This is an optimization exercise on Yosys and OpenROAD, whose aim is small area, not a production implementation.
Where RTL was checked, it was by simulation tests only, not by an equivalence proof against the original.
Some runs may be left out. An edit can pass the tests and still lose a function that they never use.
Function not checked in runs 6 and 8: the RTL went through the layout flow alone.

<file path="flow/design.v">
module motor_controller (input clk, input reset, input dir, input on, input [15:0] period, input [15:0] duty_cycle, output [3:0] out);
  reg [16-1:0] duty_counter;
  reg dir_reg;
  always @(posedge clk)
  begin
    if (reset)
    begin
      duty_counter <= 0;
      dir_reg <= 1'b0;
    end
    else
    begin
      if (duty_counter == period)
        duty_counter <= 0;
      else
        duty_counter <= duty_counter + 1;
      dir_reg <= (on && duty_counter < duty_cycle) ? ~dir : dir;
    end
  end
  motor_internal mi(clk, reset, dir_reg, on, out);
endmodule
module motor_internal (input clk, input reset, input dir, input on, output reg [3:0] out);
  reg [3:0] out_reg;
  reg [9:0] dead_time_counter;
  reg [1:0] prev_in;
  always @(posedge clk)
  begin
    if (reset)
    begin
      dead_time_counter <= 75;
      out_reg <= 4'b0000;
      prev_in <= 2'b00;
      out <= 4'b0000;
    end
    else
    begin
      if ({dir, on} != prev_in)
        dead_time_counter <= 10'd0;
      if (dead_time_counter != 75)
        dead_time_counter <= dead_time_counter + 10'd1;
      casex ({dir, on})
        2'b00: out_reg <= 4'b0000;
        2'b10: out_reg <= 4'b1010;
        2'b11: out_reg <= 4'b1001;
        2'b01: out_reg <= 4'b0110;
      endcase
      prev_in <= {dir, on};
      out <= (dead_time_counter != 75) ? 4'd0 : out_reg;
    end
  end
endmodule
module slave_controller(input clk, input reset, input chipselect, input write, input [3:0]addr, input [31:0] writedata, output [23:0] GPIO_out);
  reg [11:0] in;
  reg [6*16-1:0] duty_cycle;
  reg [15:0] period;
  always @(posedge clk)
    if (reset)
    begin
      in <= 12'd0;
      duty_cycle <= 0;
      period <= 16'd0;
    end
    else if (chipselect & write)
    casex (addr)
      4'b0000:
        in[1:0] <= writedata[1:0];
      4'b0001:
        in[3:2] <= writedata[1:0];
      4'b0010:
        in[5:4] <= writedata[1:0];
      4'b0011:
        in[7:6] <= writedata[1:0];
      4'b0100:
        in[9:8] <= writedata[1:0];
      4'b0101:
        in[11:10] <= writedata[1:0];
      4'b1000:
        duty_cycle[16-1:0] <= writedata[16-1:0];
      4'b1001:
        duty_cycle[2*16-1:16] <= writedata[16-1:0];
      4'b1010:
        duty_cycle[3*16-1:2*16] <= writedata[16-1:0];
      4'b1011:
        duty_cycle[4*16-1:3*16] <= writedata[16-1:0];
      4'b1100:
        duty_cycle[5*16-1:4*16] <= writedata[16-1:0];
      4'b1101:
        duty_cycle[6*16-1:5*16] <= writedata[16-1:0];
      4'b1110:
        period <= writedata[15:0];
      default:
        ;  
    endcase
  generate
  genvar i;
    for (i=0; i<6; i=i+1)
      begin : motor_control_loop
        motor_controller mc(clk, reset, in[i*2 + 1], in[i*2], period, duty_cycle[(i+1)*16-1:i*16], GPIO_out[i*4+3:i*4]);
      end
  endgenerate
endmodule
</file>
<file path="flow/run.sh">
#!/bin/bash
# synth_recipe.tcl (not shown) runs the flow's synth.tcl, then flattens the netlist and writes it again
# the make line also repeats each setting of config.mk as NAME=value (left out here)
make -C /OpenROAD-flow-scripts/flow DESIGN_CONFIG=/design/flow/config.mk WORK_HOME=/design/flow/orfs CLKGATE_MAP_FILE= SYNTH_SCRIPT=/design/flow/synth_recipe.tcl finish
</file>
<file path="flow/config.mk">
export PLATFORM = sky130hd
export DESIGN_NAME = slave_controller
export DESIGN_NICKNAME = slave_controller
export VERILOG_FILES = /design/flow/design.v
export SDC_FILE = /design/flow/constraint.sdc
export NUM_CORES = 4
export LEC_CHECK = 0
export CAP_MARGIN = 20
export CORE_MARGIN = 2
export CORE_UTILIZATION = 40
export SLEW_MARGIN = 20
</file>
<file path="flow/constraint.sdc">
create_clock -name core_clock -period 4.0 [get_ports {clk}]
set_input_delay 0.8000 -clock core_clock [delete_from_list [all_inputs] [get_ports {clk}]]
set_output_delay 0.8000 -clock core_clock [all_outputs]
set_load 0.01 [all_outputs]
</file>
Figure 1. Track usage over the die (run 1).
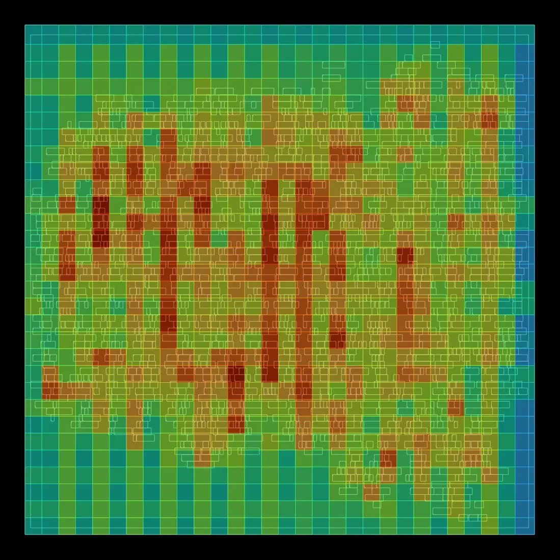
final core utilization: 0.462
GRT met1 Usage: 0.242

Figure 2. Clock tree after CTS (run 1).
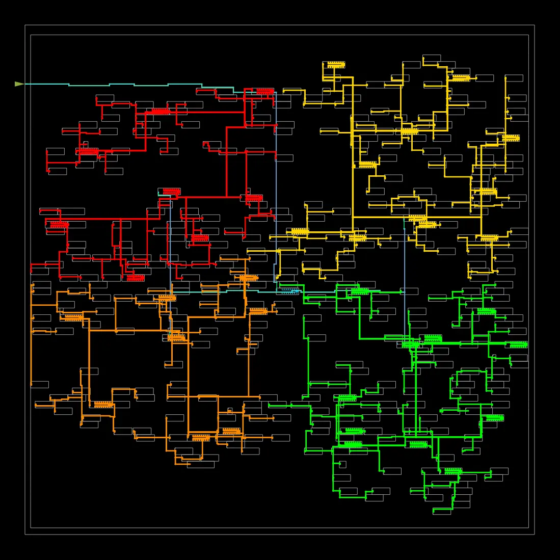
TritonCTS buffer count: 39
Seq cells: 346
Root Buffer: clkbuf_16
clock sinks: 346
H-Tree Depth: 2

Figure 3. I/O pins on the die edge (run 1).
Bar = 50 µm. Pins as bars across the die edge, other pins in gray.
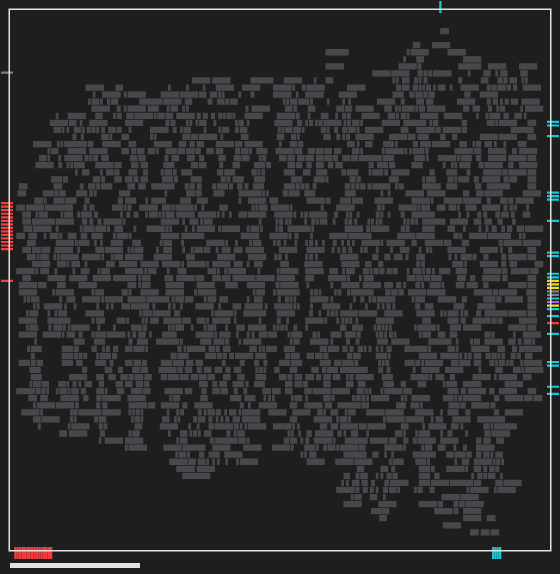
- cyan: GPIO_out (pins 24; direction output; edge 19 right, 4 bottom, 1 top)
- red: writedata (pins 32; direction input; edge 16 bottom, 15 left, 1 right)
- yellow: addr (pins 4; direction input; edge right)
- purple: chipselect (pins 1; direction input; edge right)
die height: 208 µm
input/output buffers: 47
die width: 208 µm

==> metrics.md, run 1 <==
| Metric | Value |
|---|---|
| Place WS | 1.21 ns |
| Total number of vias | 12.5k |
| GR Layer Usage met2 | 0.287 |
| Via density per instance | 5.07 |
| Critical-path top delay cell | nor4_1 |
| Most common cell after layout, fill and taps aside | dfxtp_1 |
| CP Buf/Inv Count | 0 |
| Min cycle time layout | 2.46 ns |
| Clock latency (worst-skew pair) | 0.54 ns |
| # setup viols final | 0 |
| Final wirelength | 38600 µm |
| First-pass GRT wire length | 61900 µm |
| Worst EP arrival | 2.89 ns |
| Number of synthesized flops with an enable pin | 0 |
| Commonest cells after routing, fill and taps aside | dfxtp_1, nor2_1, xor2_1 |
| Top-count cell post-synth | dfxtp_1 |
| Total grt overflow | 0 |
| Met3 usage | 0.0264 |
| Most frequent cells after synthesis | dfxtp_1, nor2_1, xor2_1, inv_1, ha_1 |
| Clock slew seen by the registers of the worst setup and hold paths | 0.06 ns |
| Status | finished clean |
| # Post-CTS Setup Buffers | 0 |
| Resize count post-CTS | 0 |
| GRT Resource Usage Total | 0.177 |
| Worst Setup End Kind | flop |
| Max Clk Rate | 406 MHz |
| Setup tns final | 0 ns |
| Vias in the first global route | 12.0k |
| Initial drt markers | 702 |
| Critical Path Start Type | flop |
| Post-Syn Area | 16700 µm² |
| Top sig layer | met4 |
| Initial antenna violation count | 0 |
| Initial Util | 0.407 |
| YS warnings | 3 |
| Cell family with most CP delay | simple AND/OR/NAND/NOR gates |
| Layout cells sized above 1 | 0.0473 |
[run 1: worst paths after layout]
check,endpoint,cells after the start,slack (ns)
max,motor_control_loop[2].mc.dir_reg,6,1.54
min,motor_control_loop[3].mc.mi.out[0],1,0.42
max reg2reg,motor_control_loop[2].mc.dir_reg,6,1.54
min reg2reg,motor_control_loop[3].mc.mi.out[0],1,0.42
[run 1: kinds of logic (layout without fill, tap and decap cells)]
kind of cell | count (synthesis) | in the layout
AND/OR/NAND/NOR | 717 | 717
flip-flops | 346 | 346
multiplexers | 96 | 96
buffers and inverters | 196 | 262
adder cells (fa/ha/maj) | 131 | 131
AO/OA/AOI/OAI | 135 | 135
XOR/XNOR | 238 | 238
[run 1: area by class of cell]
| type | instances | area (µm²) | share of cell area |
|---|---|---|---|
| sequential | 346 | 6930 | 0.366 |
| clock buffer | 51 | 1070 | 0.0567 |
| timing repair buffer | 58 | 567 | 0.0300 |
| clock inverter | 20 | 236 | 0.0125 |
| inverter | 133 | 499 | 0.0264 |
| multi-input combinational | 1317 | 8930 | 0.473 |
| tap | 532 | 666 | 0.0352 |
Figure 4. Wire density map (run 1).
21 x 21 tiles, from black (low) to pale yellow (high), scaled to the fullest tile. Values are wire area over tile area, all layers added.
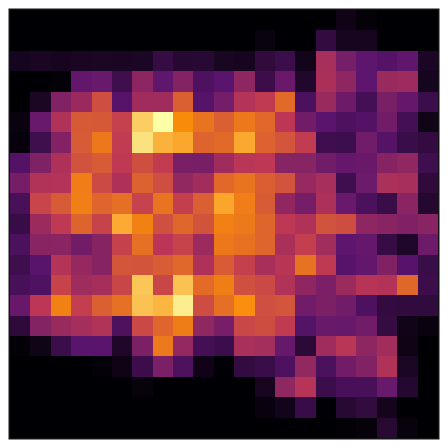

==> inputs of run 2 (changes only) <==
==> flow/design.v (replaced) <==
module motor_controller (input clk, input reset, input dir, input on, input [16-1:0] duty_counter, input [15:0] duty_cycle, output [3:0] out);
  reg dir_reg;
  always @(posedge clk)
    if (reset)
      dir_reg <= 1'b0;
    else
      dir_reg <= dir ^ (on && duty_counter < duty_cycle);
  motor_internal mi(clk, reset, dir_reg, on, out);
endmodule
module motor_internal (input clk, input reset, input dir, input on, output [3:0] out);
  localparam [6:0] START = 7'b1110010;
  localparam [6:0] REST  = 7'b1111111;
  reg [6:0] c;
  reg [1:0] prev_in;
  wire at_end = &c[5:0];
  wire change = {dir, on} != prev_in;
  always @(posedge clk)
  begin
    if (reset)
    begin
      c <= REST;
      prev_in <= 2'b00;
    end
    else if (at_end)
    begin
      c <= change ? START : REST;
    end
    else
    begin
      c <= {c[5:0], ~(c[6] ^ c[4])};
      prev_in <= {dir, on};
    end
  end
  wire show = (c == START) | (c == REST);
  wire d = prev_in[1];
  wire o = prev_in[0];
  assign out = show ? {d, ~d & o, d ^ o, d & o} : 4'b0000;
endmodule
module slave_controller(input clk, input reset, input chipselect, input write, input [3:0]addr, input [31:0] writedata, output [23:0] GPIO_out);
  reg [11:0] in;
  reg [6*16-1:0] duty_cycle;
  reg [15:0] period;
  reg [16-1:0] duty_counter;
  wire wen = chipselect & write;
  wire [15:0] wd = writedata[15:0] & {16{~reset}};
  integer k;
  always @(posedge clk)
  begin
    for (k = 0; k < 6; k = k + 1)
    begin
      if (reset | (wen & (addr == k)))
        in[2*k +: 2] <= wd[1:0];
      if (reset | (wen & (addr == k + 8)))
        duty_cycle[16*k +: 16] <= wd;
    end
    if (reset | (wen & (addr == 4'd14)))
      period <= wd;
  end
  always @(posedge clk)
    if (reset || duty_counter == period)
      duty_counter <= 0;
    else
      duty_counter <= duty_counter + 1'b1;
  generate
  genvar i;
    for (i=0; i<6; i=i+1)
      begin : motor_control_loop
        motor_controller mc(clk, reset, in[i*2 + 1], in[i*2], duty_counter, duty_cycle[(i+1)*16-1:i*16], GPIO_out[i*4+3:i*4]);
      end
  endgenerate
endmodule
Figure 5. Wire density map (run 2).
32 x 32 tiles, from black (low) to pale yellow (high), scaled to the fullest tile. Values are wire area over tile area, all layers added.
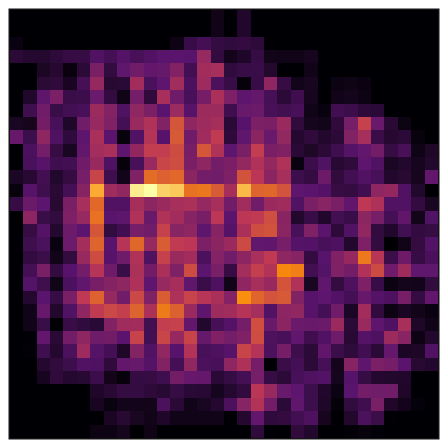
- nearly empty tiles: 21%
- mean over tiles: 0.13
- emptiest ninth of the die: top right
GRT Resource Usage Total: 0.165
routed len/inst: 16.6 µm
final wirelength: 20400 µm
total number of vias: 6115

Figure 6. Clock tree after CTS (run 2).
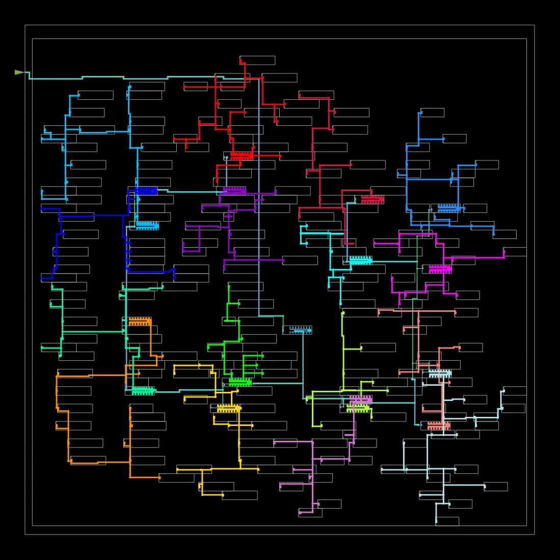
TritonCTS buffer count: 17
H-Tree Depth: 4

Figure 7. Cell area per tile (run 2).
Bar = 50 µm. 16 x 16 tiles, from black (low) to pale yellow (high), 0 to 100% covered.
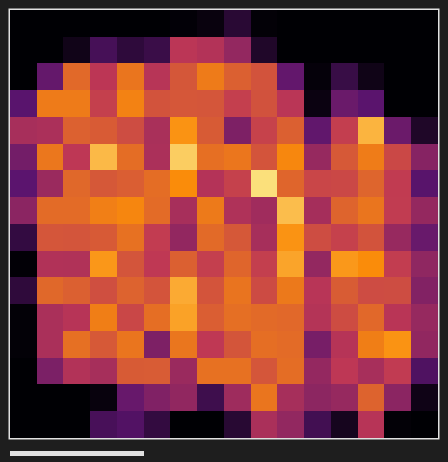
- nearly empty tiles: 16%
- mean over tiles: 42%
- densest ninth of the die: middle

==> run 2 against run 1 <==
- still clean on timing, DRC and antenna
- fmax is 15% lower
- flip-flop and latch count decreased by 146
- non-clock buffer count is 1 lower
- die area shrank 41%
- routed wire length is 47% lower
- critical path depth decreased by 2
- register-to-register slack lost 0.39 ns
- critical path type is now flop to output pin
- critical endpoint is now GPIO_out[21]
==> metrics.md, run 2 <==
| Metric | Value |
|---|---|
| Critical Path Start Type | flop (unchanged) |
| Root Buffer | clkbuf_16 (unchanged) |
| Min cycle time layout | 2.88 ns (was 2.46 ns) |
| Ys flop type | edfxtp_1 (was dfxtp_1) |
| GRT met1 Usage | 0.222 (was 0.242) |
| Status | finished clean (unchanged) |
| Hold Path Depth | 1 (unchanged) |
| Final core utilization | 0.473 (was 0.462) |
| Worst EP arrival | 2.08 ns (was 2.89 ns) |
| Clock slew seen by the registers of the worst setup and hold paths | 0.07 ns (was 0.06 ns) |
| Cell depth of the worst setup path | 4 (was 6) |
| Die height | 159 µm (was 208 µm) |
| Simple-Gate Fraction of Synth Area | 0.131 (was 0.203) |
| Place WS | 1.23 ns (was 1.21 ns) |
| Input/output buffers | 47 (unchanged) |
| Clock sinks | 200 (was 346) |
| Final Cell Area | 11100 µm² (was 18900 µm²) |
| Via density per instance | 4.98 (was 5.07) |
| Initial Util | 0.410 (was 0.407) |
| Clock latency (worst-skew pair) | 0.44 ns (was 0.54 ns) |
| GR Layer Usage met2 | 0.263 (was 0.287) |
| Layout cells sized above 1 | 0.0912 (was 0.0473) |
| RSZ-0062 raised after global routing | no (unchanged) |
| Top-area cell type share of the netlist area | 0.386 (was 0.416) |
| Initial drt markers | 375 (was 702) |
| Top-count cell post-synth | edfxtp_1 (was dfxtp_1) |
| Worst reg2reg setup slack | 1.15 ns (was 1.54 ns) |
| Die width | 159 µm (was 208 µm) |
| First-pass GRT wire length | 31700 µm (was 61900 µm) |
| Critical-path top delay cell | clkdlybuf4s50_1 (was nor4_1) |
| Period utilization | 0.720 (was 0.616) |
| Initial antenna violation count | 0 (unchanged) |
| R2R depth | 6 (unchanged) |
| Commonest cells after routing, fill and taps aside | edfxtp_1, ha_1, inv_1 (was dfxtp_1, nor2_1, xor2_1) |
| Post-synthesis mux area share | 0.0132 (was 0.0582) |
| Largest family of logic cells by synthesized area | adder cells (was simple AND/OR/NAND/NOR gates) |
| Met3 usage | 0.0326 (was 0.0264) |
| YS warnings | 3 (unchanged) |
| Unique masters post-synth | 42 (was 44) |
| Most frequent cells after synthesis | edfxtp_1, ha_1, inv_1, dfxtp_1, nor2_1 (was dfxtp_1, nor2_1, xor2_1, inv_1, ha_1) |
| Vias in the first global route | 5739 (was 12.0k) |
| Cell family with most CP delay | buffers and inverters (was simple AND/OR/NAND/NOR gates) |
| Hold Path Sink | motor_control_loop[0].mc.mi.c[1] (was motor_control_loop[3].mc.mi.out[0]) |
| Setup tns final | 0 ns (unchanged) |
| Crit path to | GPIO_out[21] (was motor_control_loop[2].mc.dir_reg) |
| Post-Syn Area | 9650 µm² (was 16700 µm²) |
| Total grt overflow | 0 (unchanged) |
| CP Buf/Inv Count | 1 (was 0) |
| Max Clk Rate | 347 MHz (was 406 MHz) |
| Number of synthesized flops with an enable pin | 124 (was 0) |
| Most common cell after layout, fill and taps aside | edfxtp_1 (was dfxtp_1) |
| # Post-CTS Setup Buffers | 0 (unchanged) |
| R2R Path End | motor_control_loop[2].mc.dir_reg (unchanged) |
| # setup viols final | 0 (unchanged) |
==> run 2: cell count changes after synthesis, sizes merged, moves of 53 or more <==
cell,previous run,this run
nand2,115,25
xor2,187,21
nor2,300,58
edfxtp,0,124
mux2i,90,6
nand3,77,24
dfxtp,346,76
==> run 2: final cells by class <==
| class | count | area (µm²) |
|---|---|---|
| Timing Repair Buffer | 57 | 541 |
| Clock inverter | 14 | 161 |
| Sequential cell | 200 | 5250 |
| Fill cell | 2188 | 12400 |
| Clock buffer | 18 | 429 |
| Multi-Input combinational cell | 519 | 3970 |
| Tap cell | 319 | 399 |
| Inverter | 102 | 383 |
==> run 2: logic make-up after synthesis <==
kind of cell,after synthesis
AND/OR/NAND/NOR,236
flip-flops,200
AO/OA/AOI/OAI,120
buffers and inverters,119
adder cells (fa/ha/maj),103
XOR/XNOR,48
multiplexers,12
==> run 2: worst register-to-register path, delay by kind of cell (launching register included) <==
| family | cells | cell delay (ns) |
|---|---|---|
| compound gates | 4 | 1.34 |
| flops | 1 | 0.69 |
| fa+ha+maj | 1 | 0.36 |
| mux | 1 | 0.35 |
==> inputs of run 3 (changes only) <==
--- a/flow/design.v
+++ b/flow/design.v
@@ -1,10 +1,19 @@
 module motor_controller (input clk, input reset, input dir, input on, input [16-1:0] duty_counter, input [15:0] duty_cycle, output [3:0] out);
   reg dir_reg;
+  function less;
+    input [15:0] a, b;
+    integer k;
+    begin
+      less = 1'b0;
+      for (k = 0; k < 16; k = k + 1)
+        less = (b[k] & ~a[k]) | ((b[k] | ~a[k]) & less);
+    end
+  endfunction
   always @(posedge clk)
     if (reset)
       dir_reg <= 1'b0;
     else
-      dir_reg <= dir ^ (on && duty_counter < duty_cycle);
+      dir_reg <= dir ^ (on & less(duty_counter, duty_cycle));
   motor_internal mi(clk, reset, dir_reg, on, out);
 endmodule
 module motor_internal (input clk, input reset, input dir, input on, output [3:0] out);
--- a/flow/config.mk
+++ b/flow/config.mk
@@ -8,4 +8,5 @@
 export CAP_MARGIN = 20
 export CORE_MARGIN = 2
 export CORE_UTILIZATION = 40
+export CTS_BUF_LIST = sky130_fd_sc_hd__clkbuf_8
 export SLEW_MARGIN = 20
==> run 3 against run 2 <==
- still clean on timing, DRC and antenna
- clock skew up 0.0065 ns
- critical path depth up 6
- cell count down 9.0%
- worst hold slack better by 0.0088 ns
- highest routed layer unchanged
==> metrics.md, run 3 <==
| Metric | Value |
|---|---|
| Vias in the first global route | 5506 (was 5739) |
| Final wirelength | 19000 µm (was 20400 µm) |
| Skew final | 0.0182 ns (was 0.0117 ns) |
| NonClk Buf Share | 0.0547 (was 0.0486) |
| Core Box Area | 21900 µm² (was 23500 µm²) |
| Worst-path cell chain | nor2b_1 > maj3_2 > maj3_2 > maj3_1 > a21oi_1 > a221o_1 > a21oi_1 > a2111oi_2 > o311ai_1 > o41ai_1 (was or3_1 > a21oi_1 > nor2b_1 > clkdlybuf4s50_1) |
| Resize count post-CTS | 0 (unchanged) |
| Final Max Slew Viols | 0 (unchanged) |
| Max-cap viol count | 0 (unchanged) |
| Hold Path Sink | motor_control_loop[2].mc.mi.c[1] (was motor_control_loop[0].mc.mi.c[1]) |
| Met3 wire length | 764 µm (was 799 µm) |
| RSZ-0062 raised after global routing | no (unchanged) |
| R2R depth | 10 (was 6) |
| Clk cell area share | 0.0457 (was 0.0531) |
| Cell family with most CP delay | compound AO/OA/AOI/OAI gates (was buffers and inverters) |
| Sequential area share after synthesis | 0.585 (was 0.544) |
| Share of cell area taken by multi-input logic gates | 0.334 (was 0.357) |
| Synthesized area per cell | 11.5 µm² (about the same) |
| # rows | 54 (was 56) |
| Seq cells | 200 (unchanged) |
| Layout cells sized above 1 | 0.119 (was 0.0912) |
| Clock buffers | 17 (was 18) |
| Area delta synth->final | 13.4% (was 15.4%) |
| Total grt overflow | 0 (unchanged) |
| Input/output buffers | 47 (unchanged) |
| Final hold viol count | 0 (unchanged) |
| Launch point of the critical path | duty_counter[0] (was motor_control_loop[5].mc.mi.c[0]) |
| Unique masters post-synth | 66 (was 42) |
| Post-route ant nets | 0 (unchanged) |
| TritonCTS buffer count | 17 (unchanged) |
| Max Clk Rate | 334 MHz (was 347 MHz) |
| Hold Path Depth | 1 (unchanged) |
| WL met1 | 9590 µm (was 9780 µm) |
| Number of fill cells | 2053 (was 2188) |
| Total number of vias | 5810 (was 6115) |
| Reg2reg start | duty_counter[0] (was duty_counter[2]) |
| Min cycle time layout | 3.00 ns (was 2.88 ns) |
| Die width | 154 µm (was 159 µm) |
| CTS tree | done (unchanged) |
| CP Buf/Inv Count | 0 (was 1) |
| Reg area | 5250 µm² (unchanged) |
| GR Layer Usage met2 | 0.250 (was 0.263) |
| Pin slew with the least headroom to its limit | 0.923 ns (was 1.04 ns) |
| DR DRC count | 0 (unchanged) |
| Biggest register | duty_cycle (unchanged) |
| Top cell category | flip-flops and latches (unchanged) |
| Hpwl dp | 13000 µm (was 14600 µm) |
| Via density per instance | 5.20 (was 4.98) |
| Top-count cell post-synth | edfxtp_1 (unchanged) |
| Setup tns final | 0 ns (unchanged) |
| GRT met1 Usage | 0.237 (was 0.222) |
| Initial Util | 0.410 (about the same) |
| Pre-antenna DRT Iters | 5 (unchanged) |
| Clock latency (worst-skew pair) | 0.48 ns (was 0.44 ns) |
| Top sig layer | met4 (unchanged) |
| Non-clk invs | 40 (was 102) |
| Number of I/O pins | 64 (unchanged) |
| Register bit total from synthesis | 200 (unchanged) |
| Initial antenna violation count | 0 (unchanged) |
| Cell accounting for the most synthesized area | edfxtp_1 (unchanged) |
| Commonest cells after routing, fill and taps aside | edfxtp_1, dfxtp_1, nor2_1 (was edfxtp_1, ha_1, inv_1) |
| N_diodes | 0 (unchanged) |
| Worst EP arrival | 3.37 ns (was 2.08 ns) |
| Period utilization | 0.749 (was 0.720) |
| Final core utilization | 0.464 (was 0.473) |
| Worst min-delay path category | flop to flop (unchanged) |
| Number of synthesized flops with an enable pin | 124 (unchanged) |
| Critical Path Start Type | flop (unchanged) |
| # Post-CTS Setup Buffers | 0 (unchanged) |
| R2R Path End | motor_control_loop[1].mc.dir_reg (was motor_control_loop[2].mc.dir_reg) |
| Post-Syn Area | 8970 µm² (was 9650 µm²) |
| H-Tree Depth | 4 (unchanged) |
| Post-synthesis async set-or-reset flop share | 0 (unchanged) |
| YS warnings | 3 (unchanged) |
| Status | finished clean (unchanged) |
| Crit path to | motor_control_loop[1].mc.dir_reg (was GPIO_out[21]) |
| Ys flop type | edfxtp_1 (unchanged) |
| Most frequent cells after synthesis | edfxtp_1, dfxtp_1, nor2_1, nor2b_1, inv_1 (was edfxtp_1, ha_1, inv_1, dfxtp_1, nor2_1) |
| Clock sinks | 200 (unchanged) |
| Clock slew seen by the registers of the worst setup and hold paths | 0.10 ns (was 0.07 ns) |
| Multi-input logic area | 3400 µm² (was 3970 µm²) |
| # setup viols final | 0 (unchanged) |
| Worst Setup End Kind | flop (was output pin) |
| Die Footprint | 23600 µm² (was 25400 µm²) |
| Most common cell after layout, fill and taps aside | edfxtp_1 (unchanged) |
| Setup Crit Path Kind | flop to flop (was flop to output pin) |
| Tapcells | 280 (was 319) |
| Final RePlAce weighted congestion | 0.782 (was 0.808) |
| Cell depth of the worst setup path | 10 (was 4) |
| Worst hold start | motor_control_loop[2].mc.mi.c[0] (was motor_control_loop[0].mc.mi.c[0]) |
| Initial drt markers | 342 (was 375) |
| Final nets | 878 (was 1040) |
| Top-area cell type share of the netlist area | 0.415 (was 0.386) |
| Die height | 154 µm (was 159 µm) |
| Met3 usage | 0.0349 (was 0.0326) |
| Seq area share | 0.516 (was 0.471) |
| Multi-input gate count | 507 (was 519) |
| First-pass GRT wire length | 30200 µm (was 31700 µm) |
| Count of plain and timing-repair buffers | 59 (was 57) |
| Critical-path top delay cell | dfxtp_1 (was clkdlybuf4s50_1) |
| Max incr delay on CP | 0.60 ns (was 0.54 ns) |
| Worst reg2reg setup slack | 1.00 ns (was 1.15 ns) |
| Top Registers | duty_cycle x96, motor_control_loop.mc.mi.c x42 (unchanged) |
| Root Buffer | clkbuf_8 (was clkbuf_16) |
run 3: changes by cell type in the layout (fill, tap and decap cells not counted), sizes merged, moves of 10 or more:
cell / previous run / this run
a211oi: 13 / 1
and4: 10 / 0
ha: 103 / 13
inv: 109 / 43
maj3: 0 / 30
nor2b: 31 / 49
o22ai: 0 / 11
run 3: cells by family (layout without fill, tap and decap cells):
kind of cell | count (synthesis) | count (layout) | share of synthesized area
simple gates | 274 | 274 | 0.163
flops | 200 | 200 | 0.585
compound gates | 133 | 133 | 0.104
buf+inv | 70 | 131 | 0.0394
xor+xnor | 50 | 50 | 0.0488
fa+ha+maj | 43 | 43 | 0.0526
mux | 7 | 7 | 0.00795
run 3: per-stage QoR:
step	setup slack (ns)	cell area, µm²	instances
CTS	0.987	10200	1118
detailed placement	1.02	9700	1086
global route	0.755	10200	1118
finish	1.00	10200	1118
global placement	1.03	9700	1086
floorplan	0.872	8970	777
Figure 8. Close-up of the layout (run 3).
Region (62, 93) to (92, 123) µm. Cells in gray, sequential cells in the stronger gray; small squares are vias.
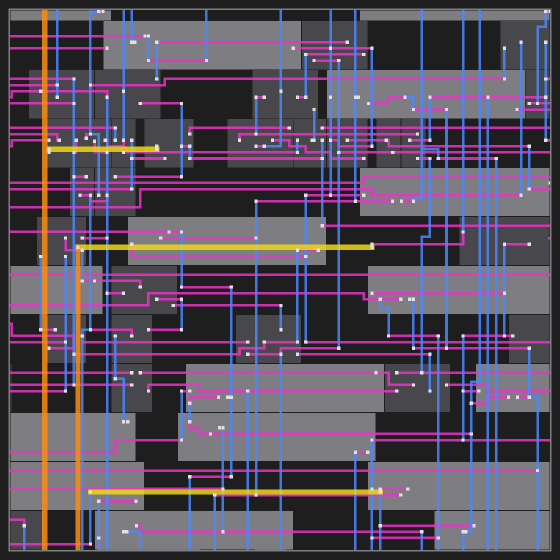
- magenta: M1
- yellow: M3
- orange: M4
- blue: M2
- netlist names of flops here include: duty_cycle (12)
- cells with their middle in the window: 36
- most frequent: edfxtp_1 (12), maj3_1 (8)
- sequential cells in the window: 12

Figure 9. Wire density map (run 3).
31 x 31 tiles, from black (low) to pale yellow (high), scaled to the fullest tile. Values are wire area over tile area, all layers added.
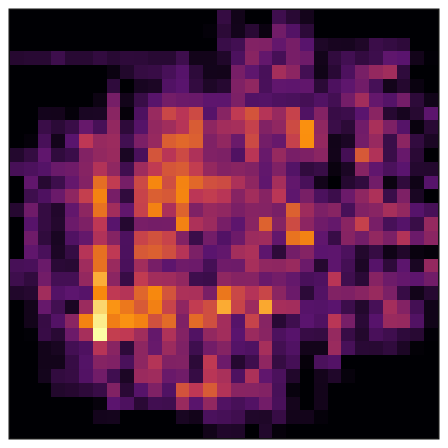
- emptiest ninth of the die: top left
- densest ninth of the die: middle
- tiles over half the peak: 10%
- fullest tile: 0.54
GRT Resource Usage Total: 0.164
routed len/inst: 17.0 µm

Figure 10. I/O pins on the die edge (run 3).
Bar = 50 µm. Pins as bars across the die edge, other pins in gray.
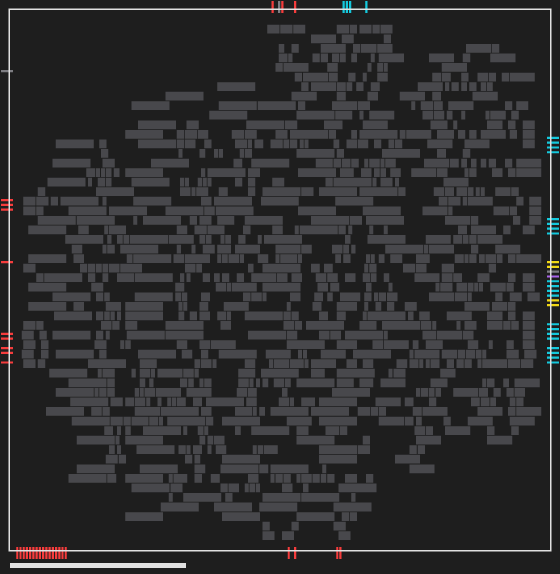
- red: writedata (pins 32; direction input; edge 20 bottom, 9 left, 3 top)
- yellow: addr (pins 4; direction input; edge right)
- purple: chipselect (pins 1; direction input; edge right)
- cyan: GPIO_out (pins 24; direction output; edge 20 right, 4 top)

Figure 11. Track usage over the die (run 3).
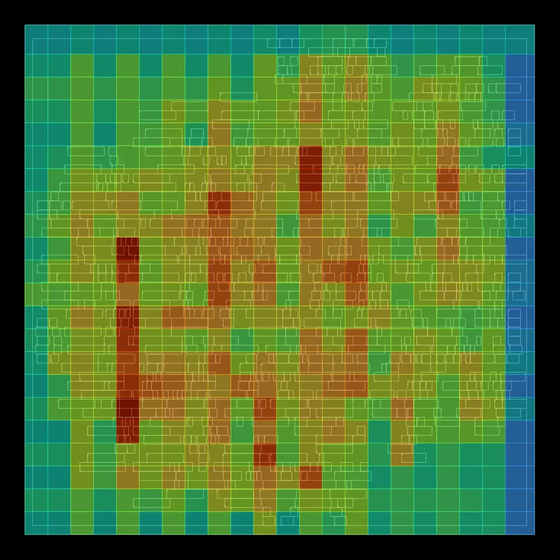

==> inputs of run 4 (changes only) <==
--- a/flow/config.mk
+++ b/flow/config.mk
@@ -8,5 +8,4 @@
 export CAP_MARGIN = 20
 export CORE_MARGIN = 2
 export CORE_UTILIZATION = 40
-export CTS_BUF_LIST = sky130_fd_sc_hd__clkbuf_8
 export SLEW_MARGIN = 20
Figure 12. Track usage over the die (run 4).
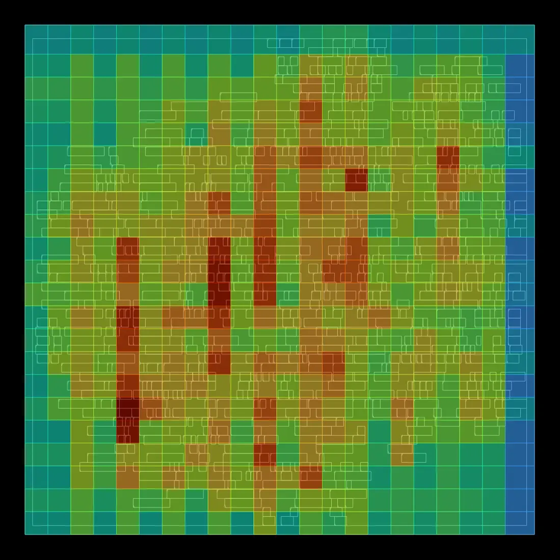
GRT met1 Usage: 0.236
busiest grt layer: met2
GRT Resource Usage Total: 0.167
final core utilization: 0.472

Figure 13. Close-up of the layout (run 4).
Region (62, 93) to (92, 123) µm. Cells in gray, sequential cells in the stronger gray; small squares are vias.
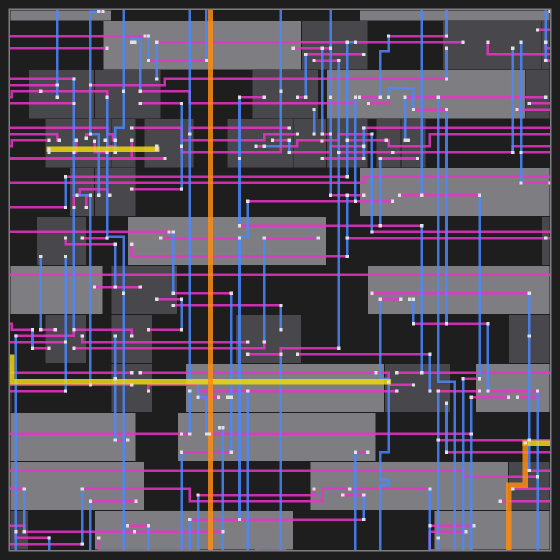
- orange: M4
- blue: M2
- yellow: M3
- magenta: M1
- cells with their middle in the window: 36
- sequential cells in the window: 12
- netlist names of flops here include: duty_cycle (12)
- most frequent: edfxtp_1 (12), maj3_1 (8)

Figure 14. Cell area per tile (run 4).
Bar = 50 µm. 15 x 15 tiles, from black (low) to pale yellow (high), 0 to 100% covered.
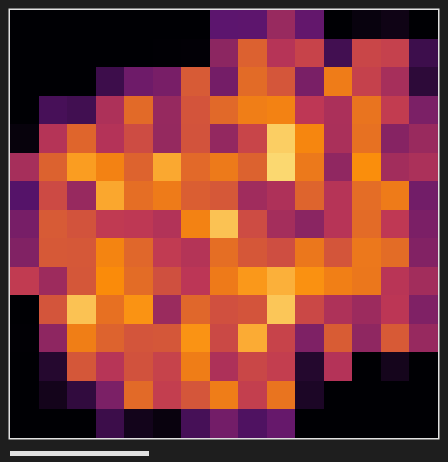
- tiles over 75% full: 6.7%
- densest ninth of the die: middle
- mean over tiles: 42%
Initial Util: 0.410
Core Box Area: 21900 µm²

==> run 4 against run 3 <==
- still clean
- clock skew down 0.0063 ns
- worst setup slack got worse by 0.038 ns
- worst hold slack got worse by 0.0031 ns
- clock-buffer cell count grew 4
==> metrics.md, run 4 <==
| Metric | Value |
|---|---|
| Status | finished clean (unchanged) |
| Skew final | 0.0119 ns (was 0.0182 ns) |
| Final nets | 878 (unchanged) |
| Vias in the first global route | 5584 (was 5506) |
| Final Max Slew Viols | 0 (unchanged) |
| XOR/XNOR Fraction of Synth Area | 0.0488 (unchanged) |
| TritonCTS buffer count | 17 (unchanged) |
| Clock sinks | 200 (unchanged) |
| Number of fill cells | 2014 (was 2053) |
| Initial antenna violation count | 0 (unchanged) |
| Min cycle time layout | 3.03 ns (was 3.00 ns) |
| Via density per instance | 5.19 (was 5.20) |
| Post-synthesis async set-or-reset flop share | 0 (unchanged) |
| # setup viols final | 0 (unchanged) |
| Place WS | 1.02 ns (unchanged) |
| Final worst setup slack | 0.967 ns (was 1.00 ns) |
| Die width | 154 µm (unchanged) |
| RSZ-0062 raised after global routing | no (unchanged) |
| Most common cell after layout, fill and taps aside | edfxtp_1 (unchanged) |
| Post-route ant nets | 0 (unchanged) |
| Final RePlAce weighted congestion | 0.782 (unchanged) |
| Cell accounting for the most synthesized area | edfxtp_1 (unchanged) |
| YS warnings | 3 (unchanged) |
| Most frequent cells after synthesis | edfxtp_1, dfxtp_1, nor2_1, nor2b_1, inv_1 (unchanged) |
| # rows | 54 (unchanged) |
| Simple-Gate Fraction of Synth Area | 0.163 (unchanged) |
| Worst-path cell chain | nor2b_1 > maj3_2 > maj3_2 > maj3_1 > a21oi_1 > a221o_1 > a21oi_1 > a2111oi_2 > o311ai_1 > o41ai_1 (unchanged) |
| Worst EP arrival | 3.36 ns (was 3.37 ns) |
| Final Cell Area | 10300 µm² (was 10200 µm²) |
| Die height | 154 µm (unchanged) |
| Top Registers | duty_cycle x96, motor_control_loop.mc.mi.c x42 (unchanged) |
| Post-Syn Area | 8970 µm² (unchanged) |
| Hpwl dp | 13000 µm (unchanged) |
| Number of synthesized flops with an enable pin | 124 (unchanged) |
| Met3 usage | 0.0338 (was 0.0349) |
| Top sig layer | met4 (unchanged) |
| Post-synthesis compound-gate area fraction | 0.104 (unchanged) |
| Worst Setup End Kind | flop (unchanged) |
| Clock latency (worst-skew pair) | 0.44 ns (was 0.48 ns) |
| Top-area cell type share of the netlist area | 0.415 (unchanged) |
| Biggest register | duty_cycle (unchanged) |
| WL met1 | 9380 µm (was 9590 µm) |
| Max Clk Rate | 330 MHz (was 334 MHz) |
| Layout cells sized above 1 | 0.119 (unchanged) |
| Fraction of the mapped netlist area in adder cells | 0.0526 (unchanged) |
| Number of I/O pins | 64 (unchanged) |
| First-pass GRT wire length | 30400 µm (was 30200 µm) |
| GR Layer Usage met2 | 0.254 (was 0.250) |
| Total number of vias | 5808 (was 5810) |
| Placed Area | 9700 µm² (unchanged) |
| Cell family with most CP delay | compound AO/OA/AOI/OAI gates (unchanged) |
| Clock slew seen by the registers of the worst setup and hold paths | 0.07 ns (was 0.10 ns) |
| Multi-input logic area | 3400 µm² (unchanged) |
| Routed len/inst | 17.1 µm (was 17.0 µm) |
| Period utilization | 0.758 (was 0.749) |
| Post-synthesis mux area share | 0.00795 (unchanged) |
| Placed Cells | 1086 (unchanged) |
| Critical-path top delay cell | dfxtp_1 (unchanged) |
run 4: cell counts after synthesis:
Identical to the previous run, type by type.
run 4: cell families after synthesis:
| kind of cell | after synthesis |
|---|---|
| xor gates and xnor gates | 50 |
| buffers and inverters | 70 |
| adders and majority gates | 43 |
| and+or+nand+nor | 274 |
| DFF | 200 |
| muxes | 7 |
| AOI/OAI and AO/OA | 133 |
run 4: layout make-up:
| class | instances | share of cell area |
|---|---|---|
| Sequential cell | 200 | 0.508 |
| Multi-Input combinational cell | 507 | 0.329 |
| Timing Repair Buffer | 59 | 0.0538 |
| Clock buffer | 21 | 0.0508 |
| Tap cell | 280 | 0.0339 |
| Inverter | 40 | 0.0145 |
| Clock inverter | 11 | 0.0107 |
run 4: worst paths after layout:
kind / startpoint / endpoint / cells after the start / slack [ns]
worst max-delay path: duty_counter[0] / motor_control_loop[1].mc.dir_reg / 10 / 0.97
worst min-delay path: motor_control_loop[2].mc.mi.c[0] / motor_control_loop[2].mc.mi.c[1] / 1 / 0.46
worst max register to register: duty_counter[0] / motor_control_loop[1].mc.dir_reg / 10 / 0.97
worst min register to register: motor_control_loop[2].mc.mi.c[0] / motor_control_loop[2].mc.mi.c[1] / 1 / 0.46
==> inputs of run 5 (changes only) <==
==> flow/flow/run.sh (new file) <==
#!/bin/bash
# Layout flow: the standard synthesis, then the combinational logic is
# mapped again for area (flip-flops untouched), then the standard layout steps.
set -euo pipefail
W=$(pwd)
F=$W/flow
R=$W/orfs/results/$FLOW_PLATFORM/slave_controller/base
L=$W/orfs/logs/$FLOW_PLATFORM/slave_controller/base

bash standard.sh synth > $W/synth.log 2>&1

cp $R/1_2_yosys.v $W/std_netlist.v
export REMAP_LIB=$(ls $FLOW_HOME/platforms/$FLOW_PLATFORM/lib/sky130_fd_sc_hd__tt_025C_1v80.lib)
export REMAP_DONTUSE="$(grep -o '\-dont_use [^ ]*' $L/1_2_yosys.log | sort -u | tr '\n' ' ')"
export REMAP_IN=$W/std_netlist.v
export REMAP_OUT=$W/remap_netlist.v
export REMAP_SCRIPT=$F/area.abc
export REMAP_D=3000
yosys -c $F/remap.tcl > $W/remap.log 2>&1
cp $W/remap_netlist.v $R/1_2_yosys.v
rm -f $R/1_synth.odb $R/1_synth.sdc

bash standard.sh finish "BUFFER_PORTS_ARGS=-buffer_cell sky130_fd_sc_hd__buf_1" \
  "CTS_ARGS=-sink_clustering_enable -repair_clock_nets -buf_list sky130_fd_sc_hd__clkbuf_8 -dont_use_dummy_load" > $W/layout.log 2>&1
==> flow/flow/area.abc (new file) <==
strash; dc2; dch -f; map -a {D}; topo; stime
==> flow/flow/remap.tcl (new file) <==
# Re-map the combinational logic of a mapped netlist for area, keeping every
# flip-flop instance (name, cell type, connections) as it is.
# env: REMAP_IN, REMAP_OUT, REMAP_LIB, REMAP_SCRIPT (abc script), REMAP_D (abc -D)
yosys read_liberty -ignore_miss_func $::env(REMAP_LIB)
# keep sequential cells as black boxes
foreach m {dfxtp dfxbp edfxtp edfxbp dfrtp dfrbp dfstp dfbbp dfsbp sdfxtp sdfxbp sedfxtp dlxtp dlxbp dlxtn dlrtp dlclkp sdlclkp dfrtn sdfrtp sdfstp sdfbbp sdfrbp sdfsbp sedfxbp dlrbp dlrbn dlrtn dlxbn} {
  catch { yosys blackbox sky130_fd_sc_hd__${m}_* }
}
yosys read_verilog -overwrite $::env(REMAP_IN)
yosys hierarchy -top slave_controller
yosys flatten
yosys opt -purge
yosys stat
yosys abc -liberty $::env(REMAP_LIB) -script $::env(REMAP_SCRIPT) -D $::env(REMAP_D) {*}$::env(REMAP_DONTUSE)
yosys opt_clean -purge
yosys setundef -zero
yosys hilomap -singleton -hicell sky130_fd_sc_hd__conb_1 HI -locell sky130_fd_sc_hd__conb_1 LO
yosys insbuf -buf sky130_fd_sc_hd__buf_4 A X
yosys splitnets
yosys opt_clean -purge
yosys tee -o $::env(REMAP_OUT).stat stat -liberty $::env(REMAP_LIB)
yosys write_verilog -noattr -nohex -nodec $::env(REMAP_OUT)
==> flow/standard.sh (new file) <==
#!/bin/bash
# synth_recipe.tcl (not shown) runs the flow's synth.tcl, then flattens the netlist and writes it again
# the make line also repeats each setting of config.mk as NAME=value (left out here)
make -C /OpenROAD-flow-scripts/flow DESIGN_CONFIG=/design/flow/config.mk WORK_HOME=/design/flow/orfs CLKGATE_MAP_FILE= SYNTH_SCRIPT=/design/flow/synth_recipe.tcl "${@:-finish}"
removed: flow/run.sh
==> run 5 against run 4 <==
- final area fell by 12%
- worst hold slack worse by 0.042 ns
- global-route usage up 0.64 points
- clock-buffer cell count fell by 4
- via count up 1.4%
- area after synthesis shrank 8.3%
- core utilization down 2.3 points
==> metrics.md, run 5 <==
| Metric | Value |
|---|---|
| Status | finished clean (unchanged) |
| Reg2reg start | duty_counter[1] (was duty_counter[0]) |
| Total grt overflow | 0 (unchanged) |
| Worst min-delay path category | flop to flop (unchanged) |
| Die Footprint | 21700 µm² (was 23600 µm²) |
| Final nets | 910 (was 878) |
| Final worst setup slack | 0.828 ns (was 0.967 ns) |
| Commonest cells after routing, fill and taps aside | clkinv_1, edfxtp_1, nor2_1 (was edfxtp_1, dfxtp_1, nor2_1) |
| Worst Setup End Kind | flop (unchanged) |
| Worst EP arrival | 3.55 ns (was 3.36 ns) |
| Crit path to | duty_counter[15] (was motor_control_loop[1].mc.dir_reg) |
| Post-route ant nets | 0 (unchanged) |
| # Post-CTS Setup Buffers | 0 (unchanged) |
| Max incr delay on CP | 0.38 ns (was 0.59 ns) |
| Setup Crit Path Kind | flop to flop (unchanged) |
| Critical-path top delay cell | dfxtp_1 (unchanged) |
| Initial drt markers | 396 (was 361) |
| Final hold viol count | 0 (unchanged) |
| Max Clk Rate | 315 MHz (was 330 MHz) |
| Number of I/O pins | 64 (unchanged) |
| # setup viols final | 0 (unchanged) |
| Final Max Slew Viols | 0 (unchanged) |
| Hold Path Sink | motor_control_loop[4].mc.mi.c[6] (was motor_control_loop[2].mc.mi.c[1]) |
| Clock latency (worst-skew pair) | 0.47 ns (was 0.44 ns) |
| Most common cell after layout, fill and taps aside | clkinv_1 (was edfxtp_1) |
| Initial Util | 0.407 (was 0.410) |
| Hpwl dp | 12900 µm (was 13000 µm) |
| Input/output buffers | 47 (unchanged) |
| Core Box Area | 20200 µm² (was 21900 µm²) |
| Post-Layout Cell Count | 1138 (was 1118) |
| RSZ-0062 raised after global routing | no (unchanged) |
| Number of fill cells | 1976 (was 2014) |
| Worst hold start | motor_control_loop[4].mc.mi.c[5] (was motor_control_loop[2].mc.mi.c[0]) |
| First-pass GRT wire length | 28900 µm (was 30400 µm) |
| Pre-antenna DRT Iters | 4 (was 5) |
| Vias in the first global route | 5721 (was 5584) |
| Place WS | 0.864 ns (was 1.02 ns) |
| H-Tree Depth | 4 (unchanged) |
| Resize count post-CTS | 0 (unchanged) |
| Critical Path Start Type | flop (unchanged) |
| Layout cells sized above 1 | 0.0530 (was 0.119) |
| Launch point of the critical path | duty_counter[1] (was duty_counter[0]) |
| Worst-path cell chain | clkinv_1 > nor2_1 > nand2_1 > nor2_1 > nand2_1 > nor2_1 > nand2_1 > nor2_1 > nand2_1 > nor2_1 > nand2_1 > nor2_1 > nand2_1 > nor2_1 > nand2_1 > clkinv_1 > nor2_1 > nor3_1 (was nor2b_1 > maj3_2 > maj3_2 > maj3_1 > a21oi_1 > a221o_1 > a21oi_1 > a2111oi_2 > o311ai_1 > o41ai_1) |
| DR DRC count | 0 (unchanged) |
| Die height | 147 µm (was 154 µm) |
| TritonCTS buffer count | 17 (unchanged) |
| Period utilization | 0.793 (was 0.758) |
| R2R Path End | duty_counter[15] (was motor_control_loop[1].mc.dir_reg) |
| Placed Area | 8830 µm² (was 9700 µm²) |
| Die width | 147 µm (was 154 µm) |
| CTS tree | done (unchanged) |
| Setup tns final | 0 ns (unchanged) |
| Clock sinks | 200 (unchanged) |
| Multi-input logic area | 2510 µm² (was 3400 µm²) |
| # rows | 52 (was 54) |
| Synthesized area per cell | 10.4 µm² (was 11.5 µm²) |
| Via density per instance | 5.17 (was 5.19) |
| Final RePlAce weighted congestion | 0.809 (was 0.782) |
| Min cycle time layout | 3.17 ns (was 3.03 ns) |
| Max-cap viol count | 0 (unchanged) |
| YS warnings | 3 (unchanged) |
| Skew final | 0.0417 ns (was 0.0119 ns) |
| Initial antenna violation count | 0 (unchanged) |
==> run 5: routing by layer <==
| metal | up-vias | GRT usage | wire [µm] |
|---|---|---|---|
| li1 | 2965 | - | - |
| met1 | 2824 | 0.234 | 8530 |
| met2 | 86 | 0.289 | 8560 |
| met3 | 12 | 0.0357 | 553 |
| met4 | 0 | 0.0394 | 160 |
| met5 | - | 0 | 0 |
==> run 5: final cells by class <==
type,count,share of cell area
Sequential cell,200,0.579
Multi-Input combinational cell,466,0.277
Inverter,126,0.0522
Tap cell,270,0.0373
Timing Repair Buffer,59,0.0295
Clock buffer,17,0.0258
==> run 5: worst max-delay path, delay by kind of cell (launching register included) <==
family	cells	cell delay [ns]
buffers and inverters	2	0.38
DFF	1	0.38
and+or+nand+nor	16	2.34
Figure 15. Close-up of the layout (run 5).
Region (59, 88) to (89, 118) µm. Cells in gray, sequential cells in the stronger gray; small squares are vias.
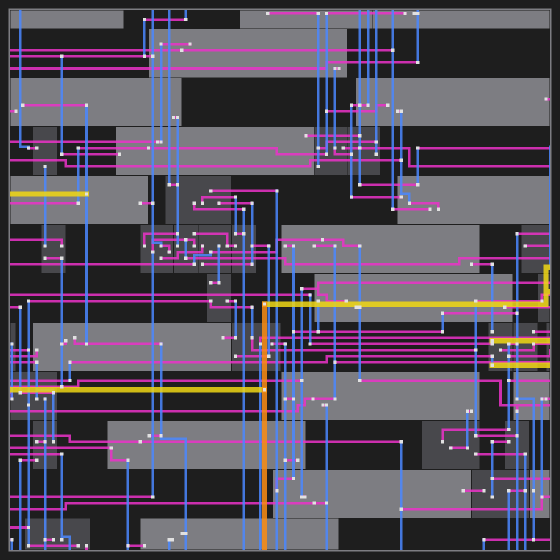
- orange: M4
- blue: M2
- yellow: M3
- magenta: M1
- netlist names of flops here include: duty_cycle (6), in (5), period (2)
- cells with their middle in the window: 32
- most frequent: edfxtp_1 (13)
- sequential cells in the window: 13

Figure 16. Track usage over the die (run 5).
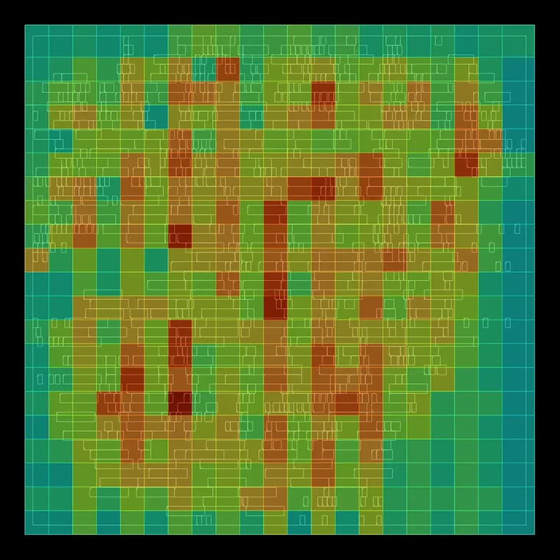
met3 usage: 0.0357
routed len/inst: 15.6 µm
final core utilization: 0.450
GR Layer Usage met2: 0.289

Figure 17. Wire density map (run 5).
29 x 29 tiles, from black (low) to pale yellow (high), scaled to the fullest tile. Values are wire area over tile area, all layers added.
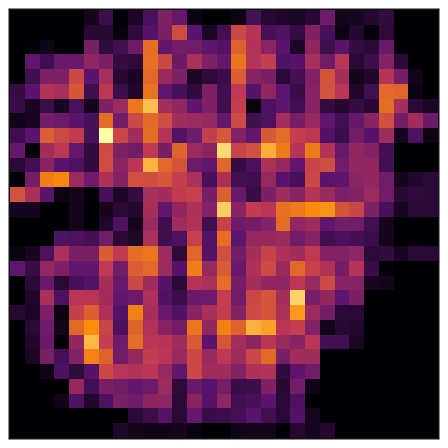
GRT Resource Usage Total: 0.173
final wirelength: 17800 µm
total number of vias: 5887

Figure 18. Clock tree after CTS (run 5).
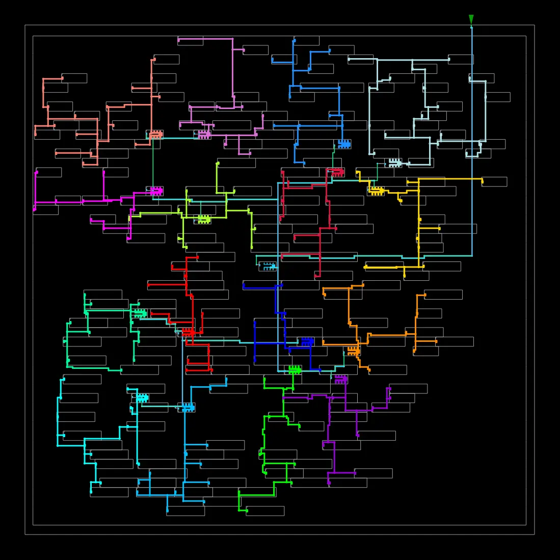

==> inputs of run 6 (changes only) <==
--- a/flow/design.v
+++ b/flow/design.v
@@ -17,11 +17,11 @@
   motor_internal mi(clk, reset, dir_reg, on, out);
 endmodule
 module motor_internal (input clk, input reset, input dir, input on, output [3:0] out);
-  localparam [6:0] START = 7'b1110010;
-  localparam [6:0] REST  = 7'b1111111;
+  localparam [6:0] START = 7'b0001101;
+  localparam [6:0] REST  = 7'b0000000;
   reg [6:0] c;
   reg [1:0] prev_in;
-  wire at_end = &c[5:0];
+  wire at_end = ~|c[5:0];
   wire change = {dir, on} != prev_in;
   always @(posedge clk)
   begin
@@ -36,7 +36,7 @@
     end
     else
     begin
-      c <= {c[5:0], ~(c[6] ^ c[4])};
+      c <= {c[5:0], c[6] ^ c[4]};
       prev_in <= {dir, on};
     end
   end
--- a/flow/config.mk
+++ b/flow/config.mk
@@ -5,7 +5,7 @@
 export SDC_FILE = /design/flow/constraint.sdc
 export NUM_CORES = 4
 export LEC_CHECK = 0
-export CAP_MARGIN = 20
+export CAP_MARGIN = 0
 export CORE_MARGIN = 2
 export CORE_UTILIZATION = 40
-export SLEW_MARGIN = 20
+export SLEW_MARGIN = 0
Figure 19. Clock tree after CTS (run 6).
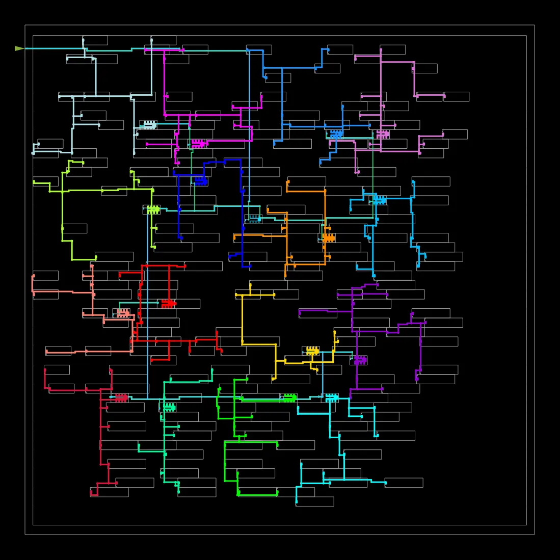
Seq cells: 200
Root Buffer: clkbuf_8
clock sinks: 200

Figure 20. I/O pins on the die edge (run 6).
Bar = 50 µm. Pins as bars across the die edge, other pins in gray.
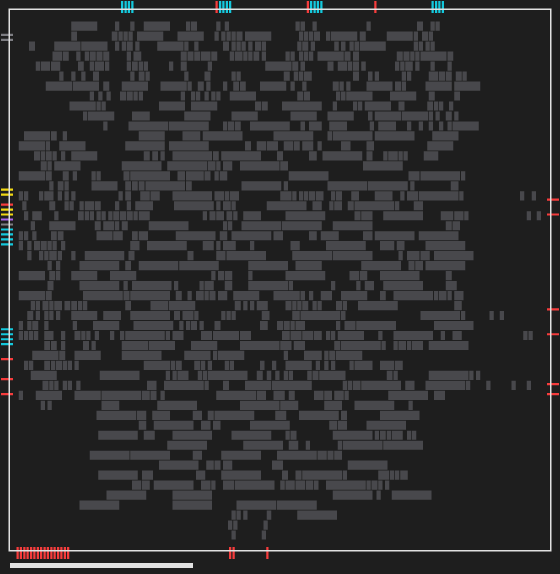
die width: 147 µm
die height: 147 µm

Figure 21. Track usage over the die (run 6).
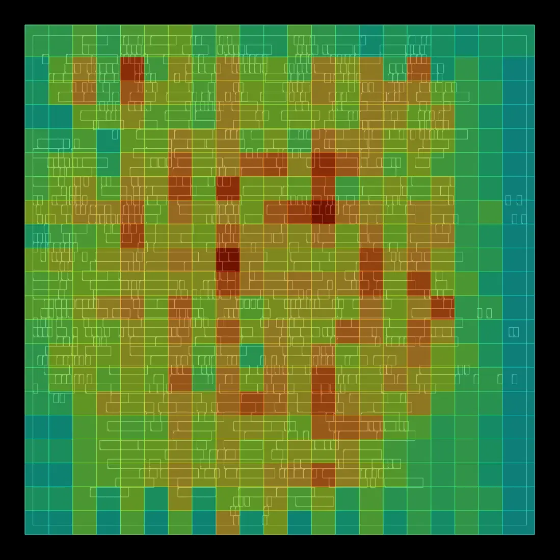
final core utilization: 0.448
GR Layer Usage met2: 0.261
GRT met1 Usage: 0.254
met3 usage: 0.0370
GRT Resource Usage Total: 0.172

==> run 6 against run 5 <==
- synthesized cell count grew 1.5%
- highest routed layer unchanged
- sequential share of layout area up 0.21 points
- still clean
==> metrics.md, run 6 <==
| Metric | Value |
|---|---|
| Status | finished clean (unchanged) |
| Skew final | 0.0221 ns (was 0.0417 ns) |
| CTS tree | done (unchanged) |
| Clk cell area share | 0.0259 (was 0.0258) |
| Commonest cells after routing, fill and taps aside | clkinv_1, edfxtp_1, nor2_1 (unchanged) |
| NonClk Buf Share | 0.0271 (was 0.0295) |
| Worst reg2reg setup slack | 0.83 ns (about the same) |
| Most common cell after layout, fill and taps aside | clkinv_1 (unchanged) |
| Crit path to | duty_counter[15] (unchanged) |
| Die Footprint | 21700 µm² (about the same) |
| Vias in the first global route | 5443 (was 5721) |
| Worst Setup End Kind | flop (unchanged) |
| Initial drt markers | 490 (was 396) |
| Min cycle time layout | 3.17 ns (about the same) |
| # setup viols final | 0 (unchanged) |
| Multi-input gate count | 474 (was 466) |
| Setup tns final | 0 ns (unchanged) |
| Synthesized area per cell | 10.2 µm² (was 10.4 µm²) |
| R2R Path End | duty_counter[15] (unchanged) |
| Clock latency (worst-skew pair) | 0.46 ns (was 0.47 ns) |
| Reg2reg start | duty_counter[1] (unchanged) |
| YS warnings | 3 (unchanged) |
| N_diodes | 0 (unchanged) |
| DR DRC count | 0 (unchanged) |
| Count of plain and timing-repair buffers | 56 (was 59) |
| Total grt overflow | 0 (unchanged) |
| Tapcells | 270 (unchanged) |
| Via density per instance | 5.15 (was 5.17) |
| Post-route ant nets | 0 (unchanged) |
| First-pass GRT wire length | 28900 µm (about the same) |
| Largest register FFs | 96 (unchanged) |
| Reg area | 5250 µm² (unchanged) |
| Resize count post-CTS | 0 (unchanged) |
| Number of I/O pins | 64 (unchanged) |
| Critical-path maximum fanout | 13 (unchanged) |
| Pre-antenna DRT Iters | 5 (was 4) |
| Initial Util | 0.407 (about the same) |
| Hold Path Sink | motor_control_loop[5].mc.mi.c[6] (was motor_control_loop[4].mc.mi.c[6]) |
| Gate Count Post-Synth | 804 (was 792) |
| # Post-CTS Setup Buffers | 0 (unchanged) |
| Top cell category | flip-flops and latches (unchanged) |
| Final RePlAce weighted congestion | 0.796 (was 0.809) |
| Area delta synth->final | 10.1% (was 10.3%) |
| Share of cell area taken by multi-input logic gates | 0.275 (was 0.277) |
| Max Buffers Root-to-Sink | 2 (unchanged) |
| Initial antenna violation count | 0 (unchanged) |
| Non-clk invs | 130 (was 126) |
| Final hold viol count | 0 (unchanged) |
| Launch point of the critical path | duty_counter[1] (unchanged) |
| Layout cells sized above 1 | 0.0388 (was 0.0530) |
| Final wirelength | 18100 µm (was 17800 µm) |
| # rows | 52 (unchanged) |
| Final Max Slew Viols | 0 (unchanged) |
| Clock slew seen by the registers of the worst setup and hold paths | 0.10 ns (was 0.12 ns) |
| Pin slew with the least headroom to its limit | 1.20 ns (was 0.971 ns) |
| H-Tree Depth | 4 (unchanged) |
| Worst min-delay path category | flop to flop (unchanged) |
| Worst rel slew slack | 0.196 (was 0.350) |
| Post-Syn Area | 8200 µm² (was 8220 µm²) |
| Max-cap viol count | 0 (unchanged) |
| TritonCTS buffer count | 17 (unchanged) |
| Hpwl dp | 12700 µm (was 12900 µm) |
| Input/output buffers | 47 (unchanged) |
| Total number of vias | 5908 (was 5887) |
| Setup Crit Path Kind | flop to flop (unchanged) |
| Biggest register | duty_cycle (unchanged) |
| Routed len/inst | 15.8 µm (was 15.6 µm) |
| R2R depth | 17 (was 18) |
| Worst hold start | motor_control_loop[5].mc.mi.c[5] (was motor_control_loop[4].mc.mi.c[5]) |
| Clock buffers | 17 (unchanged) |
| Worst EP required | 4.29 ns (was 4.38 ns) |
| Largest net degree at the start of global routing | 36 (was 21) |
| Final nets | 919 (was 910) |
| Hold Path Depth | 2 (was 1) |
| RSZ-0062 raised after global routing | no (unchanged) |
| Multi-input logic area | 2480 µm² (was 2510 µm²) |
| Number of fill cells | 1969 (was 1976) |
| Worst EP arrival | 3.47 ns (was 3.55 ns) |
| Max Clk Rate | 315 MHz (about the same) |
| Critical Path Start Type | flop (unchanged) |
| Period utilization | 0.794 (was 0.793) |
| Top Registers | duty_cycle x96, motor_control_loop.mc.mi.c x42 (unchanged) |
| Seq area share | 0.581 (was 0.579) |
| Core Box Area | 20200 µm² (unchanged) |
-- run 6: through the flow --
stage	setup WS (ns)	hold slack, ns	area, µm²	std cells	utilization
after floorplan	1.25	0.397	8200	804	-
after global placement	0.950	0.405	8800	1130	0.436
after detailed placement	0.868	0.409	8800	1130	0.436
after CTS	0.832	0.407	9030	1147	0.448
after global routing	0.335	0.417	9030	1147	0.448
final	0.826	0.396	9030	1147	0.448
-- run 6: critical path, cell delays in order, from the launching register on --
cell and delay [ns]:
dfxtp_1 0.38, clkinv_1 0.31, nor2_1 0.28, nand2_1 0.10
nor2_1 0.20, nand2_1 0.11, nor2_1 0.19, nand2_1 0.10
nor2_1 0.17, nand2_1 0.11, nor2_1 0.18, nand2_1 0.10
nor2_1 0.19, nand2_1 0.11, nor2_1 0.19, nand2_1 0.11
nor2_1 0.12, nor3_1 0.07
-- run 6: per-layer routing --
metal  vias up  GRT usage  share of wire
li1       3018          -              -
met3        11     0.0370          0.040
met4         0     0.0389         0.0085
met1      2778      0.254           0.51
met2       101      0.261           0.44
met5         -          0              0
Figure 22. Cell area per tile (run 6).
Bar = 50 µm. 15 x 15 tiles, from black (low) to pale yellow (high), 0 to 100% covered.
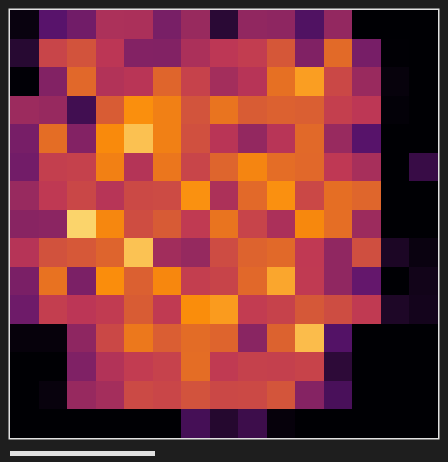

==> inputs of run 7 (changes only) <==
--- a/flow/design.v
+++ b/flow/design.v
@@ -17,11 +17,11 @@
   motor_internal mi(clk, reset, dir_reg, on, out);
 endmodule
 module motor_internal (input clk, input reset, input dir, input on, output [3:0] out);
-  localparam [6:0] START = 7'b0001101;
-  localparam [6:0] REST  = 7'b0000000;
+  localparam [6:0] START = 7'b1110010;
+  localparam [6:0] REST  = 7'b1111111;
   reg [6:0] c;
   reg [1:0] prev_in;
-  wire at_end = ~|c[5:0];
+  wire at_end = &c[5:0];
   wire change = {dir, on} != prev_in;
   always @(posedge clk)
   begin
@@ -36,7 +36,7 @@
     end
     else
     begin
-      c <= {c[5:0], c[6] ^ c[4]};
+      c <= {c[5:0], ~(c[6] ^ c[4])};
       prev_in <= {dir, on};
     end
   end
--- a/flow/flow/run.sh
+++ b/flow/flow/run.sh
@@ -20,5 +20,4 @@
 cp $W/remap_netlist.v $R/1_2_yosys.v
 rm -f $R/1_synth.odb $R/1_synth.sdc
 
-bash standard.sh finish "BUFFER_PORTS_ARGS=-buffer_cell sky130_fd_sc_hd__buf_1" \
-  "CTS_ARGS=-sink_clustering_enable -repair_clock_nets -buf_list sky130_fd_sc_hd__clkbuf_8 -dont_use_dummy_load" > $W/layout.log 2>&1
+bash standard.sh finish "BUFFER_PORTS_ARGS=-buffer_cell sky130_fd_sc_hd__buf_1" > $W/layout.log 2>&1
--- a/flow/config.mk
+++ b/flow/config.mk
@@ -5,7 +5,7 @@
 export SDC_FILE = /design/flow/constraint.sdc
 export NUM_CORES = 4
 export LEC_CHECK = 0
-export CAP_MARGIN = 0
+export CAP_MARGIN = 20
 export CORE_MARGIN = 2
 export CORE_UTILIZATION = 40
-export SLEW_MARGIN = 0
+export SLEW_MARGIN = 20
Figure 23. Cell area per tile (run 7).
Bar = 50 µm. 15 x 15 tiles, from black (low) to pale yellow (high), 0 to 100% covered.
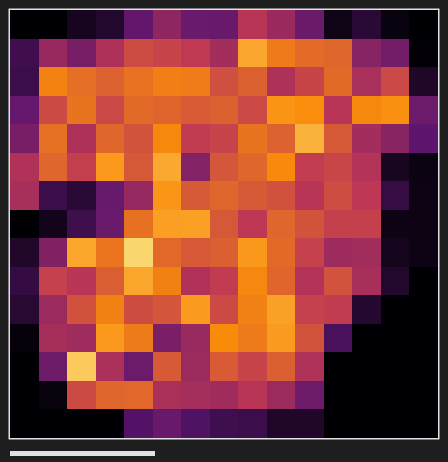
final core utilization: 0.467
Initial Util: 0.407
Core Box Area: 20200 µm²

Figure 24. I/O pins on the die edge (run 7).
Bar = 50 µm. Pins as bars across the die edge, other pins in gray.
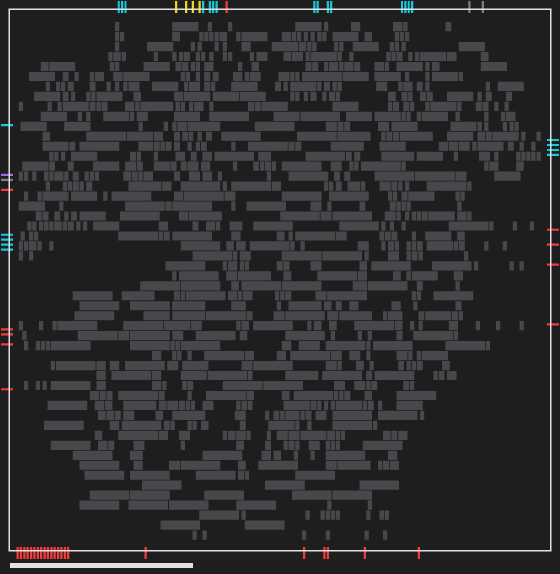
die width: 147 µm
die height: 147 µm

Figure 25. Close-up of the layout (run 7).
Region (59, 88) to (89, 118) µm. Cells in gray, sequential cells in the stronger gray; small squares are vias.
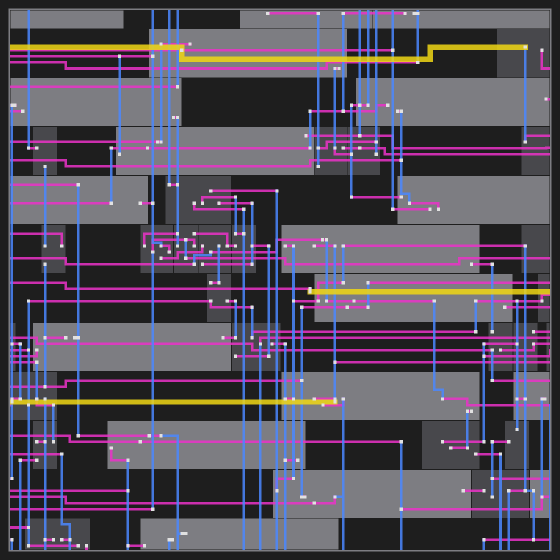
- yellow: M3
- magenta: M1
- blue: M2
- sequential cells in the window: 13
- most frequent: edfxtp_1 (13)
- cells with their middle in the window: 33
- netlist names of flops here include: duty_cycle (6), in (5), period (2)

==> run 7 against run 6 <==
- still clean on timing, DRC and antenna
- clock-buffer cell count grew 2
- synthesized cell count shrank 1.5%
- first-iteration DRC count shrank 0.61%
- area after synthesis grew 0.17%
- fmax is essentially flat
- final area grew 4.2%
- global-route usage grew 0.33 points
- largest cell class unchanged
- highest routed layer unchanged
==> metrics.md, run 7 <==
| Metric | Value |
|---|---|
| Largest net degree at the start of global routing | 21 (was 36) |
| Total number of vias | 5989 (was 5908) |
| Critical Path Start Type | flop (unchanged) |
| Final wirelength | 18000 µm (was 18100 µm) |
| Pin slew with the least headroom to its limit | 1.04 ns (was 1.20 ns) |
| TritonCTS buffer count | 17 (unchanged) |
| YS warnings | 3 (unchanged) |
| Max-cap viol count | 0 (unchanged) |
| GRT Resource Usage Total | 0.175 (was 0.172) |
| Vias in the first global route | 5786 (was 5443) |
| Top sig layer | met4 (unchanged) |
| Final hold viol count | 0 (unchanged) |
| Clock slew seen by the registers of the worst setup and hold paths | 0.07 ns (was 0.10 ns) |
| Hold Buf Count CTS | 0 (unchanged) |
| Min cycle time layout | 3.17 ns (about the same) |
| Max Clk Rate | 315 MHz (about the same) |
| CTS tree | done (unchanged) |
| GR Layer Usage met2 | 0.292 (was 0.261) |
| H-Tree Depth | 4 (unchanged) |
| Biggest register | duty_cycle (unchanged) |
| Clock sinks | 200 (unchanged) |
| DR DRC count | 0 (unchanged) |
| N_diodes | 0 (unchanged) |
| Gate Count Post-Synth | 792 (was 804) |
| # rows | 52 (unchanged) |
| Critical-path top delay cell | dfxtp_1 (unchanged) |
| WL met1 | 8340 µm (was 9240 µm) |
| Initial antenna violation count | 0 (unchanged) |
| Routed len/inst | 15.6 µm (was 15.8 µm) |
| Synthesized area per cell | 10.4 µm² (was 10.2 µm²) |
| Largest register FFs | 96 (unchanged) |
| Place WS | 0.864 ns (was 0.868 ns) |
| Post-route ant nets | 0 (unchanged) |
| Worst-path cell chain | clkinv_1 > nor2_1 > nand2_1 > nor2_1 > nand2_1 > nor2_1 > nand2_1 > nor2_1 > nand2_1 > nor2_1 > nand2_1 > nor2_1 > nand2_1 > nor2_1 > nand2_1 > clkinv_1 > nor2_1 > nor3_1 (was clkinv_1 > nor2_1 > nand2_1 > nor2_1 > nand2_1 > nor2_1 > nand2_1 > nor2_1 > nand2_1 > nor2_1 > nand2_1 > nor2_1 > nand2_1 > nor2_1 > nand2_1 > nor2_1 > nor3_1) |
| # setup viols final | 0 (unchanged) |
| CP dominant cell by count | nor2_1 (unchanged) |
| Root Buffer | clkbuf_16 (was clkbuf_8) |
| Via density per instance | 5.19 (was 5.15) |
| Top Registers | duty_cycle x96, motor_control_loop.mc.mi.c x42 (unchanged) |
| Worst rel slew slack | 0.304 (was 0.196) |
| Max Buffers Root-to-Sink | 2 (unchanged) |
| CP Buf/Inv Count | 2 (was 1) |
| Input/output buffers | 47 (unchanged) |
| Worst Setup End Kind | flop (unchanged) |
| First-pass GRT wire length | 29200 µm (was 28900 µm) |
| Final nets | 910 (was 919) |
| Max incr delay on CP | 0.37 ns (was 0.38 ns) |
| Synthesized net count | 832 (was 844) |
| Layout cells sized above 1 | 0.0680 (was 0.0388) |
| Worst min-delay path category | flop to flop (unchanged) |
| Commonest cells after routing, fill and taps aside | clkinv_1, edfxtp_1, nor2_1 (unchanged) |
| Met3 wire length | 710 µm (was 725 µm) |
| Worst EP arrival | 3.54 ns (was 3.47 ns) |
| # Post-CTS Setup Buffers | 0 (unchanged) |
| Critical-path maximum fanout | 13 (unchanged) |
| Initial drt markers | 487 (was 490) |
| GRT met1 Usage | 0.234 (was 0.254) |
| Met2 wire len | 8700 µm (was 7950 µm) |
| Period utilization | 0.793 (was 0.794) |
| Final RePlAce weighted congestion | 0.809 (was 0.796) |
| Cell family with most CP delay | simple AND/OR/NAND/NOR gates (unchanged) |
| Status | finished clean (unchanged) |
| Setup tns final | 0 ns (unchanged) |
| Post-Syn Area | 8220 µm² (was 8200 µm²) |
| Setup Crit Path Kind | flop to flop (unchanged) |
| Die Footprint | 21700 µm² (about the same) |
| Number of I/O pins | 64 (unchanged) |
| Worst EP required | 4.37 ns (was 4.29 ns) |
| Resize count post-CTS | 0 (unchanged) |
| Final Max Slew Viols | 0 (unchanged) |
| Met3 usage | 0.0376 (was 0.0370) |
| Clock latency (worst-skew pair) | 0.44 ns (was 0.46 ns) |
| Skew final | 0.00989 ns (was 0.0221 ns) |
| RSZ-0062 raised after global routing | no (unchanged) |
| Total grt overflow | 0 (unchanged) |
| Most common cell after layout, fill and taps aside | clkinv_1 (unchanged) |
| Area delta synth->final | 14.5% (was 10.1%) |
| Hpwl dp | 12900 µm (was 12700 µm) |
| Pre-antenna DRT Iters | 7 (was 5) |
| Final worst setup slack | 0.827 ns (was 0.826 ns) |
| Busiest grt layer | met2 (unchanged) |
-- run 7: final cells by class --
class | count | area [µm²]
clock buffers | 19 | 454
flip-flops and latches | 200 | 5250
well taps | 270 | 338
repair buffers | 59 | 268
clock inverters | 13 | 126
inverters | 126 | 473
multi-input cells | 466 | 2510
fillers | 1922 | 10800
-- run 7: worst paths after layout --
path / cells after the start / to / startpoint / slack [ns]
setup / recovery: 18 / duty_counter[15] / duty_counter[1] / 0.83
hold / removal: 1 / motor_control_loop[1].mc.dir_reg / in[3] / 0.44
setup reg to reg: 18 / duty_counter[15] / duty_counter[1] / 0.83
hold reg to reg: 1 / motor_control_loop[1].mc.dir_reg / in[3] / 0.44
-- run 7: metrics by stage --
step / cells / cell area [µm²] / hold WS (ns)
finish: 1153 / 9410 / 0.440
global route: 1153 / 9410 / 0.450
CTS: 1153 / 9410 / 0.444
detailed placement: 1121 / 8830 / 0.430
global placement: 1121 / 8830 / 0.428
floorplan: 792 / 8220 / 0.415
==> inputs of run 8 (changes only) <==
--- a/flow/design.v
+++ b/flow/design.v
@@ -17,30 +17,25 @@
   motor_internal mi(clk, reset, dir_reg, on, out);
 endmodule
 module motor_internal (input clk, input reset, input dir, input on, output [3:0] out);
-  localparam [6:0] START = 7'b1110010;
-  localparam [6:0] REST  = 7'b1111111;
+  localparam [6:0] START  = 7'b0010000;
+  localparam [6:0] BEFORE = 7'b1100000;    
   reg [6:0] c;
   reg [1:0] prev_in;
-  wire at_end = &c[5:0];
+  wire low_clear = ~|{c[5], c[3:0]};
+  wire at_end = low_clear & ~c[4];
+  wire show = low_clear & ~c[6];
   wire change = {dir, on} != prev_in;
   always @(posedge clk)
   begin
     if (reset)
-    begin
-      c <= REST;
-      prev_in <= 2'b00;
-    end
+      c <= BEFORE;
     else if (at_end)
-    begin
-      c <= change ? START : REST;
-    end
+      c <= change ? START : 7'b0000000;
     else
-    begin
-      c <= {c[5:0], ~(c[6] ^ c[4])};
+      c <= {c[5:0], c[6] ^ c[5] ^ c[2] ^ c[1]};
+    if (!at_end)
       prev_in <= {dir, on};
-    end
   end
-  wire show = (c == START) | (c == REST);
   wire d = prev_in[1];
   wire o = prev_in[0];
   assign out = show ? {d, ~d & o, d ^ o, d & o} : 4'b0000;
--- a/flow/flow/run.sh
+++ b/flow/flow/run.sh
@@ -20,4 +20,6 @@
 cp $W/remap_netlist.v $R/1_2_yosys.v
 rm -f $R/1_synth.odb $R/1_synth.sdc
 
-bash standard.sh finish "BUFFER_PORTS_ARGS=-buffer_cell sky130_fd_sc_hd__buf_1" > $W/layout.log 2>&1
+bash standard.sh finish "BUFFER_PORTS_ARGS=-buffer_cell sky130_fd_sc_hd__buf_1" \
+  "CTS_ARGS=-sink_clustering_enable -repair_clock_nets -buf_list sky130_fd_sc_hd__clkbuf_8 -dont_use_dummy_load -sink_clustering_size 30 -sink_clustering_max_diameter 150" \
+  > $W/layout.log 2>&1
--- a/flow/config.mk
+++ b/flow/config.mk
@@ -5,7 +5,7 @@
 export SDC_FILE = /design/flow/constraint.sdc
 export NUM_CORES = 4
 export LEC_CHECK = 0
-export CAP_MARGIN = 20
+export CAP_MARGIN = 0
 export CORE_MARGIN = 2
 export CORE_UTILIZATION = 40
-export SLEW_MARGIN = 20
+export SLEW_MARGIN = 0
Figure 26. Wire density map (run 8).
29 x 29 tiles, from black (low) to pale yellow (high), scaled to the fullest tile. Values are wire area over tile area, all layers added.
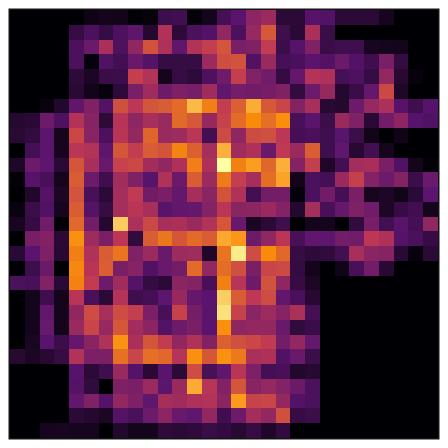
- emptiest ninth of the die: bottom right
- fullest tile: 0.48
- tiles over half the peak: 15%
- nearly empty tiles: 22%
- mean over tiles: 0.13
- densest ninth of the die: middle
final wirelength: 17400 µm
total number of vias: 5753
routed len/inst: 15.6 µm
GRT Resource Usage Total: 0.166

Figure 27. I/O pins on the die edge (run 8).
Bar = 50 µm. Pins as bars across the die edge, other pins in gray.
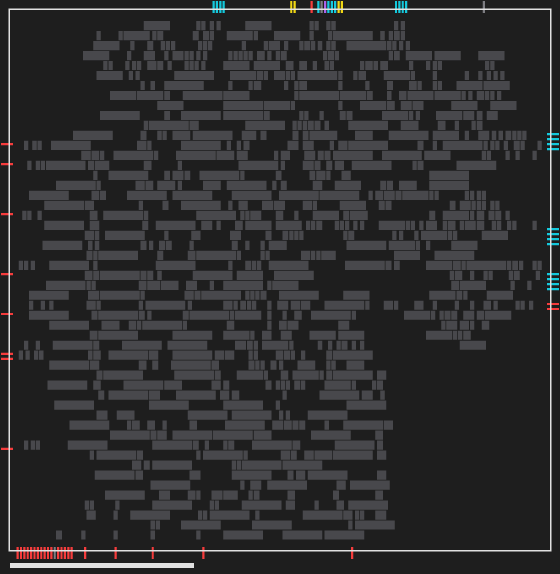
- red: writedata (pins 32; direction input; edge 21 bottom, 8 left, 2 right, 1 top)
- purple: chipselect (pins 1; direction input; edge top)
- yellow: addr (pins 4; direction input; edge top)
- cyan: GPIO_out (pins 24; direction output; edge 12 right, 12 top)
- all pins by edge: 22 bottom, 20 top, 14 right, 8 left
die height: 147 µm
die width: 147 µm

==> run 8 against run 7 <==
- worst setup slack better by 0.036 ns
- final area fell by 4.3%
- worst hold slack worse by 0.039 ns
- critical endpoint unchanged
- clock-buffer cell count is 2 lower
- highest routed layer unchanged
- via count down 3.9%
- clock skew grew 0.014 ns
- fmax increased by 1.2%
==> metrics.md, run 8 <==
| Metric | Value |
|---|---|
| Placed Area | 8770 µm² (was 8830 µm²) |
| Worst Setup End Kind | flop (unchanged) |
| Post-Syn Area | 8180 µm² (was 8220 µm²) |
| Gate Count Post-Synth | 774 (was 792) |
| Initial drt markers | 400 (was 487) |
| Most common cell after layout, fill and taps aside | nor2_1 (was clkinv_1) |
| Area delta synth->final | 10.1% (was 14.5%) |
| # rows | 52 (unchanged) |
| Reg area | 5370 µm² (was 5250 µm²) |
| CTS tree | done (unchanged) |
| First-pass GRT wire length | 27700 µm (was 29200 µm) |
| Vias in the first global route | 5468 (was 5786) |
| Cell family with most CP delay | simple AND/OR/NAND/NOR gates (unchanged) |
| H-Tree Depth | 4 (unchanged) |
| N_diodes | 0 (unchanged) |
| Share of cell area taken by multi-input logic gates | 0.267 (about the same) |
| Layout cells sized above 1 | 0.0569 (was 0.0680) |
| CP dominant cell by count | nand2_1 (was nor2_1) |
| Synthesized area per cell | 10.6 µm² (was 10.4 µm²) |
| Period utilization | 0.784 (was 0.793) |
| Min Hold Slack | 0.401 ns (was 0.440 ns) |
| Input/output buffers | 47 (unchanged) |
| Clock buffers | 17 (was 19) |
| Largest net degree at the start of global routing | 53 (was 21) |
| Post-route ant nets | 0 (unchanged) |
| Largest register FFs | 96 (unchanged) |
| R2R depth | 18 (unchanged) |
| Critical Path Start Type | flop (unchanged) |
| Clk cell area share | 0.0260 (was 0.0617) |
| Hold Path Depth | 2 (was 1) |
| Place WS | 0.902 ns (was 0.864 ns) |
| Multi-input gate count | 456 (was 466) |
| Max incr delay on CP | 0.34 ns (was 0.37 ns) |
| Count of plain and timing-repair buffers | 53 (was 59) |
| CP Buf/Inv Count | 2 (unchanged) |
| Hold Buf Count CTS | 0 (unchanged) |
| Biggest register | duty_cycle (unchanged) |
| Number of I/O pins | 64 (unchanged) |
| Resize count post-CTS | 0 (unchanged) |
| Min cycle time layout | 3.14 ns (was 3.17 ns) |
| Core Box Area | 20200 µm² (unchanged) |
| # Post-CTS Setup Buffers | 0 (unchanged) |
| Final RePlAce weighted congestion | 0.802 (was 0.809) |
| Critical-path maximum fanout | 15 (was 13) |
| Worst EP required | 4.36 ns (was 4.37 ns) |
| Final Max Slew Viols | 0 (unchanged) |
| Initial antenna violation count | 0 (unchanged) |
| # setup viols final | 0 (unchanged) |
| Clock slew seen by the registers of the worst setup and hold paths | 0.09 ns (was 0.07 ns) |
| Die Footprint | 21600 µm² (was 21700 µm²) |
| Post-Layout Cell Count | 1114 (was 1153) |
| Status | finished clean (unchanged) |
| DR DRC count | 0 (unchanged) |
| Top cell category | flip-flops and latches (unchanged) |
| Total grt overflow | 0 (unchanged) |
| Number of fill cells | 1957 (was 1922) |
| Worst rel slew slack | 0.278 (was 0.304) |
| Seq cells | 200 (unchanged) |
| Cell depth of the worst setup path | 18 (unchanged) |
| Max-cap viol count | 0 (unchanged) |
| Seq area share | 0.596 (was 0.557) |
| Skew final | 0.0243 ns (was 0.00989 ns) |
| Worst EP arrival | 3.50 ns (was 3.54 ns) |
| Setup tns final | 0 ns (unchanged) |
| RSZ-0062 raised after global routing | no (unchanged) |
| Critical-path top delay cell | clkinv_1 (was dfxtp_1) |
| Final nets | 886 (was 910) |
| Worst min-delay path category | flop to flop (unchanged) |
| Via density per instance | 5.16 (was 5.19) |
| Initial Util | 0.406 (was 0.407) |
| NonClk Buf Share | 0.0247 (was 0.0284) |
| Setup Crit Path Kind | flop to flop (unchanged) |
| Top Registers | duty_cycle x96, motor_control_loop.mc.mi.c x42 (unchanged) |
| YS warnings | 3 (unchanged) |
Figure 28. Track usage over the die (run 8).
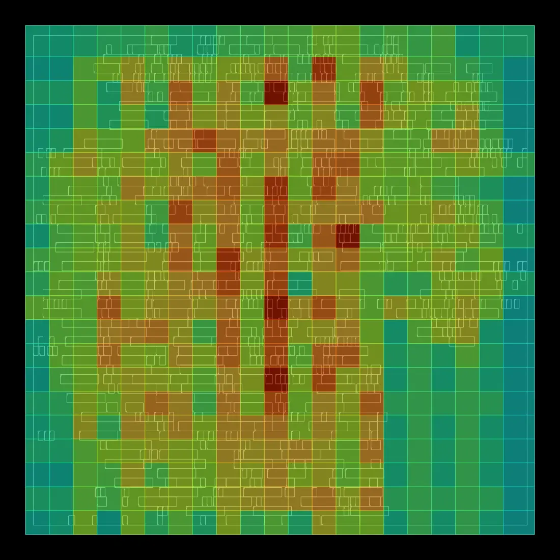
GR Layer Usage met2: 0.267
GRT met1 Usage: 0.226
final core utilization: 0.447
met3 usage: 0.0360

run 8: changes by cell type in the layout (fill, tap and decap cells not counted), moves of 15 or more:
| cell | change |
|---|---|
| nor2_1 | +20 |
| clkbuf_16 | -18 |
| clkbuf_8 | +17 |
| nand3_1 | -17 |
| a211oi_1 | -15 |
run 8: worst paths after layout:
check                                    from                          endpoint  slack [ns]
max                           duty_counter[1]                  duty_counter[15]        0.86
min          motor_control_loop[1].mc.mi.c[0]  motor_control_loop[1].mc.mi.c[1]        0.40
max reg2reg                   duty_counter[1]                  duty_counter[15]        0.86
min reg2reg  motor_control_loop[1].mc.mi.c[0]  motor_control_loop[1].mc.mi.c[1]        0.40
run 8: per-layer routing:
metal / routed length (µm) / part of all wire / track usage / vias up
met2: 8010 / 0.46 / 0.267 / 118
met1: 8370 / 0.48 / 0.226 / 2743
met4: 290 / 0.017 / 0.0538 / 0
met3: 710 / 0.041 / 0.0360 / 24
met5: 0 / 0 / 0 / -
li1: - / - / - / 2868
==> inputs of run 9 (changes only) <==
--- a/flow/design.v
+++ b/flow/design.v
@@ -60,11 +60,14 @@
     if (reset | (wen & (addr == 4'd14)))
       period <= wd;
   end
+  reg [16-1:0] duty_counter_n;
   always @(posedge clk)
     if (reset || duty_counter == period)
-      duty_counter <= 0;
+      duty_counter_n <= {16{1'b1}};
     else
-      duty_counter <= duty_counter + 1'b1;
+      duty_counter_n <= duty_counter_n - 1'b1;
+  always @*
+    duty_counter = ~duty_counter_n;
   generate
   genvar i;
     for (i=0; i<6; i=i+1)
--- a/flow/flow/run.sh
+++ b/flow/flow/run.sh
@@ -21,5 +21,5 @@
 rm -f $R/1_synth.odb $R/1_synth.sdc
 
 bash standard.sh finish "BUFFER_PORTS_ARGS=-buffer_cell sky130_fd_sc_hd__buf_1" \
-  "CTS_ARGS=-sink_clustering_enable -repair_clock_nets -buf_list sky130_fd_sc_hd__clkbuf_8 -dont_use_dummy_load -sink_clustering_size 30 -sink_clustering_max_diameter 150" \
+  "CTS_ARGS=-sink_clustering_enable -repair_clock_nets -buf_list {sky130_fd_sc_hd__clkbuf_4 sky130_fd_sc_hd__clkbuf_8} -dont_use_dummy_load" \
   > $W/layout.log 2>&1
==> flow/flow/area.abc (replaced) <==
strash; dc2; dch -f; &get -n; &nf -a -R 1000 {D}; &put; topo; stime
Figure 29. Track usage over the die (run 9).
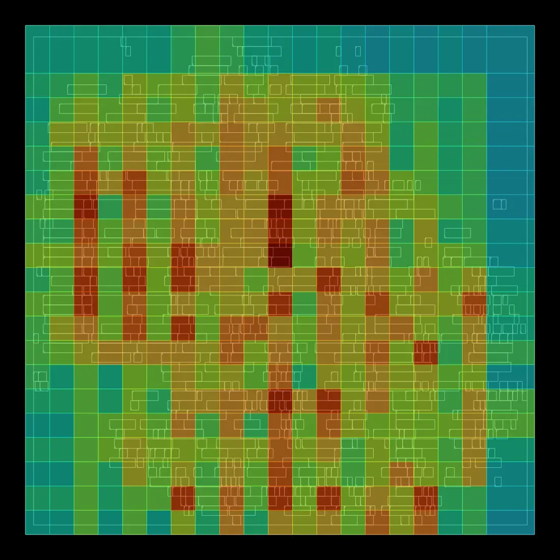
GR Layer Usage met2: 0.301
GRT met1 Usage: 0.206

Figure 30. Wire density map (run 9).
29 x 29 tiles, from black (low) to pale yellow (high), scaled to the fullest tile. Values are wire area over tile area, all layers added.
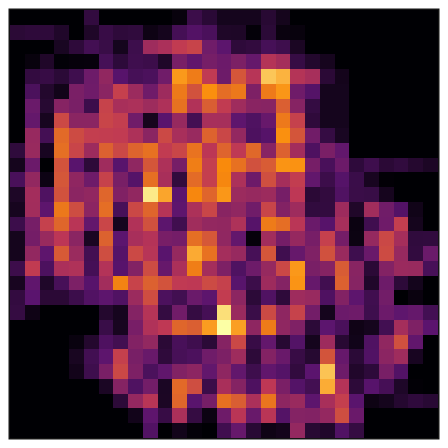
- tiles over half the peak: 17%
- emptiest ninth of the die: top right
- densest ninth of the die: middle

==> run 9 against run 8 <==
- via count fell by 7.9%
- highest routed layer unchanged
- clock skew hardly changed
- core utilization is 0.46 points higher
- still clean
- register-to-register slack got worse by 0.48 ns
- non-clock buffer count up 8
- global-route usage rose by 0.25 points
- synthesized cell count is 20% lower
- first-iteration DRC count decreased by 4.0%
==> metrics.md, run 9 <==
| Metric | Value |
|---|---|
| Final RePlAce weighted congestion | 0.804 (was 0.802) |
| Final worst setup slack | 0.385 ns (was 0.864 ns) |
| Critical-path maximum fanout | 15 (unchanged) |
| Number of fill cells | 1764 (was 1957) |
| R2R Path End | duty_counter_n[15] (was duty_counter[15]) |
| Met3 usage | 0.0369 (was 0.0360) |
| Multi-input logic area | 2520 µm² (was 2400 µm²) |
| Final core utilization | 0.451 (was 0.447) |
| Gate Count Post-Synth | 617 (was 774) |
| Min cycle time layout | 3.62 ns (was 3.14 ns) |
| R2R depth | 10 (was 18) |
| Max Buffers Root-to-Sink | 2 (unchanged) |
| DR DRC count | 0 (unchanged) |
| Die height | 145 µm (was 147 µm) |
| Top sig layer | met4 (unchanged) |
| Busiest grt layer | met2 (unchanged) |
| Placed Cells | 943 (was 1097) |
| Reg2reg start | duty_counter_n[2] (was duty_counter[1]) |
| Post-Layout Cell Count | 960 (was 1114) |
| Final nets | 737 (was 886) |
| Worst min-delay path category | flop to flop (unchanged) |
| Final wirelength | 16800 µm (was 17400 µm) |
| Vias in the first global route | 5255 (was 5468) |
| Total number of vias | 5298 (was 5753) |
| Root Buffer | clkbuf_8 (unchanged) |
| Crit path to | duty_counter_n[15] (was duty_counter[15]) |
| Setup Crit Path Kind | flop to flop (unchanged) |
| RSZ-0062 raised after global routing | no (unchanged) |
| Place WS | 0.392 ns (was 0.902 ns) |
| Pre-antenna DRT Iters | 7 (was 5) |
| Total grt overflow | 0 (unchanged) |
| Largest register FFs | 96 (unchanged) |
| Hold Path Sink | motor_control_loop[3].mc.dir_reg (was motor_control_loop[1].mc.mi.c[1]) |
| Clock slew seen by the registers of the worst setup and hold paths | 0.10 ns (was 0.09 ns) |
| Synthesized net count | 657 (was 814) |
| Commonest cells after routing, fill and taps aside | edfxtp_1, dfxtp_1, buf_1 (was nor2_1, edfxtp_1, clkinv_1) |
| Status | finished clean (unchanged) |
| Hpwl dp | 11400 µm (was 12000 µm) |
| Layout cells sized above 1 | 0.0489 (was 0.0569) |
| Biggest register | duty_cycle (unchanged) |
| H-Tree Depth | 4 (unchanged) |
| Post-route ant nets | 0 (unchanged) |
| Worst reg2reg setup slack | 0.38 ns (was 0.86 ns) |
| WL met1 | 7570 µm (was 8370 µm) |
| Clock latency (worst-skew pair) | 0.46 ns (was 0.47 ns) |
| Number of I/O pins | 64 (unchanged) |
| Final Max Slew Viols | 0 (unchanged) |
| Resize count post-CTS | 0 (unchanged) |
| Input/output buffers | 47 (unchanged) |
| Most common cell after layout, fill and taps aside | edfxtp_1 (was nor2_1) |
| Reg area | 5370 µm² (unchanged) |
| Critical Path Start Type | flop (unchanged) |
| Worst EP required | 4.36 ns (about the same) |
| TritonCTS buffer count | 17 (unchanged) |
| CTS tree | done (unchanged) |
| Initial Util | 0.407 (was 0.406) |
| Hold Buf Count CTS | 0 (unchanged) |
| Top Registers | duty_cycle x96, motor_control_loop.mc.mi.c x42 (unchanged) |
| Met2 wire len | 8510 µm (was 8010 µm) |
| Initial antenna violation count | 0 (unchanged) |
| Pin slew with the least headroom to its limit | 0.941 ns (was 1.08 ns) |
| CP dominant cell by count | or3_1 (was nand2_1) |
| Final Cell Area | 8780 µm² (was 9010 µm²) |
| GRT Resource Usage Total | 0.169 (was 0.166) |
| First-pass GRT wire length | 26800 µm (was 27700 µm) |
| Routed len/inst | 17.5 µm (was 15.6 µm) |
| Max Clk Rate | 277 MHz (was 319 MHz) |
| Critical-path top delay cell | or3_1 (was clkinv_1) |
| Via density per instance | 5.52 (was 5.16) |
| Initial drt markers | 384 (was 400) |
| Hold Path Depth | 1 (was 2) |
| Worst EP arrival | 3.97 ns (was 3.50 ns) |
| Max incr delay on CP | 0.48 ns (was 0.34 ns) |
| YS warnings | 3 (unchanged) |
| # Post-CTS Setup Buffers | 0 (unchanged) |
| Synthesized area per cell | 12.8 µm² (was 10.6 µm²) |
| Met3 wire length | 532 µm (was 710 µm) |
| Core Box Area | 19500 µm² (was 20200 µm²) |
| Placed Area | 8550 µm² (was 8770 µm²) |
| Worst hold start | in[7] (was motor_control_loop[1].mc.mi.c[0]) |
| N_diodes | 0 (unchanged) |
| Final hold viol count | 0 (unchanged) |
| Area delta synth->final | 10.9% (was 10.1%) |
| Die width | 145 µm (was 147 µm) |
| Worst rel slew slack | 0.372 (was 0.278) |
| Worst-path cell chain | or3_1 > or3_1 > or3_1 > or3_1 > or3_1 > or3_1 > or2_0 > nor2_1 > xnor2_1 > nand2_1 (was clkinv_1 > nor2_1 > nand2_1 > nor2_1 > nand2_1 > nor2_1 > nand2_1 > nor2_1 > nand2_1 > nor2_1 > nand2_1 > nor2_1 > nand2_1 > nor2_1 > nand2_1 > clkinv_1 > nand2_1 > a21oi_1) |
| Post-Syn Area | 7920 µm² (was 8180 µm²) |
Figure 31. I/O pins on the die edge (run 9).
Bar = 50 µm. Pins as bars across the die edge, other pins in gray.
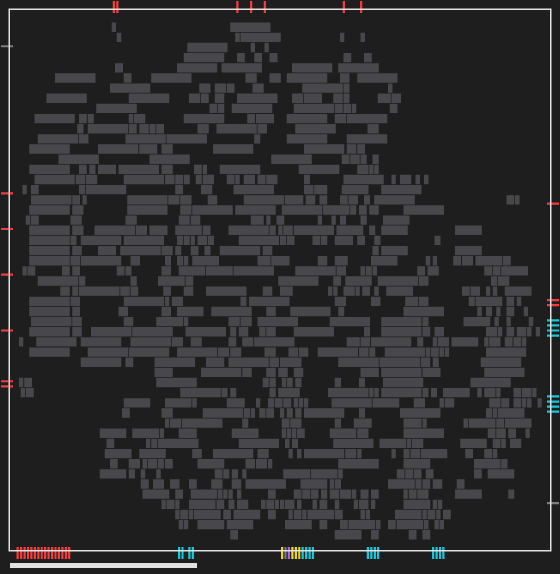
- yellow: addr (pins 4; direction input; edge bottom)
- purple: chipselect (pins 1; direction input; edge bottom)
- red: writedata (pins 32; direction input; edge 16 bottom, 7 top, 6 left, 3 right)
- cyan: GPIO_out (pins 24; direction output; edge 16 bottom, 8 right)

[run 9: worst max-delay path: cells and delay by family, from the launching register on]
kind	cells	cell delay (ns)
XOR/XNOR	1	0.13
flip-flops	1	0.47
AND/OR/NAND/NOR	9	2.91
[run 9: cell type report]
class,count,area share
Tap cell,265,0.0378
Clock buffer,17,0.0266
Inverter,13,0.00556
Timing Repair Buffer,61,0.0322
Sequential cell,200,0.611
Multi-Input combinational cell,404,0.287
[run 9: stage by stage]
step | hold slack (ns)
finish | 0.437
global route | 0.466
CTS | 0.441
detailed placement | 0.427
global placement | 0.426
floorplan | 0.416
==> inputs of run 10 (changes only) <==
--- a/flow/flow/run.sh
+++ b/flow/flow/run.sh
@@ -21,5 +21,5 @@
 rm -f $R/1_synth.odb $R/1_synth.sdc
 
 bash standard.sh finish "BUFFER_PORTS_ARGS=-buffer_cell sky130_fd_sc_hd__buf_1" \
-  "CTS_ARGS=-sink_clustering_enable -repair_clock_nets -buf_list {sky130_fd_sc_hd__clkbuf_4 sky130_fd_sc_hd__clkbuf_8} -dont_use_dummy_load" \
+  "CTS_ARGS=-sink_clustering_enable -repair_clock_nets -buf_list sky130_fd_sc_hd__clkbuf_8 -dont_use_dummy_load" \
   > $W/layout.log 2>&1
Figure 32. Close-up of the layout (run 10).
Region (57, 86) to (87, 116) µm. Cells in gray, sequential cells in the stronger gray; small squares are vias.
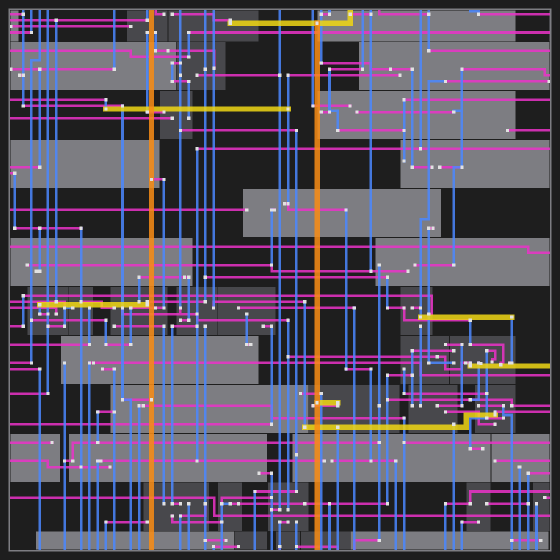
- magenta: M1
- blue: M2
- orange: M4
- yellow: M3
- sequential cells in the window: 13
- cells with their middle in the window: 33
- most frequent: edfxtp_1 (13), o22ai_1 (5)
- netlist names of flops here include: duty_cycle (12), period (1)

Figure 33. Clock tree after CTS (run 10).
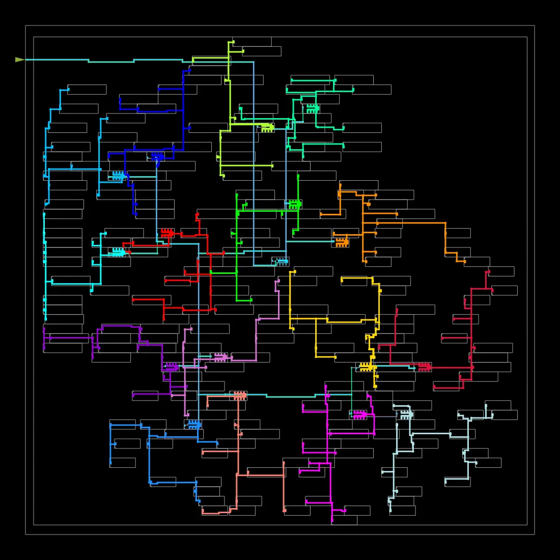

==> run 10 against run 9 <==
- non-clock buffer count did not move
- synthesized cell count stayed put
- global-route usage unchanged
- final area unchanged
- sequential share of layout area unchanged
- cell count unchanged
- critical endpoint unchanged
==> metrics.md, run 10 <==
| Metric | Value |
|---|---|
| Synthesized net count | 657 (unchanged) |
| Worst min-delay path category | flop to flop (unchanged) |
| Final wirelength | 16800 µm (unchanged) |
| Clock sinks | 200 (unchanged) |
| Period utilization | 0.904 (unchanged) |
| # Post-CTS Setup Buffers | 0 (unchanged) |
| Max Buffers Root-to-Sink | 2 (unchanged) |
| CTS tree | done (unchanged) |
| Post-Syn Area | 7920 µm² (unchanged) |
| Largest net degree at the start of global routing | 29 (unchanged) |
| Critical-path top delay cell | or3_1 (unchanged) |
| Die width | 145 µm (unchanged) |
| Hold Buf Count CTS | 0 (unchanged) |
| Final Max Slew Viols | 0 (unchanged) |
| Final RePlAce weighted congestion | 0.804 (unchanged) |
| Clock slew seen by the registers of the worst setup and hold paths | 0.10 ns (about the same) |
| Post-route ant nets | 0 (unchanged) |
| Total grt overflow | 0 (unchanged) |
| Status | finished clean (unchanged) |
| Min cycle time layout | 3.62 ns (unchanged) |
| # setup viols final | 0 (unchanged) |
| GRT met1 Usage | 0.206 (unchanged) |
| Total number of vias | 5298 (unchanged) |
| Met3 wire length | 532 µm (unchanged) |
| Area delta synth->final | 10.9% (unchanged) |
| Max-cap viol count | 0 (unchanged) |
| Synthesized area per cell | 12.8 µm² (unchanged) |
| TritonCTS buffer count | 17 (unchanged) |
| Worst EP arrival | 3.97 ns (about the same) |
| Vias in the first global route | 5255 (unchanged) |
| Number of I/O pins | 64 (unchanged) |
| Setup tns final | 0 ns (unchanged) |
| Initial drt markers | 384 (unchanged) |
| Hpwl dp | 11400 µm (unchanged) |
| Met3 usage | 0.0369 (unchanged) |
| Pin slew with the least headroom to its limit | 0.941 ns (unchanged) |
| Final worst setup slack | 0.385 ns (unchanged) |
| Die Footprint | 20900 µm² (unchanged) |
| Max Clk Rate | 277 MHz (unchanged) |
| # rows | 51 (unchanged) |
| CP dominant cell by count | or3_1 (unchanged) |
| WL met1 | 7570 µm (unchanged) |
| Critical-path maximum fanout | 15 (unchanged) |
| Setup Crit Path Kind | flop to flop (unchanged) |
| Core Box Area | 19500 µm² (unchanged) |
| Final hold viol count | 0 (unchanged) |
| Worst rel slew slack | 0.372 (unchanged) |
| GR Layer Usage met2 | 0.301 (unchanged) |
| Resize count post-CTS | 0 (unchanged) |
| First-pass GRT wire length | 26800 µm (unchanged) |
Figure 34. Cell area per tile (run 10).
Bar = 50 µm. 14 x 14 tiles, from black (low) to pale yellow (high), 0 to 100% covered.
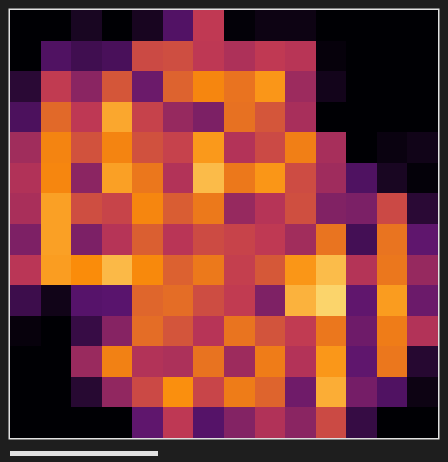
- emptiest ninth of the die: top right
- mean over tiles: 40%
- tiles over 75% full: 9.2%
- fullest tile: 91%
- nearly empty tiles: 17%

[run 10: worst max-delay path, delay by kind of cell (launching register included)]
| family | cells | cell delay, ns |
|---|---|---|
| and+or+nand+nor | 9 | 2.91 |
| DFF | 1 | 0.47 |
| xor gates and xnor gates | 1 | 0.13 |
[run 10: area by class of cell]
class                           count  area [µm²]  area share
Clock buffer                       17         234      0.0266
Inverter                           13        48.8     0.00556
Multi-Input combinational cell    404        2520       0.287
Sequential cell                   200        5370       0.611
Tap cell                          265         332      0.0378
Timing Repair Buffer               61         283      0.0322
[run 10: stage by stage]
step                instance area (µm²)  hold slack, ns  utilization  instances
floorplan                          7920           0.416            -        617
global placement                   8550           0.426        0.439        943
detailed placement                 8550           0.427        0.439        943
CTS                                8780           0.441        0.451        960
global route                       8780           0.466        0.451        960
finish                             8780           0.437        0.451        960
[run 10: final timing paths]
check	to	startpoint	slack, ns	cells after the start
max	duty_counter_n[15]	duty_counter_n[2]	0.38	10
min reg2reg	motor_control_loop[3].mc.dir_reg	in[7]	0.44	1
min	motor_control_loop[3].mc.dir_reg	in[7]	0.44	1
max reg2reg	duty_counter_n[15]	duty_counter_n[2]	0.38	10
==> inputs of run 11 (changes only) <==
--- a/flow/design.v
+++ b/flow/design.v
@@ -17,25 +17,25 @@
   motor_internal mi(clk, reset, dir_reg, on, out);
 endmodule
 module motor_internal (input clk, input reset, input dir, input on, output [3:0] out);
-  localparam [6:0] START  = 7'b0010000;
-  localparam [6:0] BEFORE = 7'b1100000;    
+  localparam [6:0] FIRST = 7'b1110111;
+  localparam [6:0] LAST  = 7'b1001100;    
   reg [6:0] c;
-  reg [1:0] prev_in;
-  wire low_clear = ~|{c[5], c[3:0]};
-  wire at_end = low_clear & ~c[4];
-  wire show = low_clear & ~c[6];
+  wire show = ~c[6] & ~c[5] & ~c[3] & ~c[2];      
+  wire at_end = ~c[6] & ~c[5] & c[4] & ~c[2];     
+  wire start = show & ~c[4];
+  wire [1:0] prev_in = c[1:0];
   wire change = {dir, on} != prev_in;
   always @(posedge clk)
-  begin
     if (reset)
-      c <= BEFORE;
+      c <= LAST;
     else if (at_end)
-      c <= change ? START : 7'b0000000;
+      c <= {2'b00, ~change, 2'b00, prev_in};      
+    else if (start)
+      c <= FIRST;
+    else if (c == LAST)
+      c <= {5'b00110, dir, on};                    
     else
-      c <= {c[5:0], c[6] ^ c[5] ^ c[2] ^ c[1]};
-    if (!at_end)
-      prev_in <= {dir, on};
-  end
+      c <= {c[5:0], c[6] ^ c[2]};
   wire d = prev_in[1];
   wire o = prev_in[0];
   assign out = show ? {d, ~d & o, d ^ o, d & o} : 4'b0000;
--- a/flow/flow/run.sh
+++ b/flow/flow/run.sh
@@ -21,5 +21,5 @@
 rm -f $R/1_synth.odb $R/1_synth.sdc
 
 bash standard.sh finish "BUFFER_PORTS_ARGS=-buffer_cell sky130_fd_sc_hd__buf_1" \
-  "CTS_ARGS=-sink_clustering_enable -repair_clock_nets -buf_list sky130_fd_sc_hd__clkbuf_8 -dont_use_dummy_load" \
+  "CTS_ARGS=-sink_clustering_enable -repair_clock_nets -buf_list sky130_fd_sc_hd__clkbuf_8 -dont_use_dummy_load -sink_clustering_size 40 -sink_clustering_max_diameter 300 -sink_clustering_levels 1" \
   > $W/layout.log 2>&1
Figure 35. I/O pins on the die edge (run 11).
Bar = 50 µm. Pins as bars across the die edge, other pins in gray.
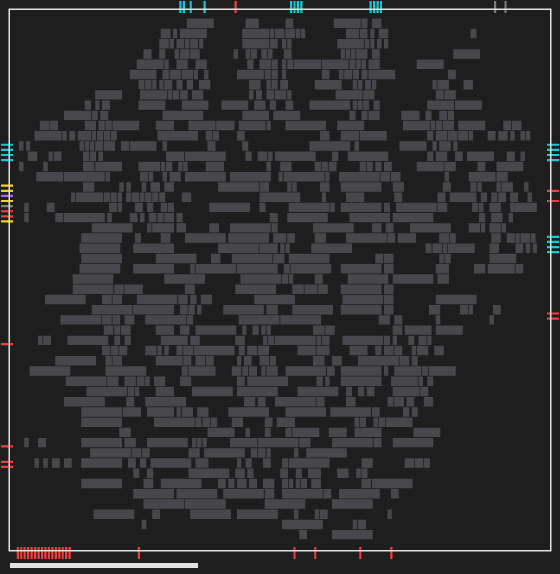
die height: 144 µm
die width: 144 µm

Figure 36. Wire density map (run 11).
29 x 29 tiles, from black (low) to pale yellow (high), scaled to the fullest tile. Values are wire area over tile area, all layers added.
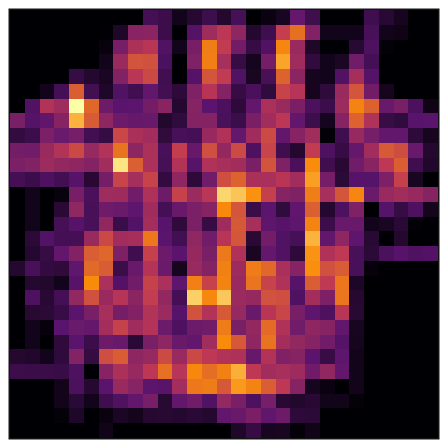
- fullest tile: 0.55
- nearly empty tiles: 22%
- emptiest ninth of the die: bottom right
- mean over tiles: 0.14
GRT Resource Usage Total: 0.185
total number of vias: 5736

==> run 11 against run 10 <==
- still clean on timing, DRC and antenna
- worst hold slack improved by 0.0084 ns
- first-iteration DRC count increased by 1.8%
- sequential share of layout area decreased by 3.3 points
- critical endpoint unchanged
==> metrics.md, run 11 <==
| Metric | Value |
|---|---|
| # rows | 51 (unchanged) |
| Status | finished clean (unchanged) |
| Most common cell after layout, fill and taps aside | edfxtp_1 (unchanged) |
| Hpwl dp | 12600 µm (was 11400 µm) |
| Commonest cells after routing, fill and taps aside | edfxtp_1, dfxtp_1, nand2_1 (was edfxtp_1, dfxtp_1, buf_1) |
| Period utilization | 0.861 (was 0.904) |
| Number of I/O pins | 64 (unchanged) |
| Met3 usage | 0.0387 (was 0.0369) |
| Worst EP arrival | 3.79 ns (was 3.97 ns) |
| Final hold viol count | 0 (unchanged) |
| GRT met1 Usage | 0.241 (was 0.206) |
| Core Box Area | 19300 µm² (was 19500 µm²) |
| Post-route ant nets | 0 (unchanged) |
| Final nets | 776 (was 737) |
| Die Footprint | 20600 µm² (was 20900 µm²) |
| RSZ-0062 raised after global routing | no (unchanged) |
| Critical Path Start Type | flop (unchanged) |
| Max Clk Rate | 290 MHz (was 277 MHz) |
| Via density per instance | 5.74 (was 5.52) |
| Initial Util | 0.405 (was 0.407) |
| Skew final | 0.0273 ns (was 0.0243 ns) |
| Root Buffer | clkbuf_8 (unchanged) |
| Worst reg2reg setup slack | 0.56 ns (was 0.38 ns) |
| Biggest register | duty_cycle (unchanged) |
| Largest net degree at the start of global routing | 29 (unchanged) |
| Setup Crit Path Kind | flop to flop (unchanged) |
| Clock latency (worst-skew pair) | 0.46 ns (about the same) |
| Met3 wire length | 940 µm (was 532 µm) |
| Min cycle time layout | 3.44 ns (was 3.62 ns) |
| H-Tree Depth | 4 (unchanged) |
| Final Max Slew Viols | 0 (unchanged) |
| # setup viols final | 0 (unchanged) |
| Top Registers | duty_cycle x96, motor_control_loop.mc.mi.c x42 (unchanged) |
| Vias in the first global route | 5502 (was 5255) |
| Post-Syn Area | 7800 µm² (was 7920 µm²) |
| Met2 wire len | 8840 µm (was 8510 µm) |
| Busiest grt layer | met2 (unchanged) |
| Largest register FFs | 96 (unchanged) |
| YS warnings | 3 (unchanged) |
| Min Hold Slack | 0.445 ns (was 0.437 ns) |
| Routed len/inst | 18.5 µm (was 17.5 µm) |
| Pre-antenna DRT Iters | 5 (was 7) |
| Final worst setup slack | 0.557 ns (was 0.385 ns) |
| GR Layer Usage met2 | 0.303 (was 0.301) |
| Worst EP required | 4.35 ns (was 4.36 ns) |
| CTS tree | done (unchanged) |
| Post-Layout Cell Count | 999 (was 960) |
| WL met1 | 8240 µm (was 7570 µm) |
| Final core utilization | 0.449 (was 0.451) |
| Synthesized area per cell | 11.9 µm² (was 12.8 µm²) |
| N_diodes | 0 (unchanged) |
| Max Buffers Root-to-Sink | 2 (unchanged) |
| DR DRC count | 0 (unchanged) |
| Worst min-delay path category | flop to flop (unchanged) |
| Input/output buffers | 47 (unchanged) |
| Place WS | 0.597 ns (was 0.392 ns) |
| Worst Setup End Kind | flop (unchanged) |
| Initial antenna violation count | 0 (unchanged) |
| Placed Area | 8420 µm² (was 8550 µm²) |
| # Post-CTS Setup Buffers | 0 (unchanged) |
| Final wirelength | 18400 µm (was 16800 µm) |
| Initial drt markers | 391 (was 384) |
| Area delta synth->final | 11.0% (was 10.9%) |
| TritonCTS buffer count | 17 (unchanged) |
| Worst rel slew slack | 0.301 (was 0.372) |
| Resize count post-CTS | 0 (unchanged) |
| Final Cell Area | 8650 µm² (was 8780 µm²) |
| First-pass GRT wire length | 28900 µm (was 26800 µm) |
| Gate Count Post-Synth | 657 (was 617) |
| Final RePlAce weighted congestion | 0.847 (was 0.804) |
| Synthesized net count | 697 (was 657) |
| Layout cells sized above 1 | 0.0450 (was 0.0489) |
| Hold Buf Count CTS | 0 (unchanged) |
| Placed Cells | 982 (was 943) |
| Max-cap viol count | 0 (unchanged) |
| Pin slew with the least headroom to its limit | 1.04 ns (was 0.941 ns) |
| Setup tns final | 0 ns (unchanged) |
| Top sig layer | met4 (unchanged) |
| Total grt overflow | 0 (unchanged) |
| Clock slew seen by the registers of the worst setup and hold paths | 0.09 ns (was 0.10 ns) |
| Critical-path maximum fanout | 5 (was 15) |
Figure 37. Clock tree after CTS (run 11).
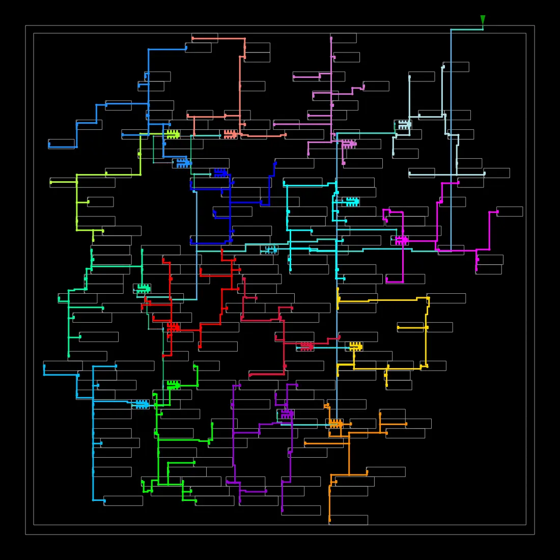
Seq cells: 188
clock sinks: 188

run 11: cell types whose count changed in the layout (fill, tap and decap cells not counted), moves of 5 or more:
cell       previous run  this run
xnor2_1              35        17
nor4_1               13         8
nand3_1              14        21
nor3b_1               0         5
o21ai_0              35        42
nor2b_1              37        20
o211ai_1              3        12
a21oi_1              24        35
nor2_1               32        41
or2_0                17         8
nor3_1                4        19
nand2_1              42        49
edfxtp_1            136       124
a2111oi_0             1         8
run 11: worst max-delay path, stage by stage, from the launching register on:
cell and delay [ns]:
dfxtp_1 0.32, or3_1 0.43, or3_1 0.39, or3_1 0.40
or3_1 0.39, or3_1 0.36, or2_0 0.29, or3_1 0.38
nor2_1 0.16, xnor2_1 0.14, nand2_1 0.07
run 11: area by class of cell:
cell class,count,area (µm²)
clock buffers,17,234
inverters,17,63.8
multi-input cells,452,2740
flip-flops and latches,188,5000
well taps,265,332
fillers,1830,10600
repair buffers,60,275
run 11: final timing paths:
path	to	start	depth (start not counted)
worst max-delay path	duty_counter_n[15]	duty_counter_n[2]	10
worst min-delay path	motor_control_loop[1].mc.dir_reg	in[3]	1
worst max register to register	duty_counter_n[15]	duty_counter_n[2]	10
worst min register to register	motor_control_loop[1].mc.dir_reg	in[3]	1

==> screenshots <==
Clock tree after CTS.
Plate I
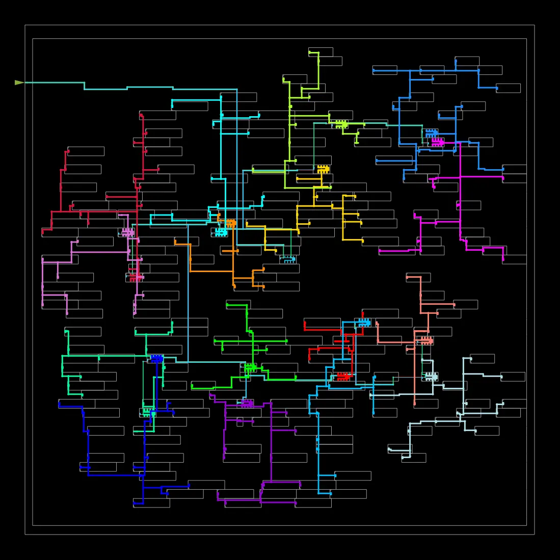
Plate II
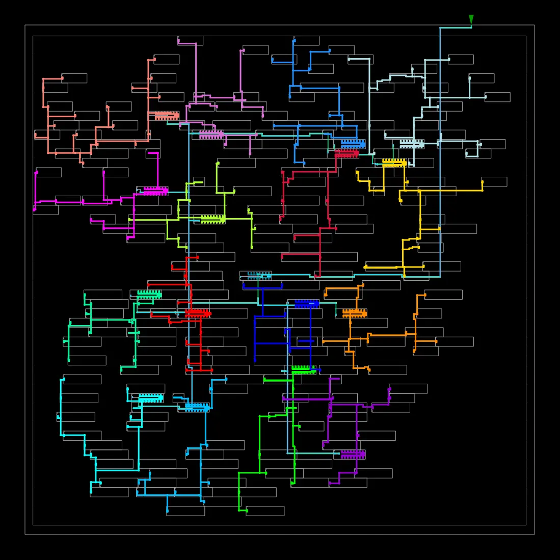
Plate III
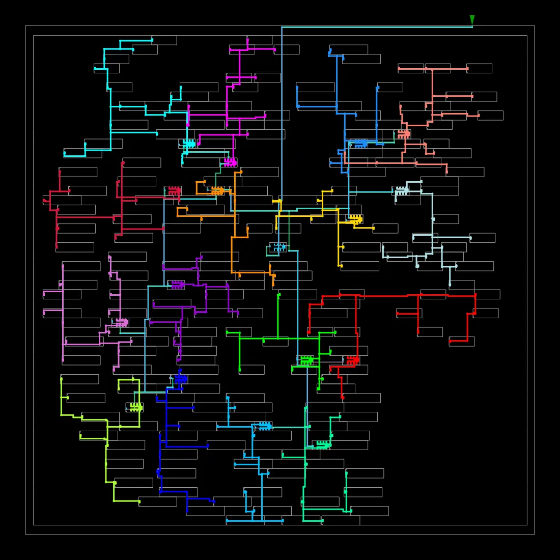
- Plate I = run 3
- Plate II = run 7
- Plate III = run 8


==> notes/layouts.md <==
Pictures saved along the way, in no particular order.

Cell area per tile.
shot_01.png
Bar = 50 µm. 15 x 15 tiles, from black (low) to pale yellow (high), 0 to 100% covered.
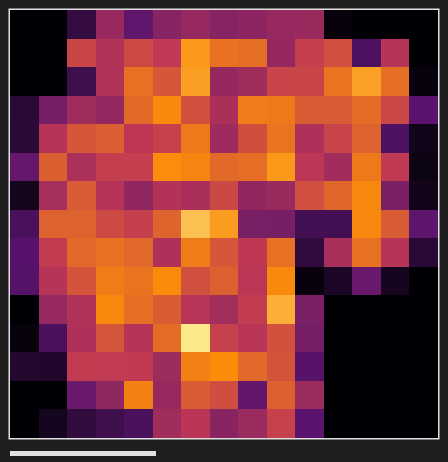
shot_02.png
Bar = 50 µm. 15 x 15 tiles, from black (low) to pale yellow (high), 0 to 100% covered.
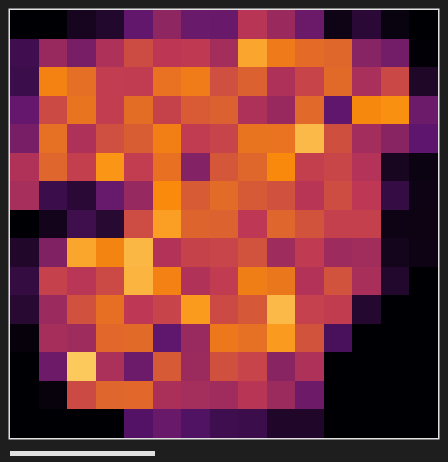
shot_03.png
Bar = 50 µm. 21 x 21 tiles, from black (low) to pale yellow (high), 0 to 100% covered.
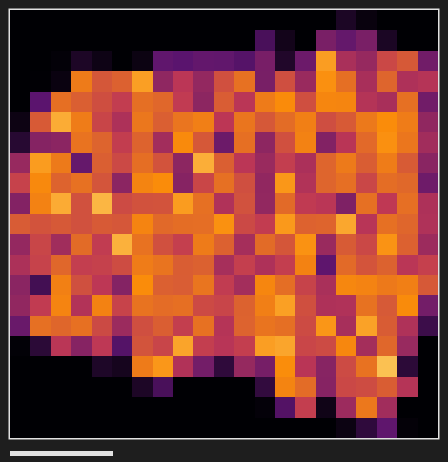
shot_04.png
Bar = 50 µm. 14 x 14 tiles, from black (low) to pale yellow (high), 0 to 100% covered.
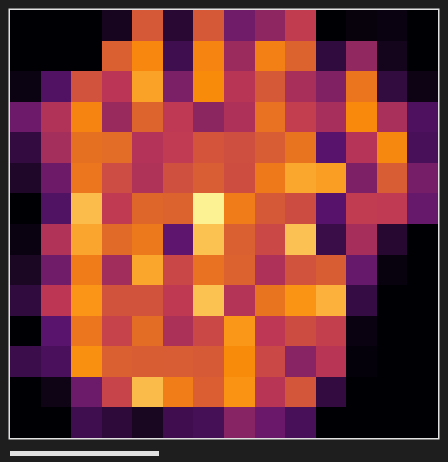
The one with the largest die is shot_03.png.
shot_03.png comes from run 1.
shot_01.png comes from run 8.
shot_04.png comes from run 11.
shot_02.png comes from run 5.

Key to shot_03.png:
- mean over tiles: 42%
- emptiest ninth of the die: bottom left
- nearly empty tiles: 21%
- tiles over 75% full: 6.1%

afterwards: timing with drivers on the ports:
The flow's constraints put no driver on any port. The routed layouts listed below were extracted and timed again, unchanged, in two steps.
Step 1: set_driving_cell puts a clkbuf_16 on clk and a buf_2 on each other input, an assumption about the parent block.
Step 2, shift: input delay + t, output delay - t, t = (earliest + latest rising clock arrival at the registers) / 2. This alone moves slack from input paths to output paths.
Slacks: ideal / step 1 / step 2; pairs: ideal / step 1.
run | t (ns) | slack for setup (ns) | pins driven straight from the clock port
run 1 | 0.585 | 1.538 / 1.538 / 1.134 | 1
run 2 | 0.485 | 1.118 / 1.069 / 1.155 | 1
run 3 | 0.511 | 1.005 / 1.005 / 1.005 | 1
run 4 | 0.480 | 0.967 / 0.967 / 0.967 | 1
run 5 | 0.492 | 0.828 / 0.828 / 0.828 | 1
run 6 | 0.480 | 0.826 / 0.826 / 0.826 | 1
run 7 | 0.483 | 0.827 / 0.827 / 0.827 | 1
run 8 | 0.492 | 0.864 / 0.864 / 0.864 | 1
run 9 | 0.485 | 0.385 / 0.385 / 0.385 | 1
run 10 | 0.485 | 0.385 / 0.385 / 0.385 | 1
run 11 | 0.488 | 0.557 / 0.557 / 0.557 | 1
After both steps every run listed still meets setup and hold. The setup slack of run 1, which loses most, moves by 0.000 ns with the drivers and by -0.404 ns with both steps.
